Context: an optimization exercise on an open-source flow, tuned for small area and a short achievable clock period. The choices shown serve that exercise and are no tape-out recipe.
At most, simulation tests tie the RTL to the original design; equivalence was not proved.
The series may have gaps, and a smaller design here may also do less where the tests do not look.
No functional check of the RTL was part of runs 2 to 4.

**config.mk**
```make
export PLATFORM = sky130hd
export DESIGN_NAME = ParallelFIR
export DESIGN_NICKNAME = ParallelFIR
export VERILOG_FILES = /design/flow/design.v
export SDC_FILE = /design/flow/constraint.sdc
export NUM_CORES = 4
export LEC_CHECK = 0
export CAP_MARGIN = 20
export CORE_MARGIN = 2
export CORE_UTILIZATION = 40
export SLEW_MARGIN = 20
```
**constraint.sdc**
```tcl
create_clock -name core_clock -period 11.0 [get_ports {clk}]
set_input_delay 2.2000 -clock core_clock [delete_from_list [all_inputs] [get_ports {clk}]]
set_output_delay 2.2000 -clock core_clock [all_outputs]
set_load 0.01 [all_outputs]
```
**design.v**
```verilog
`timescale 1ns/1ns
module ParallelFIR(input wire       		clk,
				   input wire signed [7:0]  x,
				   output reg signed [17:0] y);
	reg signed [7:0] x1, x2, x3, x4, x5, x6, x7, x8, x9, x10,
					x11, x12, x13, x14, x15, x16, x17, x18, x19, x20, x21;
	wire signed [7:0] mem[0:20];
	assign mem[0] = -2;
	assign mem[1] = 2;
	assign mem[2] = 1;
	assign mem[3] = -10;
	assign mem[4] = -8;
	assign mem[5] = 22;
	assign mem[6] = 20;
	assign mem[7] = -43;
	assign mem[8] = -56;
	assign mem[9] = 50;
	assign mem[10] = 127;
	assign mem[11] = 50;
	assign mem[12] = -56;
	assign mem[13] = -43;
	assign mem[14] = 20;
	assign mem[15] = 22;
	assign mem[16] = -8;
	assign mem[17] = -10;
	assign mem[18] = 1;
	assign mem[19] = 2;
	assign mem[20] = -2;
	always @(posedge clk)
	begin
		x1 <= x;
		x2 <= x1;
		x3 <= x2;
		x4 <= x3;
		x5 <= x4;
		x6 <= x5;
		x7 <= x6;
		x8 <= x7;
		x9 <= x8;
		x10 <= x9;
		x11 <= x10;
		x12 <= x11;
		x13 <= x12;
		x14 <= x13;
		x15 <= x14;
		x16 <= x15;
		x17 <= x16;
		x18 <= x17;
		x19 <= x18;
		x20 <= x19;
		x21 <= x20;
		y <= x1 * mem[0] + x2 * mem[1] + x3 * mem[2] + x4 * mem[3] + x5 * mem[4] +
			 x6 * mem[5] + x7 * mem[6] + x8 * mem[7] + x9 * mem[8] + x10 * mem[9] +
			 x11 * mem[10] + x12 * mem[11] + x13 * mem[12] + x14 * mem[13] + x15 * mem[14] +
			 x16 * mem[15] + x17 * mem[16] + x18 * mem[17] + x19 * mem[18] + x20 * mem[19] +
			 x21 * mem[20];
	end
endmodule
```
**run.sh**
```bash
#!/bin/bash
# synth_recipe.tcl (not shown) runs the flow's synth.tcl, then flattens the netlist and writes it again
# the make line also repeats each setting of config.mk as NAME=value (left out here)
make -C /OpenROAD-flow-scripts/flow DESIGN_CONFIG=/design/flow/config.mk WORK_HOME=/design/flow/orfs CLKGATE_MAP_FILE= SYNTH_SCRIPT=/design/flow/synth_recipe.tcl finish
```
==> summary.md, run 1 <==
| Metric | Value |
|---|---|
| Status | finished clean |
| GP Congestion | 0.932 |
| Layout Nets | 2720 |
| Pre-Repair DR Iteration Count | 6 |
| Worst slew pin tran | 1.07 ns |
| Maximum clock rate | 101 MHz |
| Vias | 12.4k |
| Routed WL | 48.8 mm |
| Largest family of logic cells by synthesized area | adder cells |
| Final Setup Violations | 0 |
| Worst Skew | 0.0208 ns |
| # rows | 84 |
| CTS tree | yes |
| Gate Count Post-Synth | 1934 |
| Clk cell area share | 0.0257 |
| Top Metal Used | met4 |
| GR peak layer | met2 |
| FF/Latch Area | 3720 um^2 |
| Reg2reg path depth | 38 |
| Filler cells | 4893 |
| Width of the die | 234 um |
| Hold Vio Cnt, Final | 0 |
| GR Util met3 | 0.0347 |
| DRC | 0 |
| Worst setup path start | x18[1]$_DFF_P_ |
| Largest class | multi-input combinational cells |
| Die Y | 234 um |
| PortBufs | 26 |
| Synth Area in Compound Gates | 0.0429 |
| Buffers, non-clock | 29 |
| Initial core utilization | 0.404 |
| Synth warnings | 1 |
| Hold-fix buffers, CTS | 0 |
| Clock slew at reported path FFs | 0.09 ns |
| Dominant synthesized flop cell | dfxtp_1 |
| WS Path Type | reg -> reg |
| Layout cells sized above 1 | 0.0296 |
| Largest cells by area after synthesis | fa_1 38%, ha_1 19%, dfxtp_1 18% |
| WP depth | 38 |
| Placed cell count | 2651 |
| Footprint of the multi-input gates | 15300 um^2 |
| Largest net degree at the start of global routing | 20 |
| DRT iter0 DRCs | 610 |
| CTS buffer count | 17 |
| GR Util met2 | 0.319 |
| Worst slew margin | 0.280 |
| N_taps | 688 |
| Total grt overflow | 0 |
| Synth Area in XOR/XNOR | 0.0723 |
| CTS max path bufs | 2 |
| NonClk Buf Share | 0.0123 |
| Post-CTS Setup Bufs | 0 |
| DR WL met3 | 1.90 mm |
| FFs w/ async S/R, synth | 0 |
| Max_cap viols | 0 |
| Synth Cell Area | 21200 um^2 |
| Max-slew violations | 0 |
| RSZ-0062 raised after global routing | false |
| Crit Reg-Reg Endpoint | y[17]$_DFF_P_ |
| Total track usage | 0.194 |
| Vias/cell | 4.60 |
| Mux cell area share after synthesis | 0.00495 |
| Post_cts resized | 0 |
| Multi-input combinational area share | 0.665 |
| Leading cell types in the layout, fill and taps excluded | 592 x inv_1, 402 x fa_1, 327 x ha_1 |
| Critical path launch point type | flop |
| WL met1 | 21.6 mm |
| ANT nets after route | 0 |
| Share of synthesized cell area in full adder, half adder and majority cells | 0.572 |
| Count of multi-input gates | 1153 |
| First-pass GRT wire length | 77.2 mm |
| Crit-path max FO | 5 |
| Hold depth | 0 |
| ANT cells | 2 |
| Initial antenna violation count | 1 |
| Vias in the first global route | 13.6k |
| Top cell type's share of synthesized area | 0.379 |
| CP Buf/Inv Count | 10 |
| Flop-to-flop setup slack | 1.05 ns |
| Worst path top cell family by delay | adder cells |
| Slowest-stage cell, CP | xnor2_1 |
| Arrival time worst endpoint | 10.34 ns |
| Critical path destination | y[17]$_DFF_P_ |
| Sequential-to-total area share from yosys stat | 0.175 |
| Yosys reg bits | 186 |
| Cell variety after synth | 47 |
| Type of the worst min-delay path | reg -> reg |
| EDFF count, synth | 0 |
| Non-filler cells, final | 2685 |
| Die Footprint | 54900 um^2 |
| I/O pin cnt | 27 |
| Clkbuf count | 18 |
| Commonest non-fill, non-tap cell in the layout | inv_1 |
| Clk latency of the worst-skew pair | 0.50 ns |
| Final min period | 9.95 ns |
| Hold Crit Endpoint | x3[2]$_DFF_P_ |
| Crit. End Element | flop |
| Critical path required time | 11.39 ns |
| Nonclk inv count | 595 |
| Avg Inst Size Synth | 11.0 um^2 |
| CP peak stage delay | 0.85 ns |
| Area Growth Syn to Fin | 8.22% |
| Cell taking the most area after synthesis | fa_1 |
| Post-Synth Simple-Gate Area | 0.0272 |
| Hold Startpoint | x2[2]$_DFF_P_ |
| RR Startpoint | x18[1]$_DFF_P_ |
| Post-DP HPWL | 43.9 mm |
| Met1 usage | 0.254 |
[run 1: cells in the mapped netlist, drive strengths merged, types with 2 or more instances]
| cell type | instances |
|---|---|
| mux2i | 6 |
| nor4b | 3 |
| dfxtp | 186 |
| o21ai | 24 |
| and3 | 2 |
| nor4 | 3 |
| nand2b | 9 |
| a221oi | 2 |
| nand3b | 2 |
| mux2 | 4 |
| xor2 | 39 |
| nor3 | 11 |
| o21bai | 21 |
| a21oi | 54 |
| a21o | 22 |
| o21a | 8 |
| nand3 | 3 |
| or3 | 2 |
| or2 | 6 |
| xnor2 | 125 |
| xnor3 | 2 |
| fa | 402 |
| a21boi | 2 |
| nor2b | 15 |
| nand2 | 16 |
| inv | 594 |
| o21ba | 2 |
| ha | 327 |
| nor2 | 31 |
| a31oi | 3 |
[run 1: sequential cells by signal, indices dropped and copies added, names as in the netlist]
| signal | flops |
|---|---|
| y | 18 |
| x10 | 8 |
| x11 | 8 |
| x12 | 8 |
| x13 | 8 |
| x14 | 8 |
| x15 | 8 |
| x16 | 8 |
| x17 | 8 |
| x18 | 8 |
| x19 | 8 |
| x1 | 8 |
| x20 | 8 |
| x21 | 8 |
| x2 | 8 |
| x3 | 8 |
| x4 | 8 |
| x5 | 8 |
| x6 | 8 |
| x7 | 8 |
| x8 | 8 |
| x9 | 8 |
[run 1: metrics by stage]
step	setup slack (ns)	hold WS, ns	cell area, um^2	util
2_1_floorplan	2.00	0.331	21200	-
3_3_place_gp	1.13	0.342	22400	0.426
3_5_place_dp	1.05	0.339	22400	0.426
4_1_cts	1.03	0.359	23000	0.437
5_1_grt	0.531	0.363	23000	0.437
6_report	1.05	0.357	23000	0.437
run_1/placement.png
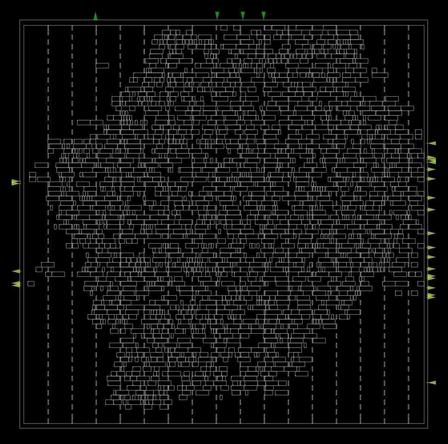
Core Util, Final: 0.437
Seq/total area: 0.162
total core area: 52600 um^2

run_1/layer_met3.png
The bar under the picture is 50 um long.
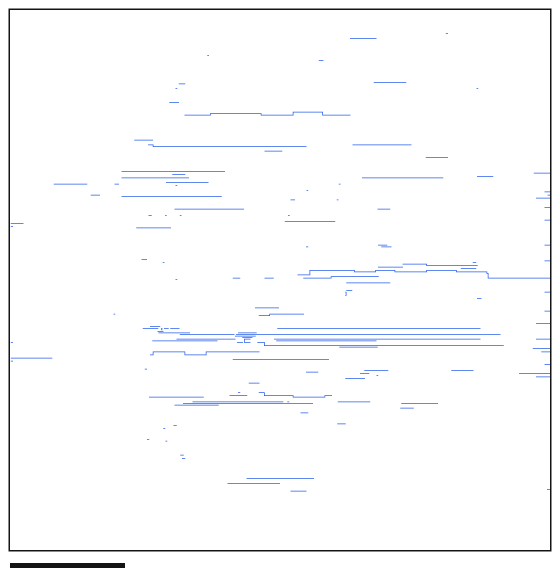
wire length on this layer	1900 um
nets with wire on the layer	94
longest straight run	115 um

run_1/clock_tree.png
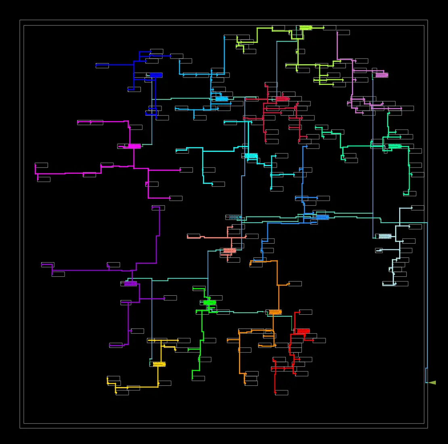
clock sinks: 186
sequential cells: 186
H-tree depth: 4
CTS root buffer: clkbuf_16

run_1/sizes.png
The bar under the picture is 50 um long.
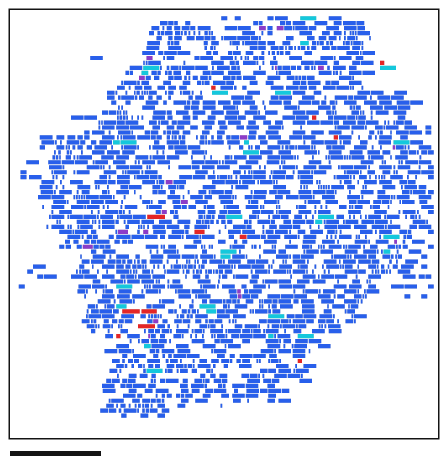

--- run 2 (changed files replaced; the others as in run 1) ---
==> design.v <==
`timescale 1ns/1ns
module ParallelFIR(input wire clk,
                   input wire signed [7:0] x,
                   output reg signed [17:0] y);
  reg [7:0] x1, x2, x3, x4, x5, x6, x7, x8, x9, x10, x11, x12, x13, x14, x15, x16, x17, x18, x19, x20;
  reg p1_0_0, p1_0_1, p1_1_0, p1_1_1, p1_2_0, p1_2_1, p1_3_0, p1_3_1, p1_4_0, p1_4_1, p1_5_0, p1_5_1, p1_6_0, p1_6_1, p1_7_0, p1_7_1, p1_8_0, p1_8_1, p1_9_0, p1_9_1, p1_10_0, p1_10_1, p1_11_0, p1_11_1, p1_12_0, p1_12_1, p1_13_0, p1_13_1, p1_14_0, p1_14_1, p1_15_0, p1_15_1, p1_16_0;
  wire s1, c1;
  FullAdd u1 (.a(1'b1), .b(x8[1]), .c(x9[3]), .s(s1), .co(c1));
  wire s2, c2;
  FullAdd u2 (.a(x8[2]), .b(x9[4]), .c(x11[4]), .s(s2), .co(c2));
  wire s3 = x12[2] ^ x13[5];
  wire c3 = x12[2] & x13[5];
  wire s4, c4;
  FullAdd u4 (.a(1'b1), .b(x8[3]), .c(x9[5]), .s(s4), .co(c4));
  wire s5, c5;
  FullAdd u5 (.a(x8[0]), .b(x9[2]), .c(x10[6]), .s(s5), .co(c5));
  wire s6, c6;
  FullAdd u6 (.a(x9[0]), .b(x11[5]), .c(x11[0]), .s(s6), .co(c6));
  wire s7, c7;
  FullAdd u7 (.a(x12[3]), .b(x13[6]), .c(x13[4]), .s(s7), .co(c7));
  wire s8, c8;
  FullAdd u8 (.a(x11[2]), .b(x12[0]), .c(x13[0]), .s(s8), .co(c8));
  wire s9, c9;
  FullAdd u9 (.a(1'b1), .b(x8[4]), .c(x9[6]), .s(s9), .co(c9));
  wire s10, c10;
  FullAdd u10 (.a(x9[1]), .b(x10[7]), .c(x10[0]), .s(s10), .co(c10));
  wire s11, c11;
  FullAdd u11 (.a(x8[1]), .b(x9[3]), .c(x11[3]), .s(s11), .co(c11));
  wire s12, c12;
  FullAdd u12 (.a(x11[6]), .b(x11[1]), .c(x12[4]), .s(s12), .co(c12));
  wire s13, c13;
  FullAdd u13 (.a(x12[1]), .b(x13[7]), .c(x13[1]), .s(s13), .co(c13));
  wire s14, c14;
  FullAdd u14 (.a(x13[5]), .b(x13[3]), .c(x14[5]), .s(s14), .co(c14));
  wire s15, c15;
  FullAdd u15 (.a(x15[6]), .b(x15[4]), .c(x16[4]), .s(s15), .co(c15));
  wire s16, c16;
  FullAdd u16 (.a(x8[2]), .b(x9[7]), .c(x9[4]), .s(s16), .co(c16));
  wire s17, c17;
  FullAdd u17 (.a(x8[5]), .b(x9[2]), .c(x10[1]), .s(s17), .co(c17));
  wire s18, c18;
  FullAdd u18 (.a(x11[7]), .b(x11[4]), .c(x12[2]), .s(s18), .co(c18));
  wire s19, c19;
  FullAdd u19 (.a(x11[2]), .b(x12[5]), .c(x13[6]), .s(s19), .co(c19));
  wire s20, c20;
  FullAdd u20 (.a(x13[4]), .b(x14[6]), .c(x14[4]), .s(s20), .co(c20));
  wire s21, c21;
  FullAdd u21 (.a(x13[2]), .b(x15[5]), .c(x16[5]), .s(s21), .co(c21));
  wire s22, c22;
  FullAdd u22 (.a(x8[6]), .b(x9[3]), .c(x10[2]), .s(s22), .co(c22));
  wire s23, c23;
  FullAdd u23 (.a(x8[3]), .b(x9[5]), .c(x11[5]), .s(s23), .co(c23));
  wire s24 = x11[3] ^ x12[6];
  wire c24 = x11[3] & x12[6];
  wire s25 = 1'b1 ^ x9[4];
  wire c25 = 1'b1 & x9[4];
  wire s26, c26;
  FullAdd u26 (.a(1'b1), .b(x8[0]), .c(x9[2]), .s(s26), .co(c26));
  wire s27, c27;
  FullAdd u27 (.a(x11[2]), .b(x12[0]), .c(x13[3]), .s(s27), .co(c27));
  wire s28, c28;
  FullAdd u28 (.a(x9[0]), .b(x10[4]), .c(x11[0]), .s(s28), .co(c28));
  wire s29, c29;
  FullAdd u29 (.a(x11[3]), .b(x12[1]), .c(x13[4]), .s(s29), .co(c29));
  wire s30, c30;
  FullAdd u30 (.a(x13[2]), .b(x13[0]), .c(x14[2]), .s(s30), .co(c30));
  wire s31, c31;
  FullAdd u31 (.a(x15[3]), .b(x15[1]), .c(x16[1]), .s(s31), .co(c31));
  wire s32, c32;
  FullAdd u32 (.a(x9[1]), .b(x10[5]), .c(x11[1]), .s(s32), .co(c32));
  wire s33, c33;
  FullAdd u33 (.a(x13[3]), .b(x13[1]), .c(x14[3]), .s(s33), .co(c33));
  wire s34, c34;
  FullAdd u34 (.a(x15[4]), .b(x15[2]), .c(x16[2]), .s(s34), .co(c34));
  wire s35, c35;
  FullAdd u35 (.a(x14[1]), .b(x15[0]), .c(x18[5]), .s(s35), .co(c35));
  wire s36, c36;
  FullAdd u36 (.a(x17[4]), .b(x17[2]), .c(x20[4]), .s(s36), .co(c36));
  wire s37, c37;
  FullAdd u37 (.a(x13[2]), .b(x14[4]), .c(x14[2]), .s(s37), .co(c37));
  wire s38, c38;
  FullAdd u38 (.a(x15[5]), .b(x15[3]), .c(x16[3]), .s(s38), .co(c38));
  wire s39, c39;
  FullAdd u39 (.a(x15[1]), .b(x18[6]), .c(x19[5]), .s(s39), .co(c39));
  wire s40, c40;
  FullAdd u40 (.a(x17[5]), .b(x17[3]), .c(x20[5]), .s(s40), .co(c40));
  wire s41, c41;
  FullAdd u41 (.a(c3), .b(c2), .c(s4), .s(s41), .co(c41));
  wire s42 = s6 ^ s7;
  wire c42 = s6 & s7;
  wire s43, c43;
  FullAdd u43 (.a(x17[6]), .b(x17[4]), .c(x18[7]), .s(s43), .co(c43));
  wire s44, c44;
  FullAdd u44 (.a(x14[3]), .b(x15[2]), .c(x19[6]), .s(s44), .co(c44));
  wire s45, c45;
  FullAdd u45 (.a(c4), .b(c6), .c(c7), .s(s45), .co(c45));
  wire s46, c46;
  FullAdd u46 (.a(x20[6]), .b(c5), .c(c8), .s(s46), .co(c46));
  wire s47, c47;
  FullAdd u47 (.a(s9), .b(s10), .c(s12), .s(s47), .co(c47));
  wire s48, c48;
  FullAdd u48 (.a(s11), .b(s13), .c(s15), .s(s48), .co(c48));
  wire s49, c49;
  FullAdd u49 (.a(x15[7]), .b(x15[3]), .c(x17[7]), .s(s49), .co(c49));
  wire s50, c50;
  FullAdd u50 (.a(x20[7]), .b(c9), .c(c10), .s(s50), .co(c50));
  wire s51, c51;
  FullAdd u51 (.a(x17[5]), .b(x19[7]), .c(c11), .s(s51), .co(c51));
  wire s52, c52;
  FullAdd u52 (.a(c13), .b(c15), .c(s16), .s(s52), .co(c52));
  wire s53, c53;
  FullAdd u53 (.a(c12), .b(c14), .c(s17), .s(s53), .co(c53));
  wire n54 = ~s18;
  wire s55, c55;
  FullAdd u55 (.a(n54), .b(s19), .c(s20), .s(s55), .co(c55));
  wire s56, c56;
  FullAdd u56 (.a(x12[3]), .b(x13[7]), .c(x13[3]), .s(s56), .co(c56));
  wire s57, c57;
  FullAdd u57 (.a(x13[5]), .b(x14[5]), .c(x15[4]), .s(s57), .co(c57));
  wire s58, c58;
  FullAdd u58 (.a(x14[7]), .b(x15[6]), .c(x16[6]), .s(s58), .co(c58));
  wire s59, c59;
  FullAdd u59 (.a(x17[6]), .b(c16), .c(c18), .s(s59), .co(c59));
  wire s60, c60;
  FullAdd u60 (.a(s24), .b(c17), .c(c19), .s(s60), .co(c60));
  wire n61 = ~c21;
  wire s62, c62;
  FullAdd u62 (.a(c20), .b(n61), .c(s22), .s(s62), .co(c62));
  wire s63, c63;
  FullAdd u63 (.a(x8[7]), .b(x8[4]), .c(x9[6]), .s(s63), .co(c63));
  wire s64, c64;
  FullAdd u64 (.a(x11[6]), .b(x12[7]), .c(x12[4]), .s(s64), .co(c64));
  wire s65, c65;
  FullAdd u65 (.a(x10[3]), .b(x11[4]), .c(x13[6]), .s(s65), .co(c65));
  wire s66, c66;
  FullAdd u66 (.a(x14[6]), .b(x15[7]), .c(x15[5]), .s(s66), .co(c66));
  wire s67, c67;
  FullAdd u67 (.a(x16[7]), .b(x17[7]), .c(c24), .s(s67), .co(c67));
  wire n68 = ~x13[4];
  wire s69, c69;
  FullAdd u69 (.a(n68), .b(s25), .c(c22), .s(s69), .co(c69));
  wire s70, c70;
  FullAdd u70 (.a(1'b1), .b(x9[7]), .c(x9[5]), .s(s70), .co(c70));
  wire s71, c71;
  FullAdd u71 (.a(x10[4]), .b(x11[7]), .c(x11[5]), .s(s71), .co(c71));
  wire s72, c72;
  FullAdd u72 (.a(x8[5]), .b(x12[5]), .c(x13[7]), .s(s72), .co(c72));
  wire s73, c73;
  FullAdd u73 (.a(1'b1), .b(x9[1]), .c(x11[1]), .s(s73), .co(c73));
  wire s74 = x13[2] ^ x13[0];
  wire c74 = x13[2] & x13[0];
  wire s75, c75;
  FullAdd u75 (.a(x10[3]), .b(x15[2]), .c(x15[0]), .s(s75), .co(c75));
  wire s76, c76;
  FullAdd u76 (.a(x16[0]), .b(x17[2]), .c(x17[0]), .s(s76), .co(c76));
  wire s77, c77;
  FullAdd u77 (.a(x13[1]), .b(x14[1]), .c(x18[3]), .s(s77), .co(c77));
  wire s78, c78;
  FullAdd u78 (.a(x14[0]), .b(x18[4]), .c(x19[3]), .s(s78), .co(c78));
  wire s79, c79;
  FullAdd u79 (.a(x17[3]), .b(x17[1]), .c(x20[3]), .s(s79), .co(c79));
  wire s80, c80;
  FullAdd u80 (.a(c26), .b(c27), .c(s29), .s(s80), .co(c80));
  wire s81 = s30 ^ s1;
  wire c81 = s30 & s1;
  wire s82, c82;
  FullAdd u82 (.a(x19[4]), .b(s3), .c(c29), .s(s82), .co(c82));
  wire s83, c83;
  FullAdd u83 (.a(c28), .b(c31), .c(s32), .s(s83), .co(c83));
  wire s84, c84;
  FullAdd u84 (.a(c30), .b(c1), .c(s33), .s(s84), .co(c84));
  wire n85 = ~s35;
  wire s86, c86;
  FullAdd u86 (.a(s34), .b(n85), .c(s36), .s(s86), .co(c86));
  wire s87, c87;
  FullAdd u87 (.a(c32), .b(c34), .c(c36), .s(s87), .co(c87));
  wire s88, c88;
  FullAdd u88 (.a(c33), .b(c35), .c(s37), .s(s88), .co(c88));
  wire s89, c89;
  FullAdd u89 (.a(s38), .b(s40), .c(s5), .s(s89), .co(c89));
  wire s90, c90;
  FullAdd u90 (.a(s39), .b(s42), .c(s41), .s(s90), .co(c90));
  wire s91, c91;
  FullAdd u91 (.a(c38), .b(c40), .c(s43), .s(s91), .co(c91));
  wire s92, c92;
  FullAdd u92 (.a(c37), .b(c39), .c(s44), .s(s92), .co(c92));
  wire s93, c93;
  FullAdd u93 (.a(s14), .b(c42), .c(c41), .s(s93), .co(c93));
  wire n94 = ~s46;
  wire s95, c95;
  FullAdd u95 (.a(s45), .b(n94), .c(s47), .s(s95), .co(c95));
  wire s96, c96;
  FullAdd u96 (.a(c44), .b(s49), .c(c45), .s(s96), .co(c96));
  wire s97, c97;
  FullAdd u97 (.a(c43), .b(s21), .c(c46), .s(s97), .co(c97));
  wire s98, c98;
  FullAdd u98 (.a(c48), .b(s51), .c(s52), .s(s98), .co(c98));
  wire s99, c99;
  FullAdd u99 (.a(c47), .b(s50), .c(s53), .s(s99), .co(c99));
  wire s100, c100;
  FullAdd u100 (.a(s56), .b(s58), .c(s23), .s(s100), .co(c100));
  wire s101, c101;
  FullAdd u101 (.a(c49), .b(s57), .c(c50), .s(s101), .co(c101));
  wire s102, c102;
  FullAdd u102 (.a(c51), .b(c52), .c(s59), .s(s102), .co(c102));
  wire s103, c103;
  FullAdd u103 (.a(c53), .b(s60), .c(c55), .s(s103), .co(c103));
  wire s104, c104;
  FullAdd u104 (.a(c56), .b(c58), .c(c23), .s(s104), .co(c104));
  wire s105, c105;
  FullAdd u105 (.a(c57), .b(s65), .c(s66), .s(s105), .co(c105));
  wire s106, c106;
  FullAdd u106 (.a(s63), .b(s64), .c(c59), .s(s106), .co(c106));
  wire s107, c107;
  FullAdd u107 (.a(s67), .b(c60), .c(c62), .s(s107), .co(c107));
  wire s108, c108;
  FullAdd u108 (.a(x13[5]), .b(x14[7]), .c(c63), .s(s108), .co(c108));
  wire s109, c109;
  FullAdd u109 (.a(x15[6]), .b(c25), .c(c65), .s(s109), .co(c109));
  wire s110, c110;
  FullAdd u110 (.a(c66), .b(s70), .c(s71), .s(s110), .co(c110));
  wire n111 = ~c67;
  wire s112, c112;
  FullAdd u112 (.a(c64), .b(s72), .c(n111), .s(s112), .co(c112));
  wire s113, c113;
  FullAdd u113 (.a(1'b1), .b(x9[6]), .c(x10[5]), .s(s113), .co(c113));
  wire s114, c114;
  FullAdd u114 (.a(x8[6]), .b(x12[6]), .c(x13[6]), .s(s114), .co(c114));
  wire s115, c115;
  FullAdd u115 (.a(x11[6]), .b(c70), .c(c71), .s(s115), .co(c115));
  wire s116 = 1'b1 ^ x8[7];
  wire c116 = 1'b1 & x8[7];
  wire s117, c117;
  FullAdd u117 (.a(x9[0]), .b(x11[0]), .c(x13[1]), .s(s117), .co(c117));
  wire s118 = x18[1] ^ x19[0];
  wire c118 = x18[1] & x19[0];
  wire s119, c119;
  FullAdd u119 (.a(x10[2]), .b(x15[1]), .c(x17[1]), .s(s119), .co(c119));
  wire s120, c120;
  FullAdd u120 (.a(x14[0]), .b(x18[2]), .c(x19[1]), .s(s120), .co(c120));
  wire s121 = s74 ^ s73;
  wire c121 = s74 & s73;
  wire s122, c122;
  FullAdd u122 (.a(x19[2]), .b(c74), .c(c73), .s(s122), .co(c122));
  wire s123, c123;
  FullAdd u123 (.a(x20[2]), .b(s75), .c(s76), .s(s123), .co(c123));
  wire s124, c124;
  FullAdd u124 (.a(s77), .b(s26), .c(s27), .s(s124), .co(c124));
  wire s125, c125;
  FullAdd u125 (.a(c75), .b(c76), .c(s79), .s(s125), .co(c125));
  wire s126, c126;
  FullAdd u126 (.a(c77), .b(s78), .c(s81), .s(s126), .co(c126));
  wire n127 = ~s80;
  wire s128, c128;
  FullAdd u128 (.a(s28), .b(s31), .c(n127), .s(s128), .co(c128));
  wire s129, c129;
  FullAdd u129 (.a(c78), .b(s2), .c(c81), .s(s129), .co(c129));
  wire s130, c130;
  FullAdd u130 (.a(c80), .b(s82), .c(s84), .s(s130), .co(c130));
  wire s131, c131;
  FullAdd u131 (.a(c79), .b(s83), .c(s86), .s(s131), .co(c131));
  wire s132, c132;
  FullAdd u132 (.a(s8), .b(c83), .c(s87), .s(s132), .co(c132));
  wire s133, c133;
  FullAdd u133 (.a(c82), .b(c84), .c(s88), .s(s133), .co(c133));
  wire n134 = ~s90;
  wire s135, c135;
  FullAdd u135 (.a(s89), .b(c86), .c(n134), .s(s135), .co(c135));
  wire s136, c136;
  FullAdd u136 (.a(c87), .b(c89), .c(s91), .s(s136), .co(c136));
  wire s137, c137;
  FullAdd u137 (.a(c88), .b(s92), .c(c90), .s(s137), .co(c137));
  wire n138 = ~s48;
  wire s139, c139;
  FullAdd u139 (.a(n138), .b(s93), .c(s95), .s(s139), .co(c139));
  wire s140, c140;
  FullAdd u140 (.a(c92), .b(s55), .c(c93), .s(s140), .co(c140));
  wire s141, c141;
  FullAdd u141 (.a(c91), .b(s97), .c(s98), .s(s141), .co(c141));
  wire s142, c142;
  FullAdd u142 (.a(s96), .b(c95), .c(s99), .s(s142), .co(c142));
  wire s143, c143;
  FullAdd u143 (.a(s62), .b(c96), .c(s101), .s(s143), .co(c143));
  wire s144, c144;
  FullAdd u144 (.a(s100), .b(c97), .c(c98), .s(s144), .co(c144));
  wire n145 = ~s102;
  wire s146, c146;
  FullAdd u146 (.a(c99), .b(n145), .c(s103), .s(s146), .co(c146));
  wire s147, c147;
  FullAdd u147 (.a(s69), .b(s105), .c(c101), .s(s147), .co(c147));
  wire s148, c148;
  FullAdd u148 (.a(c100), .b(s104), .c(c102), .s(s148), .co(c148));
  wire n149 = ~s106;
  wire s150, c150;
  FullAdd u150 (.a(n149), .b(c103), .c(s107), .s(s150), .co(c150));
  wire s151, c151;
  FullAdd u151 (.a(c69), .b(c105), .c(s109), .s(s151), .co(c151));
  wire s152, c152;
  FullAdd u152 (.a(c104), .b(s108), .c(s112), .s(s152), .co(c152));
  wire n153 = ~c106;
  wire s154, c154;
  FullAdd u154 (.a(s110), .b(n153), .c(c107), .s(s154), .co(c154));
  wire s155, c155;
  FullAdd u155 (.a(x15[7]), .b(c72), .c(s114), .s(s155), .co(c155));
  wire s156, c156;
  FullAdd u156 (.a(s113), .b(c109), .c(c110), .s(s156), .co(c156));
  wire n157 = ~s115;
  wire s158, c158;
  FullAdd u158 (.a(c108), .b(n157), .c(c112), .s(s158), .co(c158));
  wire s159, c159;
  FullAdd u159 (.a(x10[6]), .b(x12[7]), .c(x13[7]), .s(s159), .co(c159));
  wire s160, c160;
  FullAdd u160 (.a(x9[7]), .b(x11[7]), .c(c114), .s(s160), .co(c160));
  wire s161, c161;
  FullAdd u161 (.a(s116), .b(c113), .c(c115), .s(s161), .co(c161));
  wire s162, c162;
  FullAdd u162 (.a(x10[1]), .b(x15[0]), .c(x17[0]), .s(s162), .co(c162));
  wire s163, c163;
  FullAdd u163 (.a(c118), .b(c117), .c(s120), .s(s163), .co(c163));
  wire n164 = ~x20[1];
  wire n165 = ~s119;
  wire s166 = n164 ^ n165;
  wire c166 = n164 & n165;
  wire s167, c167;
  FullAdd u167 (.a(c120), .b(c121), .c(s122), .s(s167), .co(c167));
  wire n168 = ~s124;
  wire s169, c169;
  FullAdd u169 (.a(c119), .b(s123), .c(n168), .s(s169), .co(c169));
  wire s170, c170;
  FullAdd u170 (.a(c122), .b(c124), .c(s126), .s(s170), .co(c170));
  wire s171, c171;
  FullAdd u171 (.a(c123), .b(s125), .c(s128), .s(s171), .co(c171));
  wire s172, c172;
  FullAdd u172 (.a(c126), .b(s129), .c(s130), .s(s172), .co(c172));
  wire s173, c173;
  FullAdd u173 (.a(c125), .b(c128), .c(s131), .s(s173), .co(c173));
  wire s174, c174;
  FullAdd u174 (.a(c129), .b(c130), .c(s133), .s(s174), .co(c174));
  wire s175, c175;
  FullAdd u175 (.a(s132), .b(c131), .c(s135), .s(s175), .co(c175));
  wire s176, c176;
  FullAdd u176 (.a(c132), .b(s136), .c(c135), .s(s176), .co(c176));
  wire s177, c177;
  FullAdd u177 (.a(c133), .b(s137), .c(s139), .s(s177), .co(c177));
  wire s178, c178;
  FullAdd u178 (.a(c137), .b(s140), .c(c139), .s(s178), .co(c178));
  wire n179 = ~s142;
  wire s180, c180;
  FullAdd u180 (.a(c136), .b(s141), .c(n179), .s(s180), .co(c180));
  wire s181, c181;
  FullAdd u181 (.a(c140), .b(s143), .c(c142), .s(s181), .co(c181));
  wire n182 = ~s146;
  wire s183, c183;
  FullAdd u183 (.a(s144), .b(c141), .c(n182), .s(s183), .co(c183));
  wire s184, c184;
  FullAdd u184 (.a(c143), .b(s147), .c(c146), .s(s184), .co(c184));
  wire n185 = ~s150;
  wire s186, c186;
  FullAdd u186 (.a(c144), .b(s148), .c(n185), .s(s186), .co(c186));
  wire s187, c187;
  FullAdd u187 (.a(s151), .b(c147), .c(s154), .s(s187), .co(c187));
  wire n188 = ~c150;
  wire s189, c189;
  FullAdd u189 (.a(s152), .b(c148), .c(n188), .s(s189), .co(c189));
  wire s190, c190;
  FullAdd u190 (.a(s155), .b(c152), .c(s158), .s(s190), .co(c190));
  wire s191, c191;
  FullAdd u191 (.a(c151), .b(s156), .c(c154), .s(s191), .co(c191));
  wire s192, c192;
  FullAdd u192 (.a(s159), .b(c156), .c(s161), .s(s192), .co(c192));
  wire s193, c193;
  FullAdd u193 (.a(c155), .b(s160), .c(c158), .s(s193), .co(c193));
  wire s194, c194;
  FullAdd u194 (.a(1'b1), .b(c116), .c(c159), .s(s194), .co(c194));
  wire n195 = ~c161;
  wire s196, c196;
  FullAdd u196 (.a(x10[7]), .b(c160), .c(n195), .s(s196), .co(c196));
  wire s197 = 1'b1 ^ x13[0];
  wire c197 = 1'b1 & x13[0];
  wire n198 = ~s118;
  wire s199, c199;
  FullAdd u199 (.a(x20[0]), .b(n198), .c(s162), .s(s199), .co(c199));
  wire s200, c200;
  FullAdd u200 (.a(s121), .b(s166), .c(s163), .s(s200), .co(c200));
  wire s201, c201;
  FullAdd u201 (.a(c166), .b(c163), .c(s167), .s(s201), .co(c201));
  wire n202 = ~c169;
  wire s203, c203;
  FullAdd u203 (.a(c167), .b(n202), .c(s170), .s(s203), .co(c203));
  wire n204 = ~c171;
  wire s205, c205;
  FullAdd u205 (.a(c170), .b(n204), .c(s172), .s(s205), .co(c205));
  wire n206 = ~c173;
  wire s207, c207;
  FullAdd u207 (.a(c172), .b(s174), .c(n206), .s(s207), .co(c207));
  wire n208 = ~c174;
  wire s209, c209;
  FullAdd u209 (.a(n208), .b(s176), .c(c175), .s(s209), .co(c209));
  wire n210 = ~c176;
  wire s211, c211;
  FullAdd u211 (.a(n210), .b(s178), .c(c177), .s(s211), .co(c211));
  wire n212 = ~c180;
  wire s213, c213;
  FullAdd u213 (.a(c178), .b(s181), .c(n212), .s(s213), .co(c213));
  wire n214 = ~s186;
  wire s215, c215;
  FullAdd u215 (.a(c181), .b(s184), .c(n214), .s(s215), .co(c215));
  wire n216 = ~c186;
  wire s217, c217;
  FullAdd u217 (.a(s187), .b(c184), .c(n216), .s(s217), .co(c217));
  wire n218 = ~s190;
  wire s219, c219;
  FullAdd u219 (.a(n218), .b(c187), .c(s191), .s(s219), .co(c219));
  wire n220 = ~s192;
  wire s221, c221;
  FullAdd u221 (.a(n220), .b(c190), .c(s193), .s(s221), .co(c221));
  wire n222 = ~s196;
  wire s223, c223;
  FullAdd u223 (.a(s194), .b(c192), .c(n222), .s(s223), .co(c223));
  wire s224 = x18[0] ^ s197;
  wire c224 = x18[0] & s197;
  wire n225 = ~s199;
  wire s226, c226;
  FullAdd u226 (.a(c197), .b(s117), .c(n225), .s(s226), .co(c226));
  wire n227 = ~s200;
  wire s228, c228;
  FullAdd u228 (.a(c162), .b(c199), .c(n227), .s(s228), .co(c228));
  wire n229 = ~s169;
  wire s230, c230;
  FullAdd u230 (.a(c200), .b(n229), .c(s201), .s(s230), .co(c230));
  wire n231 = ~s171;
  wire s232, c232;
  FullAdd u232 (.a(c201), .b(n231), .c(s203), .s(s232), .co(c232));
  wire n233 = ~s173;
  wire s234, c234;
  FullAdd u234 (.a(n233), .b(c203), .c(s205), .s(s234), .co(c234));
  wire n235 = ~s175;
  wire s236, c236;
  FullAdd u236 (.a(c205), .b(s207), .c(n235), .s(s236), .co(c236));
  wire n237 = ~s209;
  wire s238, c238;
  FullAdd u238 (.a(c207), .b(s177), .c(n237), .s(s238), .co(c238));
  wire n239 = ~s211;
  wire s240, c240;
  FullAdd u240 (.a(s180), .b(c209), .c(n239), .s(s240), .co(c240));
  wire n241 = ~s183;
  wire s242, c242;
  FullAdd u242 (.a(n241), .b(c211), .c(s213), .s(s242), .co(c242));
  wire n243 = ~c183;
  wire s244, c244;
  FullAdd u244 (.a(n243), .b(c213), .c(s215), .s(s244), .co(c244));
  wire n245 = ~s189;
  wire s246, c246;
  FullAdd u246 (.a(n245), .b(c215), .c(s217), .s(s246), .co(c246));
  wire n247 = ~c189;
  wire s248, c248;
  FullAdd u248 (.a(n247), .b(s219), .c(c217), .s(s248), .co(c248));
  wire n249 = ~s221;
  wire s250, c250;
  FullAdd u250 (.a(c191), .b(n249), .c(c219), .s(s250), .co(c250));
  wire n251 = ~s223;
  wire s252, c252;
  FullAdd u252 (.a(c193), .b(n251), .c(c221), .s(s252), .co(c252));
  wire n253 = ~c196;
  wire s254, c254;
  FullAdd u254 (.a(c194), .b(n253), .c(c223), .s(s254), .co(c254));
  wire s255, c255;
  FullAdd u255 (.a(p1_4_0), .b(p1_4_1), .c(x2[3]), .s(s255), .co(c255));
  wire s256, c256;
  FullAdd u256 (.a(p1_5_0), .b(p1_5_1), .c(x2[4]), .s(s256), .co(c256));
  wire s257, c257;
  FullAdd u257 (.a(x1[4]), .b(x4[4]), .c(x4[2]), .s(s257), .co(c257));
  wire s258, c258;
  FullAdd u258 (.a(p1_6_0), .b(p1_6_1), .c(x2[5]), .s(s258), .co(c258));
  wire s259, c259;
  FullAdd u259 (.a(x1[5]), .b(x4[5]), .c(x4[3]), .s(s259), .co(c259));
  wire s260, c260;
  FullAdd u260 (.a(x5[3]), .b(x6[5]), .c(x6[3]), .s(s260), .co(c260));
  wire s261, c261;
  FullAdd u261 (.a(p1_7_0), .b(p1_7_1), .c(x2[6]), .s(s261), .co(c261));
  wire s262, c262;
  FullAdd u262 (.a(x1[6]), .b(x3[7]), .c(x4[6]), .s(s262), .co(c262));
  wire s263, c263;
  FullAdd u263 (.a(x4[4]), .b(x5[4]), .c(x6[6]), .s(s263), .co(c263));
  wire s264 = x6[2] ^ x7[5];
  wire c264 = x6[2] & x7[5];
  wire s265, c265;
  FullAdd u265 (.a(p1_8_0), .b(x1[7]), .c(x4[7]), .s(s265), .co(c265));
  wire s266, c266;
  FullAdd u266 (.a(p1_8_1), .b(x2[7]), .c(x4[5]), .s(s266), .co(c266));
  wire s267, c267;
  FullAdd u267 (.a(x6[7]), .b(x6[3]), .c(x7[6]), .s(s267), .co(c267));
  wire n268 = ~p1_9_0;
  wire s269 = n268 ^ p1_9_1;
  wire c269 = n268 & p1_9_1;
  wire s270 = p1_2_0 ^ x2[1];
  wire c270 = p1_2_0 & x2[1];
  wire s271, c271;
  FullAdd u271 (.a(p1_3_1), .b(x2[2]), .c(x3[3]), .s(s271), .co(c271));
  wire s272, c272;
  FullAdd u272 (.a(p1_3_0), .b(x1[2]), .c(x4[2]), .s(s272), .co(c272));
  wire n273 = ~x4[0];
  wire n274 = ~x5[0];
  wire s275 = n273 ^ n274;
  wire c275 = n273 & n274;
  wire s276, c276;
  FullAdd u276 (.a(x1[3]), .b(x4[3]), .c(x4[1]), .s(s276), .co(c276));
  wire s277, c277;
  FullAdd u277 (.a(x5[1]), .b(x6[3]), .c(x6[1]), .s(s277), .co(c277));
  wire s278, c278;
  FullAdd u278 (.a(x3[4]), .b(x7[2]), .c(x7[0]), .s(s278), .co(c278));
  wire s279 = x8[4] ^ x8[2];
  wire c279 = x8[4] & x8[2];
  wire s280, c280;
  FullAdd u280 (.a(x5[2]), .b(x6[4]), .c(x6[2]), .s(s280), .co(c280));
  wire s281, c281;
  FullAdd u281 (.a(x3[5]), .b(x6[0]), .c(x7[3]), .s(s281), .co(c281));
  wire s282, c282;
  FullAdd u282 (.a(x7[1]), .b(x8[5]), .c(x8[3]), .s(s282), .co(c282));
  wire s283, c283;
  FullAdd u283 (.a(x8[1]), .b(c255), .c(s256), .s(s283), .co(c283));
  wire s284, c284;
  FullAdd u284 (.a(x3[6]), .b(x6[1]), .c(x7[4]), .s(s284), .co(c284));
  wire s285, c285;
  FullAdd u285 (.a(x7[2]), .b(x8[6]), .c(x8[4]), .s(s285), .co(c285));
  wire s286, c286;
  FullAdd u286 (.a(x8[2]), .b(c256), .c(s258), .s(s286), .co(c286));
  wire s287, c287;
  FullAdd u287 (.a(x8[0]), .b(c257), .c(s259), .s(s287), .co(c287));
  wire s288, c288;
  FullAdd u288 (.a(x7[3]), .b(x8[5]), .c(x8[3]), .s(s288), .co(c288));
  wire s289, c289;
  FullAdd u289 (.a(x6[4]), .b(x8[7]), .c(x8[1]), .s(s289), .co(c289));
  wire s290, c290;
  FullAdd u290 (.a(s264), .b(c258), .c(s261), .s(s290), .co(c290));
  wire s291, c291;
  FullAdd u291 (.a(c259), .b(c260), .c(s262), .s(s291), .co(c291));
  wire s292, c292;
  FullAdd u292 (.a(x7[4]), .b(x8[6]), .c(x8[4]), .s(s292), .co(c292));
  wire s293, c293;
  FullAdd u293 (.a(x5[5]), .b(x6[5]), .c(x8[2]), .s(s293), .co(c293));
  wire s294, c294;
  FullAdd u294 (.a(c264), .b(c261), .c(s265), .s(s294), .co(c294));
  wire s295, c295;
  FullAdd u295 (.a(c262), .b(c263), .c(s266), .s(s295), .co(c295));
  wire s296, c296;
  FullAdd u296 (.a(x4[6]), .b(x5[6]), .c(x6[6]), .s(s296), .co(c296));
  wire s297, c297;
  FullAdd u297 (.a(x6[4]), .b(x7[5]), .c(x8[5]), .s(s297), .co(c297));
  wire s298, c298;
  FullAdd u298 (.a(x7[7]), .b(x8[7]), .c(x8[3]), .s(s298), .co(c298));
  wire s299, c299;
  FullAdd u299 (.a(s269), .b(c265), .c(c267), .s(s299), .co(c299));
  wire s300, c300;
  FullAdd u300 (.a(p1_10_0), .b(p1_10_1), .c(x4[7]), .s(s300), .co(c300));
  wire s301, c301;
  FullAdd u301 (.a(x5[7]), .b(x6[7]), .c(x6[5]), .s(s301), .co(c301));
  wire s302 = x7[6] ^ x8[6];
  wire c302 = x7[6] & x8[6];
  wire s303, c303;
  FullAdd u303 (.a(p1_1_0), .b(p1_1_1), .c(x2[0]), .s(s303), .co(c303));
  wire s304, c304;
  FullAdd u304 (.a(p1_2_1), .b(x1[1]), .c(x4[1]), .s(s304), .co(c304));
  wire s305, c305;
  FullAdd u305 (.a(x3[2]), .b(x7[0]), .c(x8[2]), .s(s305), .co(c305));
  wire s306, c306;
  FullAdd u306 (.a(x7[1]), .b(x8[3]), .c(x8[1]), .s(s306), .co(c306));
  wire s307, c307;
  FullAdd u307 (.a(c270), .b(s275), .c(s271), .s(s307), .co(c307));
  wire n308 = ~x6[2];
  wire n309 = ~x6[0];
  wire s310 = n308 ^ n309;
  wire c310 = n308 & n309;
  wire s311, c311;
  FullAdd u311 (.a(x8[0]), .b(s279), .c(c275), .s(s311), .co(c311));
  wire s312, c312;
  FullAdd u312 (.a(c272), .b(s276), .c(s277), .s(s312), .co(c312));
  wire s313, c313;
  FullAdd u313 (.a(c271), .b(s278), .c(s255), .s(s313), .co(c313));
  wire s314, c314;
  FullAdd u314 (.a(c276), .b(c277), .c(s280), .s(s314), .co(c314));
  wire s315, c315;
  FullAdd u315 (.a(c279), .b(c278), .c(s281), .s(s315), .co(c315));
  wire n316 = ~s257;
  wire s317, c317;
  FullAdd u317 (.a(s282), .b(n316), .c(s283), .s(s317), .co(c317));
  wire s318, c318;
  FullAdd u318 (.a(c281), .b(c282), .c(s284), .s(s318), .co(c318));
  wire s319, c319;
  FullAdd u319 (.a(s285), .b(c283), .c(s286), .s(s319), .co(c319));
  wire s320, c320;
  FullAdd u320 (.a(c280), .b(s260), .c(s287), .s(s320), .co(c320));
  wire s321, c321;
  FullAdd u321 (.a(c284), .b(c285), .c(s288), .s(s321), .co(c321));
  wire s322, c322;
  FullAdd u322 (.a(s289), .b(s263), .c(c287), .s(s322), .co(c322));
  wire n323 = ~s291;
  wire s324, c324;
  FullAdd u324 (.a(c286), .b(s290), .c(n323), .s(s324), .co(c324));
  wire s325, c325;
  FullAdd u325 (.a(c288), .b(s292), .c(s267), .s(s325), .co(c325));
  wire s326, c326;
  FullAdd u326 (.a(c289), .b(s293), .c(c291), .s(s326), .co(c326));
  wire n327 = ~s295;
  wire s328, c328;
  FullAdd u328 (.a(c290), .b(s294), .c(n327), .s(s328), .co(c328));
  wire s329, c329;
  FullAdd u329 (.a(c293), .b(c266), .c(s296), .s(s329), .co(c329));
  wire s330, c330;
  FullAdd u330 (.a(c292), .b(s297), .c(c294), .s(s330), .co(c330));
  wire n331 = ~s299;
  wire s332, c332;
  FullAdd u332 (.a(s298), .b(c295), .c(n331), .s(s332), .co(c332));
  wire s333, c333;
  FullAdd u333 (.a(s302), .b(c269), .c(c297), .s(s333), .co(c333));
  wire s334, c334;
  FullAdd u334 (.a(x8[4]), .b(c296), .c(c298), .s(s334), .co(c334));
  wire s335, c335;
  FullAdd u335 (.a(s300), .b(s301), .c(c299), .s(s335), .co(c335));
  wire s336, c336;
  FullAdd u336 (.a(p1_11_0), .b(p1_11_1), .c(x6[6]), .s(s336), .co(c336));
  wire s337, c337;
  FullAdd u337 (.a(x7[7]), .b(x8[7]), .c(x8[5]), .s(s337), .co(c337));
  wire s338, c338;
  FullAdd u338 (.a(c302), .b(c300), .c(c301), .s(s338), .co(c338));
  wire s339 = p1_12_0 ^ p1_12_1;
  wire c339 = p1_12_0 & p1_12_1;
  wire s340, c340;
  FullAdd u340 (.a(x1[0]), .b(x4[0]), .c(x6[0]), .s(s340), .co(c340));
  wire s341, c341;
  FullAdd u341 (.a(x8[0]), .b(s270), .c(c303), .s(s341), .co(c341));
  wire n342 = ~x6[1];
  wire n343 = ~s304;
  wire s344 = n342 ^ n343;
  wire c344 = n342 & n343;
  wire s345, c345;
  FullAdd u345 (.a(s310), .b(c305), .c(s306), .s(s345), .co(c345));
  wire n346 = ~s307;
  wire s347, c347;
  FullAdd u347 (.a(c304), .b(s272), .c(n346), .s(s347), .co(c347));
  wire s348, c348;
  FullAdd u348 (.a(c310), .b(c306), .c(s311), .s(s348), .co(c348));
  wire n349 = ~s312;
  wire s350, c350;
  FullAdd u350 (.a(c307), .b(n349), .c(s313), .s(s350), .co(c350));
  wire s351, c351;
  FullAdd u351 (.a(c311), .b(c313), .c(s315), .s(s351), .co(c351));
  wire n352 = ~s317;
  wire s353, c353;
  FullAdd u353 (.a(c312), .b(s314), .c(n352), .s(s353), .co(c353));
  wire s354, c354;
  FullAdd u354 (.a(c315), .b(s318), .c(c317), .s(s354), .co(c354));
  wire n355 = ~s319;
  wire s356, c356;
  FullAdd u356 (.a(c314), .b(n355), .c(s320), .s(s356), .co(c356));
  wire s357, c357;
  FullAdd u357 (.a(c318), .b(s321), .c(c319), .s(s357), .co(c357));
  wire n358 = ~s324;
  wire s359, c359;
  FullAdd u359 (.a(c320), .b(s322), .c(n358), .s(s359), .co(c359));
  wire s360, c360;
  FullAdd u360 (.a(c321), .b(s325), .c(c324), .s(s360), .co(c360));
  wire n361 = ~s328;
  wire s362, c362;
  FullAdd u362 (.a(c322), .b(s326), .c(n361), .s(s362), .co(c362));
  wire s363, c363;
  FullAdd u363 (.a(c325), .b(s330), .c(c328), .s(s363), .co(c363));
  wire s364, c364;
  FullAdd u364 (.a(s329), .b(c326), .c(s332), .s(s364), .co(c364));
  wire s365, c365;
  FullAdd u365 (.a(s333), .b(c330), .c(s335), .s(s365), .co(c365));
  wire s366, c366;
  FullAdd u366 (.a(c329), .b(s334), .c(c332), .s(s366), .co(c366));
  wire s367, c367;
  FullAdd u367 (.a(s336), .b(c333), .c(s338), .s(s367), .co(c367));
  wire n368 = ~c335;
  wire s369, c369;
  FullAdd u369 (.a(s337), .b(c334), .c(n368), .s(s369), .co(c369));
  wire s370, c370;
  FullAdd u370 (.a(x6[7]), .b(x8[6]), .c(c337), .s(s370), .co(c370));
  wire s371, c371;
  FullAdd u371 (.a(s339), .b(c336), .c(c338), .s(s371), .co(c371));
  wire s372, c372;
  FullAdd u372 (.a(p1_13_0), .b(p1_13_1), .c(x8[7]), .s(s372), .co(c372));
  wire s373 = p1_0_0 ^ x3[0];
  wire c373 = p1_0_0 & x3[0];
  wire s374, c374;
  FullAdd u374 (.a(x3[1]), .b(x8[1]), .c(s303), .s(s374), .co(c374));
  wire s375, c375;
  FullAdd u375 (.a(s305), .b(s344), .c(s341), .s(s375), .co(c375));
  wire s376, c376;
  FullAdd u376 (.a(c344), .b(c341), .c(s345), .s(s376), .co(c376));
  wire s377, c377;
  FullAdd u377 (.a(c345), .b(s348), .c(s350), .s(s377), .co(c377));
  wire s378, c378;
  FullAdd u378 (.a(c348), .b(c350), .c(s351), .s(s378), .co(c378));
  wire n379 = ~c353;
  wire s380, c380;
  FullAdd u380 (.a(c351), .b(s354), .c(n379), .s(s380), .co(c380));
  wire n381 = ~c356;
  wire s382, c382;
  FullAdd u382 (.a(c354), .b(s357), .c(n381), .s(s382), .co(c382));
  wire n383 = ~c359;
  wire s384, c384;
  FullAdd u384 (.a(c357), .b(s360), .c(n383), .s(s384), .co(c384));
  wire n385 = ~s364;
  wire s386, c386;
  FullAdd u386 (.a(c360), .b(s363), .c(n385), .s(s386), .co(c386));
  wire n387 = ~c364;
  wire s388, c388;
  FullAdd u388 (.a(s365), .b(c363), .c(n387), .s(s388), .co(c388));
  wire n389 = ~s369;
  wire s390, c390;
  FullAdd u390 (.a(s367), .b(c365), .c(n389), .s(s390), .co(c390));
  wire n391 = ~s370;
  wire s392, c392;
  FullAdd u392 (.a(n391), .b(c367), .c(s371), .s(s392), .co(c392));
  wire s393, c393;
  FullAdd u393 (.a(c339), .b(s372), .c(c371), .s(s393), .co(c393));
  wire s394 = p1_14_0 ^ c372;
  wire c394 = p1_14_0 & c372;
  wire s395 = x8[0] ^ s373;
  wire c395 = x8[0] & s373;
  wire n396 = ~s340;
  wire s397, c397;
  FullAdd u397 (.a(c373), .b(n396), .c(s374), .s(s397), .co(c397));
  wire n398 = ~c340;
  wire s399, c399;
  FullAdd u399 (.a(n398), .b(c374), .c(s375), .s(s399), .co(c399));
  wire n400 = ~s347;
  wire s401, c401;
  FullAdd u401 (.a(c375), .b(s376), .c(n400), .s(s401), .co(c401));
  wire n402 = ~c347;
  wire s403, c403;
  FullAdd u403 (.a(c376), .b(n402), .c(s377), .s(s403), .co(c403));
  wire n404 = ~s353;
  wire s405, c405;
  FullAdd u405 (.a(c377), .b(s378), .c(n404), .s(s405), .co(c405));
  wire n406 = ~s356;
  wire s407, c407;
  FullAdd u407 (.a(c378), .b(n406), .c(s380), .s(s407), .co(c407));
  wire n408 = ~s359;
  wire s409, c409;
  FullAdd u409 (.a(n408), .b(c380), .c(s382), .s(s409), .co(c409));
  wire n410 = ~s362;
  wire s411, c411;
  FullAdd u411 (.a(n410), .b(c382), .c(s384), .s(s411), .co(c411));
  wire n412 = ~c362;
  wire s413, c413;
  FullAdd u413 (.a(n412), .b(c384), .c(s386), .s(s413), .co(c413));
  wire n414 = ~s366;
  wire s415, c415;
  FullAdd u415 (.a(n414), .b(s388), .c(c386), .s(s415), .co(c415));
  wire n416 = ~c366;
  wire s417, c417;
  FullAdd u417 (.a(n416), .b(s390), .c(c388), .s(s417), .co(c417));
  wire n418 = ~c369;
  wire s419, c419;
  FullAdd u419 (.a(n418), .b(s392), .c(c390), .s(s419), .co(c419));
  wire n420 = ~c370;
  wire s421, c421;
  FullAdd u421 (.a(n420), .b(c392), .c(s393), .s(s421), .co(c421));
  wire n422 = ~p1_14_1;
  wire s423, c423;
  FullAdd u423 (.a(n422), .b(s394), .c(c393), .s(s423), .co(c423));
  wire n424 = ~p1_15_0;
  wire s425, c425;
  FullAdd u425 (.a(n424), .b(p1_15_1), .c(c394), .s(s425), .co(c425));
  wire [17:0] r0 = {1'b1, c425, c423, c421, c419, c417, c415, c413, c411, c409, c407, c405, c403, c401, c399, c397, c395, s395};
  wire [17:0] r1 = {1'b0, p1_16_0, s425, s423, s421, s419, s417, s415, s413, s411, s409, s407, s405, s403, s401, s399, s397, ~p1_0_1};
  always @(posedge clk) begin
    x1 <= x;
    x2 <= x1;
    x3 <= x2;
    x4 <= x3;
    x5 <= x4;
    x6 <= x5;
    x7 <= x6;
    x8 <= x7;
    x9 <= x8;
    x10 <= x9;
    x11 <= x10;
    x12 <= x11;
    x13 <= x12;
    x14 <= x13;
    x15 <= x14;
    x16 <= x15;
    x17 <= x16;
    x18 <= x17;
    x19 <= x18;
    x20 <= x19;
    p1_0_0 <= s224;
    p1_0_1 <= x10[0];
    p1_1_0 <= c224;
    p1_1_1 <= s226;
    p1_2_0 <= c226;
    p1_2_1 <= s228;
    p1_3_0 <= c228;
    p1_3_1 <= s230;
    p1_4_0 <= c230;
    p1_4_1 <= s232;
    p1_5_0 <= c232;
    p1_5_1 <= s234;
    p1_6_0 <= c234;
    p1_6_1 <= s236;
    p1_7_0 <= c236;
    p1_7_1 <= s238;
    p1_8_0 <= c238;
    p1_8_1 <= s240;
    p1_9_0 <= c240;
    p1_9_1 <= s242;
    p1_10_0 <= c242;
    p1_10_1 <= s244;
    p1_11_0 <= c244;
    p1_11_1 <= s246;
    p1_12_0 <= c246;
    p1_12_1 <= s248;
    p1_13_0 <= c248;
    p1_13_1 <= s250;
    p1_14_0 <= c250;
    p1_14_1 <= s252;
    p1_15_0 <= c252;
    p1_15_1 <= s254;
    p1_16_0 <= c254;
    y <= r0 + r1;
  end
endmodule
module FullAdd(input wire a, input wire b, input wire c,
               output wire s, output wire co);
  assign s = a ^ b ^ c;
  assign co = (a & b) | (a & c) | (b & c);
endmodule
==> config.mk <==
export PLATFORM = sky130hd
export DESIGN_NAME = ParallelFIR
export DESIGN_NICKNAME = ParallelFIR
export VERILOG_FILES = /design/flow/design.v
export SDC_FILE = /design/flow/constraint.sdc
export NUM_CORES = 4
export LEC_CHECK = 0
export CAP_MARGIN = 20
export CORE_MARGIN = 2
export CORE_UTILIZATION = 50
export SLEW_MARGIN = 20
export SYNTH_HIERARCHICAL = 1
export SYNTH_MINIMUM_KEEP_SIZE = 0
run_2/sizes.png
The bar under the picture is 50 um long.
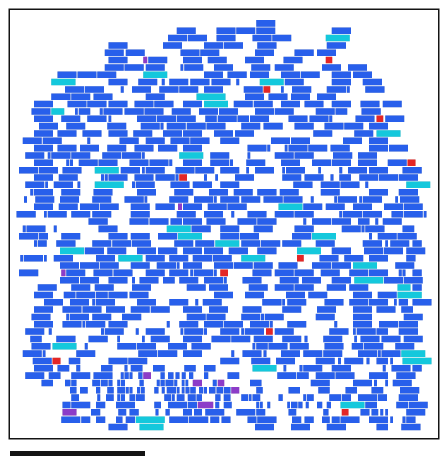
size	color	cells	share
_3 and _4 cells	red	10	1.2%
_2 cells	purple	9	1.1%
_6 and larger	cyan	32	3.8%
_0 and _1 cells	blue	784	94%

run_2/placement_by_type.png
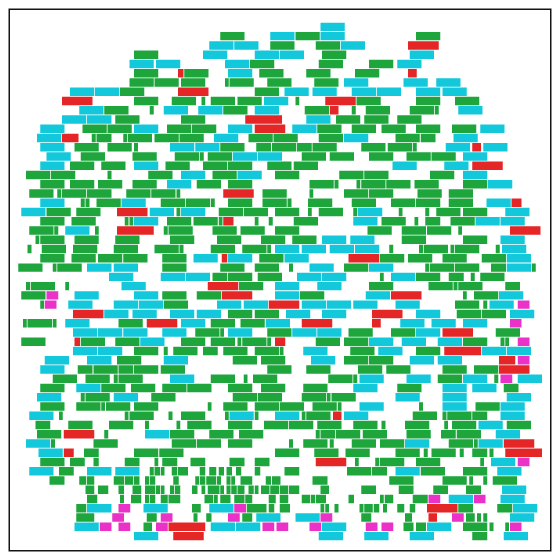
class	color	cells	share of their area
clock drivers and dummy loads	red	45	6.8%
combinational and other logic	green	554	59%
other buffers and delay cells	magenta	26	2.0%
flops	cyan	210	32%

==> run 2 against run 1 <==
  * Critical path depth is 24 lower
  * Via count decreased by 54%
  * Highest routed layer unchanged
  * Synthesized cell count decreased by 61%
  * Count of clock-buffer cells in the layout is 9 higher
  * Routed wire length decreased by 51%
  * First-iteration DRC count decreased by 53%
  * Area after synthesis fell by 44%
  * Register-to-register slack improved by 5.0 ns
  * Sequential share of layout area rose by 15 points
==> summary.md, run 2 <==
| Metric | Value |
|---|---|
| Total core area | 23500 um^2 (-55%) |
| Flop-to-flop setup slack | 6.07 ns (+5.01 ns) |
| Hold Crit Endpoint | x6[0]$_DFF_P_ |
| Area Growth Syn to Fin | 13.1% |
| I/O pin cnt | 27 (unchanged) |
| Initial antenna violation count | 1 (unchanged) |
| DRC | 0 (unchanged) |
| CTS buffer count | 25 (+8) |
| Worst setup path start | x6[3]$_DFF_P_ |
| Crit Reg-Reg Endpoint | y[14]$_DFF_P_ |
| Top cell type's share of synthesized area | 0.526 (+0.147) |
| Vias | 5680 (-54%) |
| Routed WL | 24.0 mm (-51%) |
| Avg Inst Size Synth | 15.7 um^2 (+43%) |
| Status | finished clean |
| Largest cells by area after synthesis | fa_1 53%, dfxtp_1 35%, ha_1 4.0% |
| Crit. End Element | flop |
| CTS root buffer | clkbuf_16 |
| RR Startpoint | x6[3]$_DFF_P_ |
| Worst slew pin tran | 0.690 ns (-0.382 ns) |
| ANT cells | 0 (-2) |
| Pre-Repair DR Iteration Count | 4 (-2) |
| Worst slew margin | 0.539 (+0.259) |
| Total track usage | 0.219 (+0.0251) |
| Width of the die | 159 um (-32%) |
| GP Congestion | 0.971 (+4.2%) |
| Synth Cell Area | 12000 um^2 (-44%) |
| Hold Vio Cnt, Final | 0 (unchanged) |
| Critical path required time | 11.46 ns (+0.07 ns) |
| Die Footprint | 25200 um^2 (-54%) |
| GR Util met3 | 0.0327 (-0.00199) |
| Dominant synthesized flop cell | dfxtp_1 |
| Cell taking the most area after synthesis | fa_1 |
| Max_cap viols | 0 (unchanged) |
| Post_cts resized | 0 (unchanged) |
| Largest net degree at the start of global routing | 15 (-25%) |
| Maximum clock rate | 203 MHz (+100%) |
| # rows | 56 (-33%) |
| Max FFs per register | 18 (unchanged) |
| Commonest non-fill, non-tap cell in the layout | fa_1 |
| Final min period | 4.93 ns (-5.01 ns) |
| CTS max path bufs | 3 (+1) |
| Most frequent cell after synthesis | fa_1 |
| Worst Skew | 0.0139 ns (-0.00685 ns) |
| Final Setup Violations | 0 (unchanged) |
| Die Y | 159 um (-32%) |
| DRT iter0 DRCs | 289 (-53%) |
| Type of the worst min-delay path | reg -> reg |
| WS Path Type | reg -> reg |
| FFs w/ async S/R, synth | 0 (unchanged) |
| Layout cells sized above 1 | 0.0611 (+0.0315) |
| PortBufs | 26 (unchanged) |
| Gate Count Post-Synth | 760 (-61%) |
| Total grt overflow | 0 (unchanged) |
| Clk latency of the worst-skew pair | 0.52 ns (+0.02 ns) |
| Biggest register | y |
| EDFF count, synth | 0 (unchanged) |
| Hold depth | 0 (unchanged) |
| Max-slew violations | 0 (unchanged) |
| Initial core utilization | 0.509 (+0.106) |
| Post-DP HPWL | 20.7 mm (-53%) |
| Cell variety after synth | 39 (-17%) |
| Clock slew at reported path FFs | 0.06 ns (-0.03 ns) |
| GR Util met2 | 0.344 (+0.0252) |
| Post-CTS Setup Bufs | 0 (unchanged) |
run 2: worst max-delay path, cell delays in order, from the launching register on:
cell and delay, ns:
dfxtp_1 0.41, fa_1 0.45, fa_1 0.49, inv_1 0.05, fa_1 0.46, fa_1 0.49, inv_1 0.05, fa_1 0.49
fa_1 0.41, ha_1 0.35, a21oi_1 0.26, o21ai_0 0.23, a2111oi_0 0.50, mux2i_1 0.15, nand3_1 0.09
run 2: area by class of cell:
class,instances,area [um^2]
tap,319,399
fill,1844,9950
sequential,210,4200
timing repair buffer,26,260
clock inverter,18,245
clock buffer,27,653
inverter,98,368
multi-input combinational,456,7400
run 2: logic make-up after synthesis:
group | Yosys count | synth area share
other | 1 | 0.000314
adder cells (fa/ha/maj) | 352 | 0.566
AO/OA/AOI/OAI | 43 | 0.0255
buffers and inverters | 101 | 0.0319
AND/OR/NAND/NOR | 40 | 0.0155
XOR/XNOR | 12 | 0.00879
multiplexers | 1 | 0.000837
flip-flops | 210 | 0.352
run 2: metal layers:
layer / up-vias / share of wire
met4: 0 / 0.021
met3: 35 / 0.046
met2: 111 / 0.49
li1: 2440 / -
met5: - / 0
met1: 3094 / 0.44
run 2: through the flow:
step / area [um^2] / instances / worst slack [ns] / util / hold slack (ns)
after floorplan: 12000 / 767 / 6.51 / - / 0.331
after global placement: 12600 / 1109 / 6.25 / 0.538 / 0.343
after detailed placement: 12600 / 1109 / 6.10 / 0.538 / 0.339
after CTS: 13500 / 1154 / 6.08 / 0.576 / 0.360
after global routing: 13500 / 1154 / 5.84 / 0.576 / 0.366
final: 13500 / 1154 / 6.07 / 0.576 / 0.356
run 2: per-module statistics from Yosys, one instance, submodules excluded:
module | times used | flops+latches | cell area (um^2) | cells
FullAdd | 313 | 0 | 20.0 | 1
ParallelFIR | 1 | 210 | 5690 | 447
run_2/layer_met3.png
The bar under the picture is 50 um long.
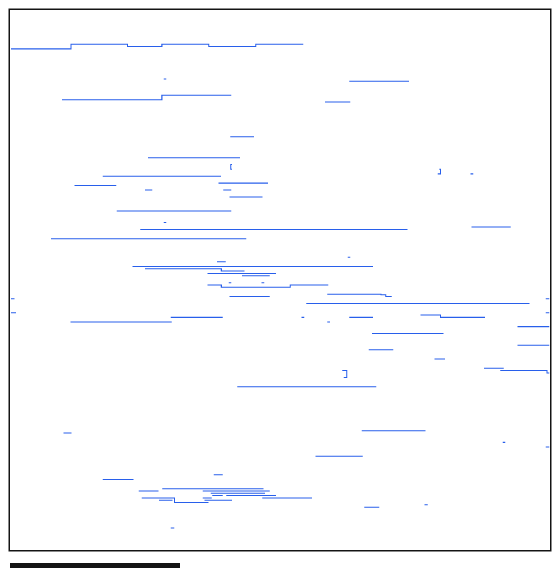

--- run 3: outline of the changes from run 2 ---
design.v: 832 -> 898 lines; modules unchanged: 1
  ParallelFIR: edited, 826 -> 892 lines
run_3/layer_met3.png
The bar under the picture is 50 um long.
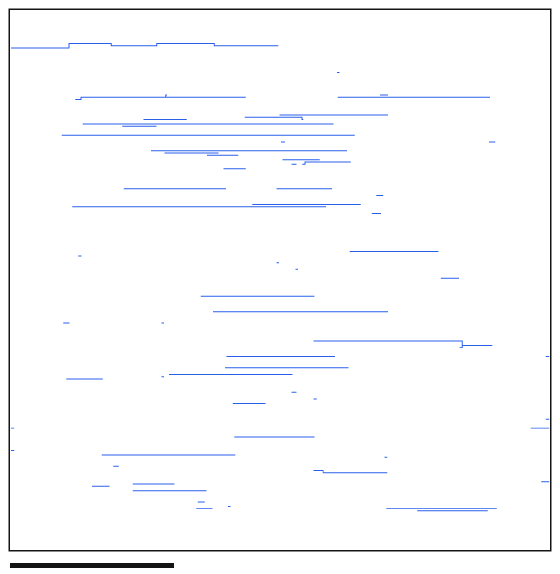
Routed WL: 24.4 mm
vias: 6167
GR Util met3: 0.0381

==> run 3 against run 2 <==
  * Via count increased by 8.6%
  * Flip-flop and latch count increased by 25
==> summary.md, run 3 <==
| Metric | Value |
|---|---|
| Status | finished clean |
| Cell taking the most area after synthesis | fa_1 |
| Hold-fix buffers, CTS | 0 |
| Non-filler cells, final | 1241 (+7.5%) |
| EDFF count, synth | 0 (unchanged) |
| CTS tree | yes |
| CP peak stage delay | 0.69 ns (+0.19 ns) |
| Max_cap viols | 0 (unchanged) |
| Pre-CTS setup slack | 6.77 ns (+0.667 ns) |
| Worst Skew | 0.0177 ns (+0.00373 ns) |
| Dpl cell area | 13500 um^2 (+7.0%) |
| Max FFs per register | 18 (unchanged) |
| Post-CTS Setup Bufs | 0 (unchanged) |
| Dominant synthesized flop cell | dfxtp_1 |
| CP Buf/Inv Count | 2 (unchanged) |
| Pre-Repair DR Iteration Count | 4 (unchanged) |
| Slowest-stage cell, CP | dfxtp_1 |
| Design area | 14400 um^2 (+6.5%) |
| Period utilization | 0.381 |
| Final TNS setup | 0 ns |
| Worst slew pin tran | 0.591 ns (-0.0986 ns) |
| Most frequent cell after synthesis | fa_1 |
| Crit. End Element | flop |
| Critical path launch point type | flop |
| Placed cell count | 1196 (+7.8%) |
| CTS buffer count | 26 (+4.0%) |
| Total track usage | 0.203 (-0.0160) |
| Area Growth Syn to Fin | 12.3% |
| Layout cells sized above 1 | 0.0615 (+0.000393) |
| Setup WS post-layout | 6.81 ns (+0.746 ns) |
| Clk latency of the worst-skew pair | 0.54 ns (+0.02 ns) |
| Crit-path max FO | 7 |
| PortBufs | 26 (unchanged) |
| ANT nets after route | 0 |
| Die Y | 164 um (+3.5%) |
| RSZ-0062 raised after global routing | false |
| Gate Count Post-Synth | 835 (+9.9%) |
| Maximum clock rate | 239 MHz (+18%) |
| Synth warnings | 7 |
| Worst slew margin | 0.605 (+0.0658) |
| Arrival time worst endpoint | 4.60 ns |
| CTS max path bufs | 3 (unchanged) |
| WS Path Type | reg -> reg |
| Final Setup Violations | 0 (unchanged) |
| Commonest non-fill, non-tap cell in the layout | fa_1 |
| Cell variety after synth | 47 (+21%) |
| Worst setup path start | x7[6]$_DFF_P_ |
| Width of the die | 164 um (+3.5%) |
| First-pass GRT wire length | 40.4 mm |
| Largest net degree at the start of global routing | 14 (-1) |
| Synth Cell Area | 12800 um^2 (+7.3%) |
| Post-DP HPWL | 21.2 mm (+2.3%) |
| I/O pin cnt | 27 (unchanged) |
| GP Congestion | 0.916 (-5.6%) |
| Hold Startpoint | p2_16_0$_DFF_P_ |
| Biggest register | y |
| Top post-synthesis cells by count | 313 x fa_1, 235 x dfxtp_1, 116 x inv_1 |
| DRT iter0 DRCs | 256 (-11%) |
| Sequential-to-total area share from yosys stat | 0.367 |
| Post_cts resized | 0 (unchanged) |
| Vias/cell | 4.97 |
| Layout Nets | 1267 |
| Avg Inst Size Synth | 15.4 um^2 (-2.3%) |
| Leading cell types in the layout, fill and taps excluded | 313 x fa_1, 235 x dfxtp_1, 116 x inv_1 |
| Die Footprint | 27000 um^2 (+7.1%) |
| DRC | 0 (unchanged) |
| Final min period | 4.19 ns (-0.746 ns) |
| Clock slew at reported path FFs | 0.06 ns (about the same) |
| Total core area | 25200 um^2 (+7.3%) |
| Yosys reg bits | 235 |
| Crit-path most repeated cell | fa_1 |
| Initial core utilization | 0.510 (about the same) |
| Max-slew violations | 0 (unchanged) |
| WL/cell | 19.7 um |
| CTS root buffer | clkbuf_16 |
| Total grt overflow | 0 (unchanged) |
| Critical path required time | 11.41 ns (-0.05 ns) |
| FFs w/ async S/R, synth | 0 (unchanged) |
| RR Startpoint | x7[6]$_DFF_P_ |
| Initial antenna violation count | 0 (-1) |
| Top cell type's share of synthesized area | 0.488 (-0.0375) |
| # rows | 58 (+3.6%) |
| ANT cells | 0 (unchanged) |
| Hold Vio Cnt, Final | 0 (unchanged) |
| Crit path cell chain | fa_1 -> fa_1 -> fa_1 -> fa_1 -> inv_1 -> fa_1 -> inv_1 -> fa_1 -> fa_1 |
| Vias in the first global route | 7161 |
| Type of the worst min-delay path | reg -> reg |
| Worst path top cell family by delay | adder cells |
| Largest cells by area after synthesis | fa_1 49%, dfxtp_1 37%, ha_1 5.0% |
run_3/clock_tree.png
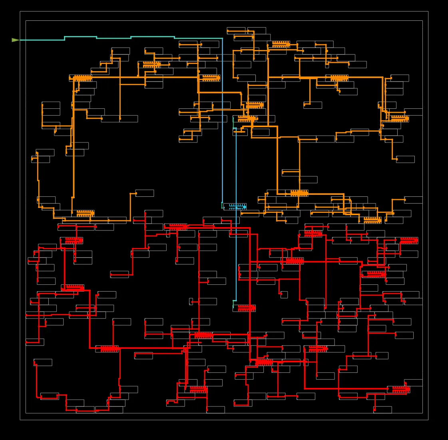
clock sinks: 235
H-tree depth: 1

## run 3: final timing paths
check	slack (ns)	cells after the start	endpoint
worst min-delay path	0.34	0	p1_16_1$_DFF_P_
worst max-delay path	6.81	9	p2_10_1$_DFF_P_
worst max register to register	6.81	9	p2_10_1$_DFF_P_
worst min register to register	0.34	0	p1_16_1$_DFF_P_
## run 3: per-stage QoR
stage / utilization / hold slack, ns
floorplan: - / 0.310
global placement: 0.537 / 0.321
detailed placement: 0.537 / 0.319
CTS: 0.572 / 0.343
global route: 0.572 / 0.345
finish: 0.572 / 0.341
## run 3: layer usage
layer  GRT usage  part of all wire
met1       0.298              0.44
met2       0.318              0.49
met3      0.0381             0.050
met4      0.0478             0.018
met5           0                 0
## run 3: cell type report
class / instances / area (um^2)
flip-flops and latches: 235 / 4700
clock inverters: 6 / 119
clock buffers: 39 / 779
repair buffers: 26 / 260
multi-input cells: 489 / 7700
inverters: 116 / 435
fillers: 1979 / 10800
well taps: 330 / 413
## run 3: cells by family after synthesis
family / after synthesis / share of synthesized area
other: 1 / 0.000292
AO/OA/AOI/OAI: 49 / 0.0292
AND/OR/NAND/NOR: 59 / 0.0245
adder cells (fa/ha/maj): 364 / 0.538
buffers and inverters: 118 / 0.0354
XOR/XNOR: 9 / 0.00614
flip-flops: 235 / 0.367
## run 3: Yosys stat by module (local to each module, per instance)
| module | cells inside | area, um^2 |
|---|---|---|
| ParallelFIR | 523 | 6590 |
| FullAdd | 1 | 20.0 |
run_3/layer_met1.png
Supply wires on this layer in gray.
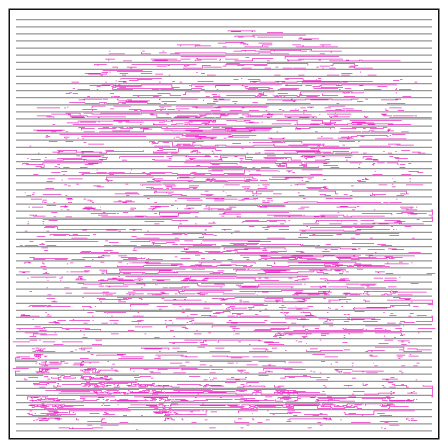

## Run 4: large edit since run 3, in outline
design.v: 898 -> 949 lines; modules unchanged: 1
  ParallelFIR: edited, 892 -> 943 lines
==> flow/run.sh (new file) <==
#!/bin/bash
# The standard layout, with repair_timing asked to keep extra setup margin
# (the SDC and its clock period are unchanged) so that it sizes the design for
# a shorter achieved period.  Each tool's output is in the ORFS logs; make's
# output is in standard.log.
set -e
export SETUP_SLACK_MARGIN=7.5
bash standard.sh > standard.log 2>&1
==> standard.sh (new file) <==
#!/bin/bash
# synth_recipe.tcl (not shown) runs the flow's synth.tcl, then flattens the netlist and writes it again
# the make line also repeats each setting of config.mk as NAME=value (left out here)
make -C /OpenROAD-flow-scripts/flow DESIGN_CONFIG=/design/flow/config.mk WORK_HOME=/design/flow/orfs CLKGATE_MAP_FILE= SYNTH_SCRIPT=/design/flow/synth_recipe.tcl "${@:-finish}"
removed: run.sh
run_4/layer_met1.png
Supply wires on this layer in gray.
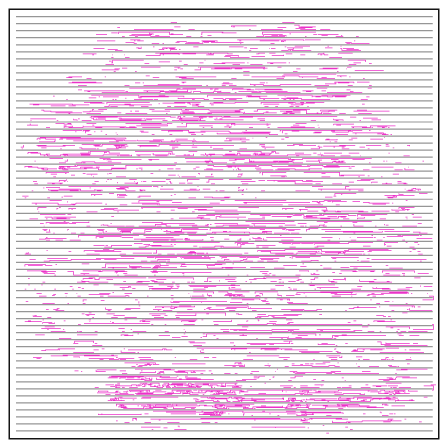
wire length on this layer	10200 um
nets with wire on the layer	1197
longest straight run	58.4 um

==> run 4 against run 3 <==
  * Still clean
  * Worst hold slack worse by 0.0029 ns
  * Die area is 1.9% higher
  * Clock skew shrank 0.0062 ns
  * Largest cell class unchanged
  * Highest routed layer unchanged
==> summary.md, run 4 <==
| Metric | Value |
|---|---|
| Routed WL | 23.6 mm (-3.4%) |
| Design area | 14700 um^2 (+2.2%) |
| CTS root buffer | clkbuf_16 |
| Hold Vio Cnt, Final | 0 (unchanged) |
| Hold depth | 0 (unchanged) |
| Layout Nets | 1293 (+2.1%) |
| Sequential-to-total area share from yosys stat | 0.379 (+0.0128) |
| Dpl cell area | 13800 um^2 (+1.9%) |
| Leading cell types in the layout, fill and taps excluded | 310 x fa_1, 206 x dfxtp_1, 136 x inv_1 |
| Footprint of the multi-input gates | 7660 um^2 (-0.47%) |
| EDFF count, synth | 0 (unchanged) |
| Placed cell count | 1223 (+2.3%) |
| Layout cells sized above 1 | 0.104 (+0.0425) |
| Area Growth Syn to Fin | 12.5% |
| Crit path cell chain | fa_1 -> fa_1 -> inv_1 -> fa_1 -> inv_1 -> ha_2 -> nand3_1 -> nor2_2 -> and4bb_4 -> o41ai_2 -> xor2_1 |
| Dominant synthesized flop cell | dfxtp_1 |
| ANT cells | 0 (unchanged) |
| Critical path launch point type | flop |
| CTS tree | yes |
| Slowest-stage cell, CP | fa_1 |
| CTS max path bufs | 3 (unchanged) |
| FFs w/ async S/R, synth | 0 (unchanged) |
| Final Setup Violations | 0 (unchanged) |
| CTS buffer count | 27 (+3.8%) |
| Vias in the first global route | 7305 (+2.0%) |
| Gate Count Post-Synth | 860 (+3.0%) |
| Die Footprint | 27500 um^2 (+1.9%) |
| DRC | 0 (unchanged) |
| WS Path Type | reg -> reg |
| Hold Crit Endpoint | x17[0]$_DFF_P_ |
| Top post-synthesis cells by count | 312 x fa_1, 248 x dfxtp_1, 136 x inv_1 |
| CP Buf/Inv Count | 2 (unchanged) |
| Period utilization | 0.314 (-0.0670) |
| Critical path required time | 11.45 ns (+0.04 ns) |
| Clk latency of the worst-skew pair | 0.53 ns (about the same) |
| Type of the worst min-delay path | reg -> reg |
| Worst path top cell family by delay | adder cells |
| Width of the die | 166 um (+0.96%) |
| Synth Area in XOR/XNOR | 0.00870 (+0.00256) |
| Post-DP HPWL | 19.5 mm (-7.8%) |
| Maximum clock rate | 290 MHz (+21%) |
| Post-Synth Simple-Gate Area | 0.0167 (-0.00774) |
| Final min period | 3.45 ns (-0.736 ns) |
| Max_cap viols | 0 (unchanged) |
| Total core area | 25900 um^2 (+2.9%) |
| Largest cells by area after synthesis | fa_1 48%, dfxtp_1 38%, ha_1 5.3% |
| Cell taking the most area after synthesis | fa_1 |
| Crit-path most repeated cell | fa_1 |
| Avg Inst Size Synth | 15.2 um^2 (-0.99%) |
| Synth Area in Compound Gates | 0.0249 (-0.00429) |
| Yosys reg bits | 248 (+5.5%) |
| Crit Reg-Reg Endpoint | y[15]$_DFF_P_ |
| Final TNS setup | 0 ns (unchanged) |
| DRT iter0 DRCs | 259 (+1.2%) |
| FF/Latch Area | 5040 um^2 (+7.2%) |
| WL/cell | 18.6 um (-5.5%) |
| I/O pin cnt | 27 (unchanged) |
| Max FFs per register | 18 (unchanged) |
| Largest net degree at the start of global routing | 14 (unchanged) |
| Setup WS post-layout | 7.55 ns (+0.736 ns) |
| GP Congestion | 0.893 (-2.6%) |
| Synth warnings | 7 (unchanged) |
| Synth Cell Area | 13100 um^2 (+2.0%) |
| Cell variety after synth | 42 (-11%) |
| Mux cell area share after synthesis | 0 (unchanged) |
| Arrival time worst endpoint | 3.90 ns (-0.70 ns) |
| Top cell type's share of synthesized area | 0.477 (-0.0110) |
| Max-slew violations | 0 (unchanged) |
| Crit. End Element | flop |
| Total track usage | 0.189 (-0.0144) |
| Commonest non-fill, non-tap cell in the layout | fa_1 |
| Hold Startpoint | x16[0]$_DFF_P_ |
| Biggest register | y |
| Initial antenna violation count | 0 (unchanged) |
| Vias/cell | 4.88 (-1.7%) |
| Die Y | 166 um (+0.96%) |
| H-tree depth | 1 (unchanged) |
| Pre-CTS setup slack | 7.25 ns (+0.482 ns) |
| Pre-Repair DR Iteration Count | 4 (unchanged) |
| Total grt overflow | 0 (unchanged) |
| Post-CTS Setup Bufs | 0 (unchanged) |
| ANT nets after route | 0 (unchanged) |
| Worst Skew | 0.0114 ns (-0.00622 ns) |
| Most frequent cell after synthesis | fa_1 |
| Flop-to-flop setup slack | 7.55 ns (+0.74 ns) |
| Clock sinks | 248 (+5.5%) |
| PortBufs | 26 (unchanged) |
| Share of synthesized cell area in full adder, half adder and majority cells | 0.530 (-0.00815) |
| Vias | 6194 (+0.44%) |
| Reg2reg path depth | 11 (+2) |
| Worst slew pin tran | 0.648 ns (+0.0568 ns) |
| First-pass GRT wire length | 40.2 mm (-0.38%) |
| Status | finished clean |
| RSZ-0062 raised after global routing | true |
| # rows | 59 (+1.7%) |
| Largest family of logic cells by synthesized area | adder cells |
| Worst slew margin | 0.568 (-0.0378) |
| Clock slew at reported path FFs | 0.06 ns (about the same) |
| Initial core utilization | 0.505 (-0.00454) |
| Crit-path max FO | 5 (-2) |
| CP peak stage delay | 0.49 ns (-0.20 ns) |
| RR Startpoint | p1_3_0$_DFF_P_ |
run_4/placement.png
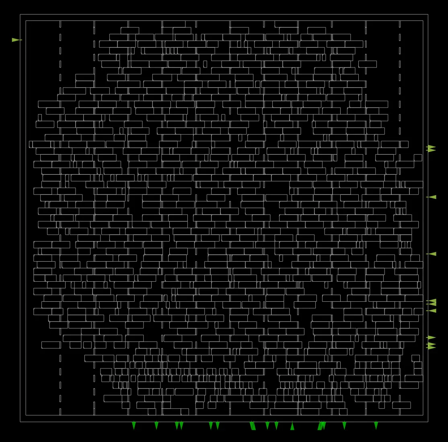
Seq/total area: 0.342
non-filler cells, final: 1268
Filler cells: 2104

[run 4: cell types whose count changed after synthesis, sizes merged, moves of 3 or more]
cell and change:
nand3 -4, dfxtp +13, clkbuf +3, inv +20, nor2 -5, o21ai -7, ha +4, a21o -3
or2 +4
[run 4: metal layers]
| layer | up-vias | global-route usage | wire, um |
|---|---|---|---|
| met5 | - | 0 | 0 |
| met4 | 0 | 0.0457 | 427 |
| li1 | 2734 | - | - |
| met3 | 34 | 0.0317 | 917 |
| met1 | 3344 | 0.272 | 10200 |
| met2 | 82 | 0.305 | 12000 |
[run 4: worst max path at each step]
stage                                 to  slack [ns]            from  cells past startpoint
final                      y[15]$_DFF_P_        7.55  p1_3_0$_DFF_P_                     11
after detailed placement  p1_7_1$_DFF_P_        7.25   x9[5]$_DFF_P_                      8
after global routing       y[15]$_DFF_P_        7.43   x3[2]$_DFF_P_                     11
after CTS                   y[8]$_DFF_P_        7.49  p1_4_0$_DFF_P_                      9
after floorplan           p1_7_1$_DFF_P_        7.58   x9[5]$_DFF_P_                      8
after global placement    p1_7_1$_DFF_P_        7.36   x9[5]$_DFF_P_                      8
[run 4: cell type report]
cell class,instances,area share
clock buffers,36,0.0523
clock inverters,9,0.00544
inverters,136,0.0347
multi-input cells,478,0.521
flip-flops and latches,248,0.342
well taps,335,0.0285
repair buffers,26,0.0161
[run 4: cell families after synthesis]
family                   count (synthesis)
other                                    1
buffers and inverters                  140
XOR/XNOR                                13
AO/OA/AOI/OAI                           46
adder cells (fa/ha/maj)                367
flip-flops                             248
AND/OR/NAND/NOR                         45
[run 4: metrics by stage]
stage	hold slack, ns	util
2_1_floorplan	0.310	-
3_3_place_gp	0.312	0.532
3_5_place_dp	0.327	0.532
4_1_cts	0.341	0.565
5_1_grt	0.355	0.568
6_report	0.338	0.568
[run 4: per-module statistics from Yosys (local to each module, per instance)]
| module | cell area, um^2 | cells |
|---|---|---|
| ParallelFIR | 6860 | 549 |
| FullAdd | 20.0 | 1 |
[run 4: timing repair]
item,in CTS,in global routing
gates resized for setup,42,40
hold buffers,0,0
endpoints found under the setup margin,40,23

==> notes/layouts.md <==
Pictures saved along the way, in no particular order.

Placed cells, one color a class.
panel A
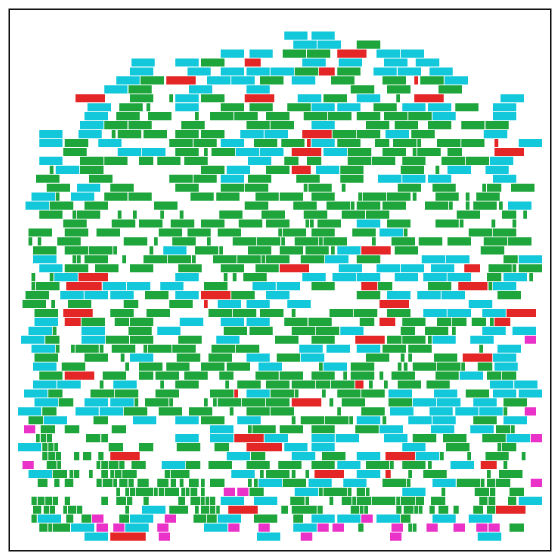
panel B
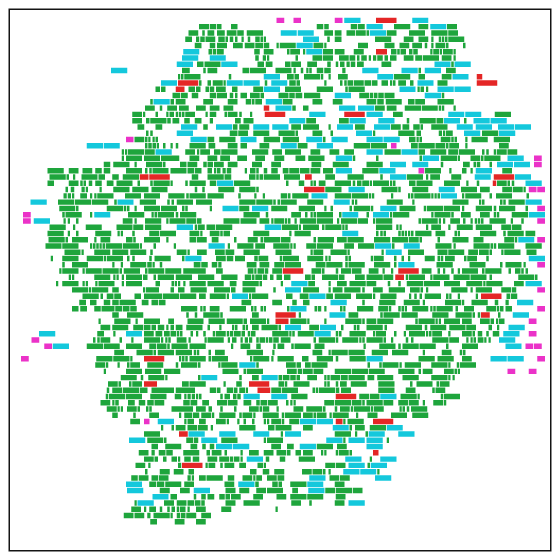
panel C
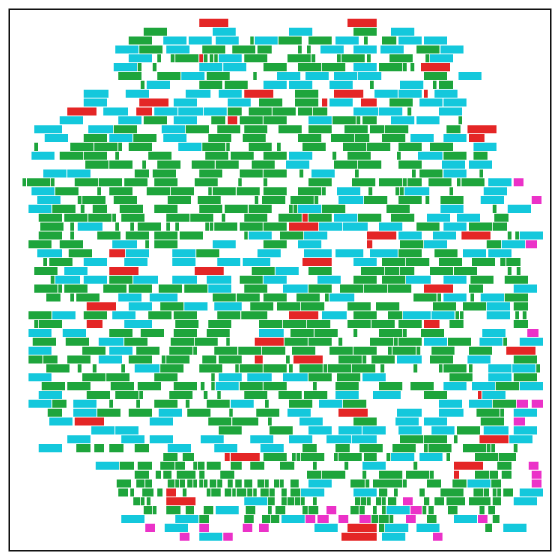
The one with the lowest utilization is panel B.
| from | picture |
|---|---|
| run 4 | panel C |
| run 1 | panel B |
| run 3 | panel A |

-- re-timing with driven ports --
How much do the figures lean on ideal ports? The routed layouts below were timed once more, with nothing changed but the port constraints. Step 1 assumes that a clkbuf_16 drives the clock port and a buf_2 every other input. Step 2 also shifts input and output timing later by t, the mid clock arrival at the registers, as if the neighbouring blocks saw the same clock. Slacks: ideal / step 1 / step 2; pairs: ideal / step 1.
run	shift t [ns]	slack for setup (ns)	worst setup path at the end	slew at the worst register clock pin (ns)
run 1	0.543	1.051 / 1.051 / 1.051	register to register	0.09 / 0.09
run 2	0.567	6.065 / 6.065 / 6.065	register to register	0.06 / 0.06
run 3	0.580	6.812 / 6.812 / 6.812	register to register	0.06 / 0.06
run 4	0.578	7.548 / 7.548 / 7.548	register to register	0.06 / 0.06
After both steps setup and hold are still met in every run listed.
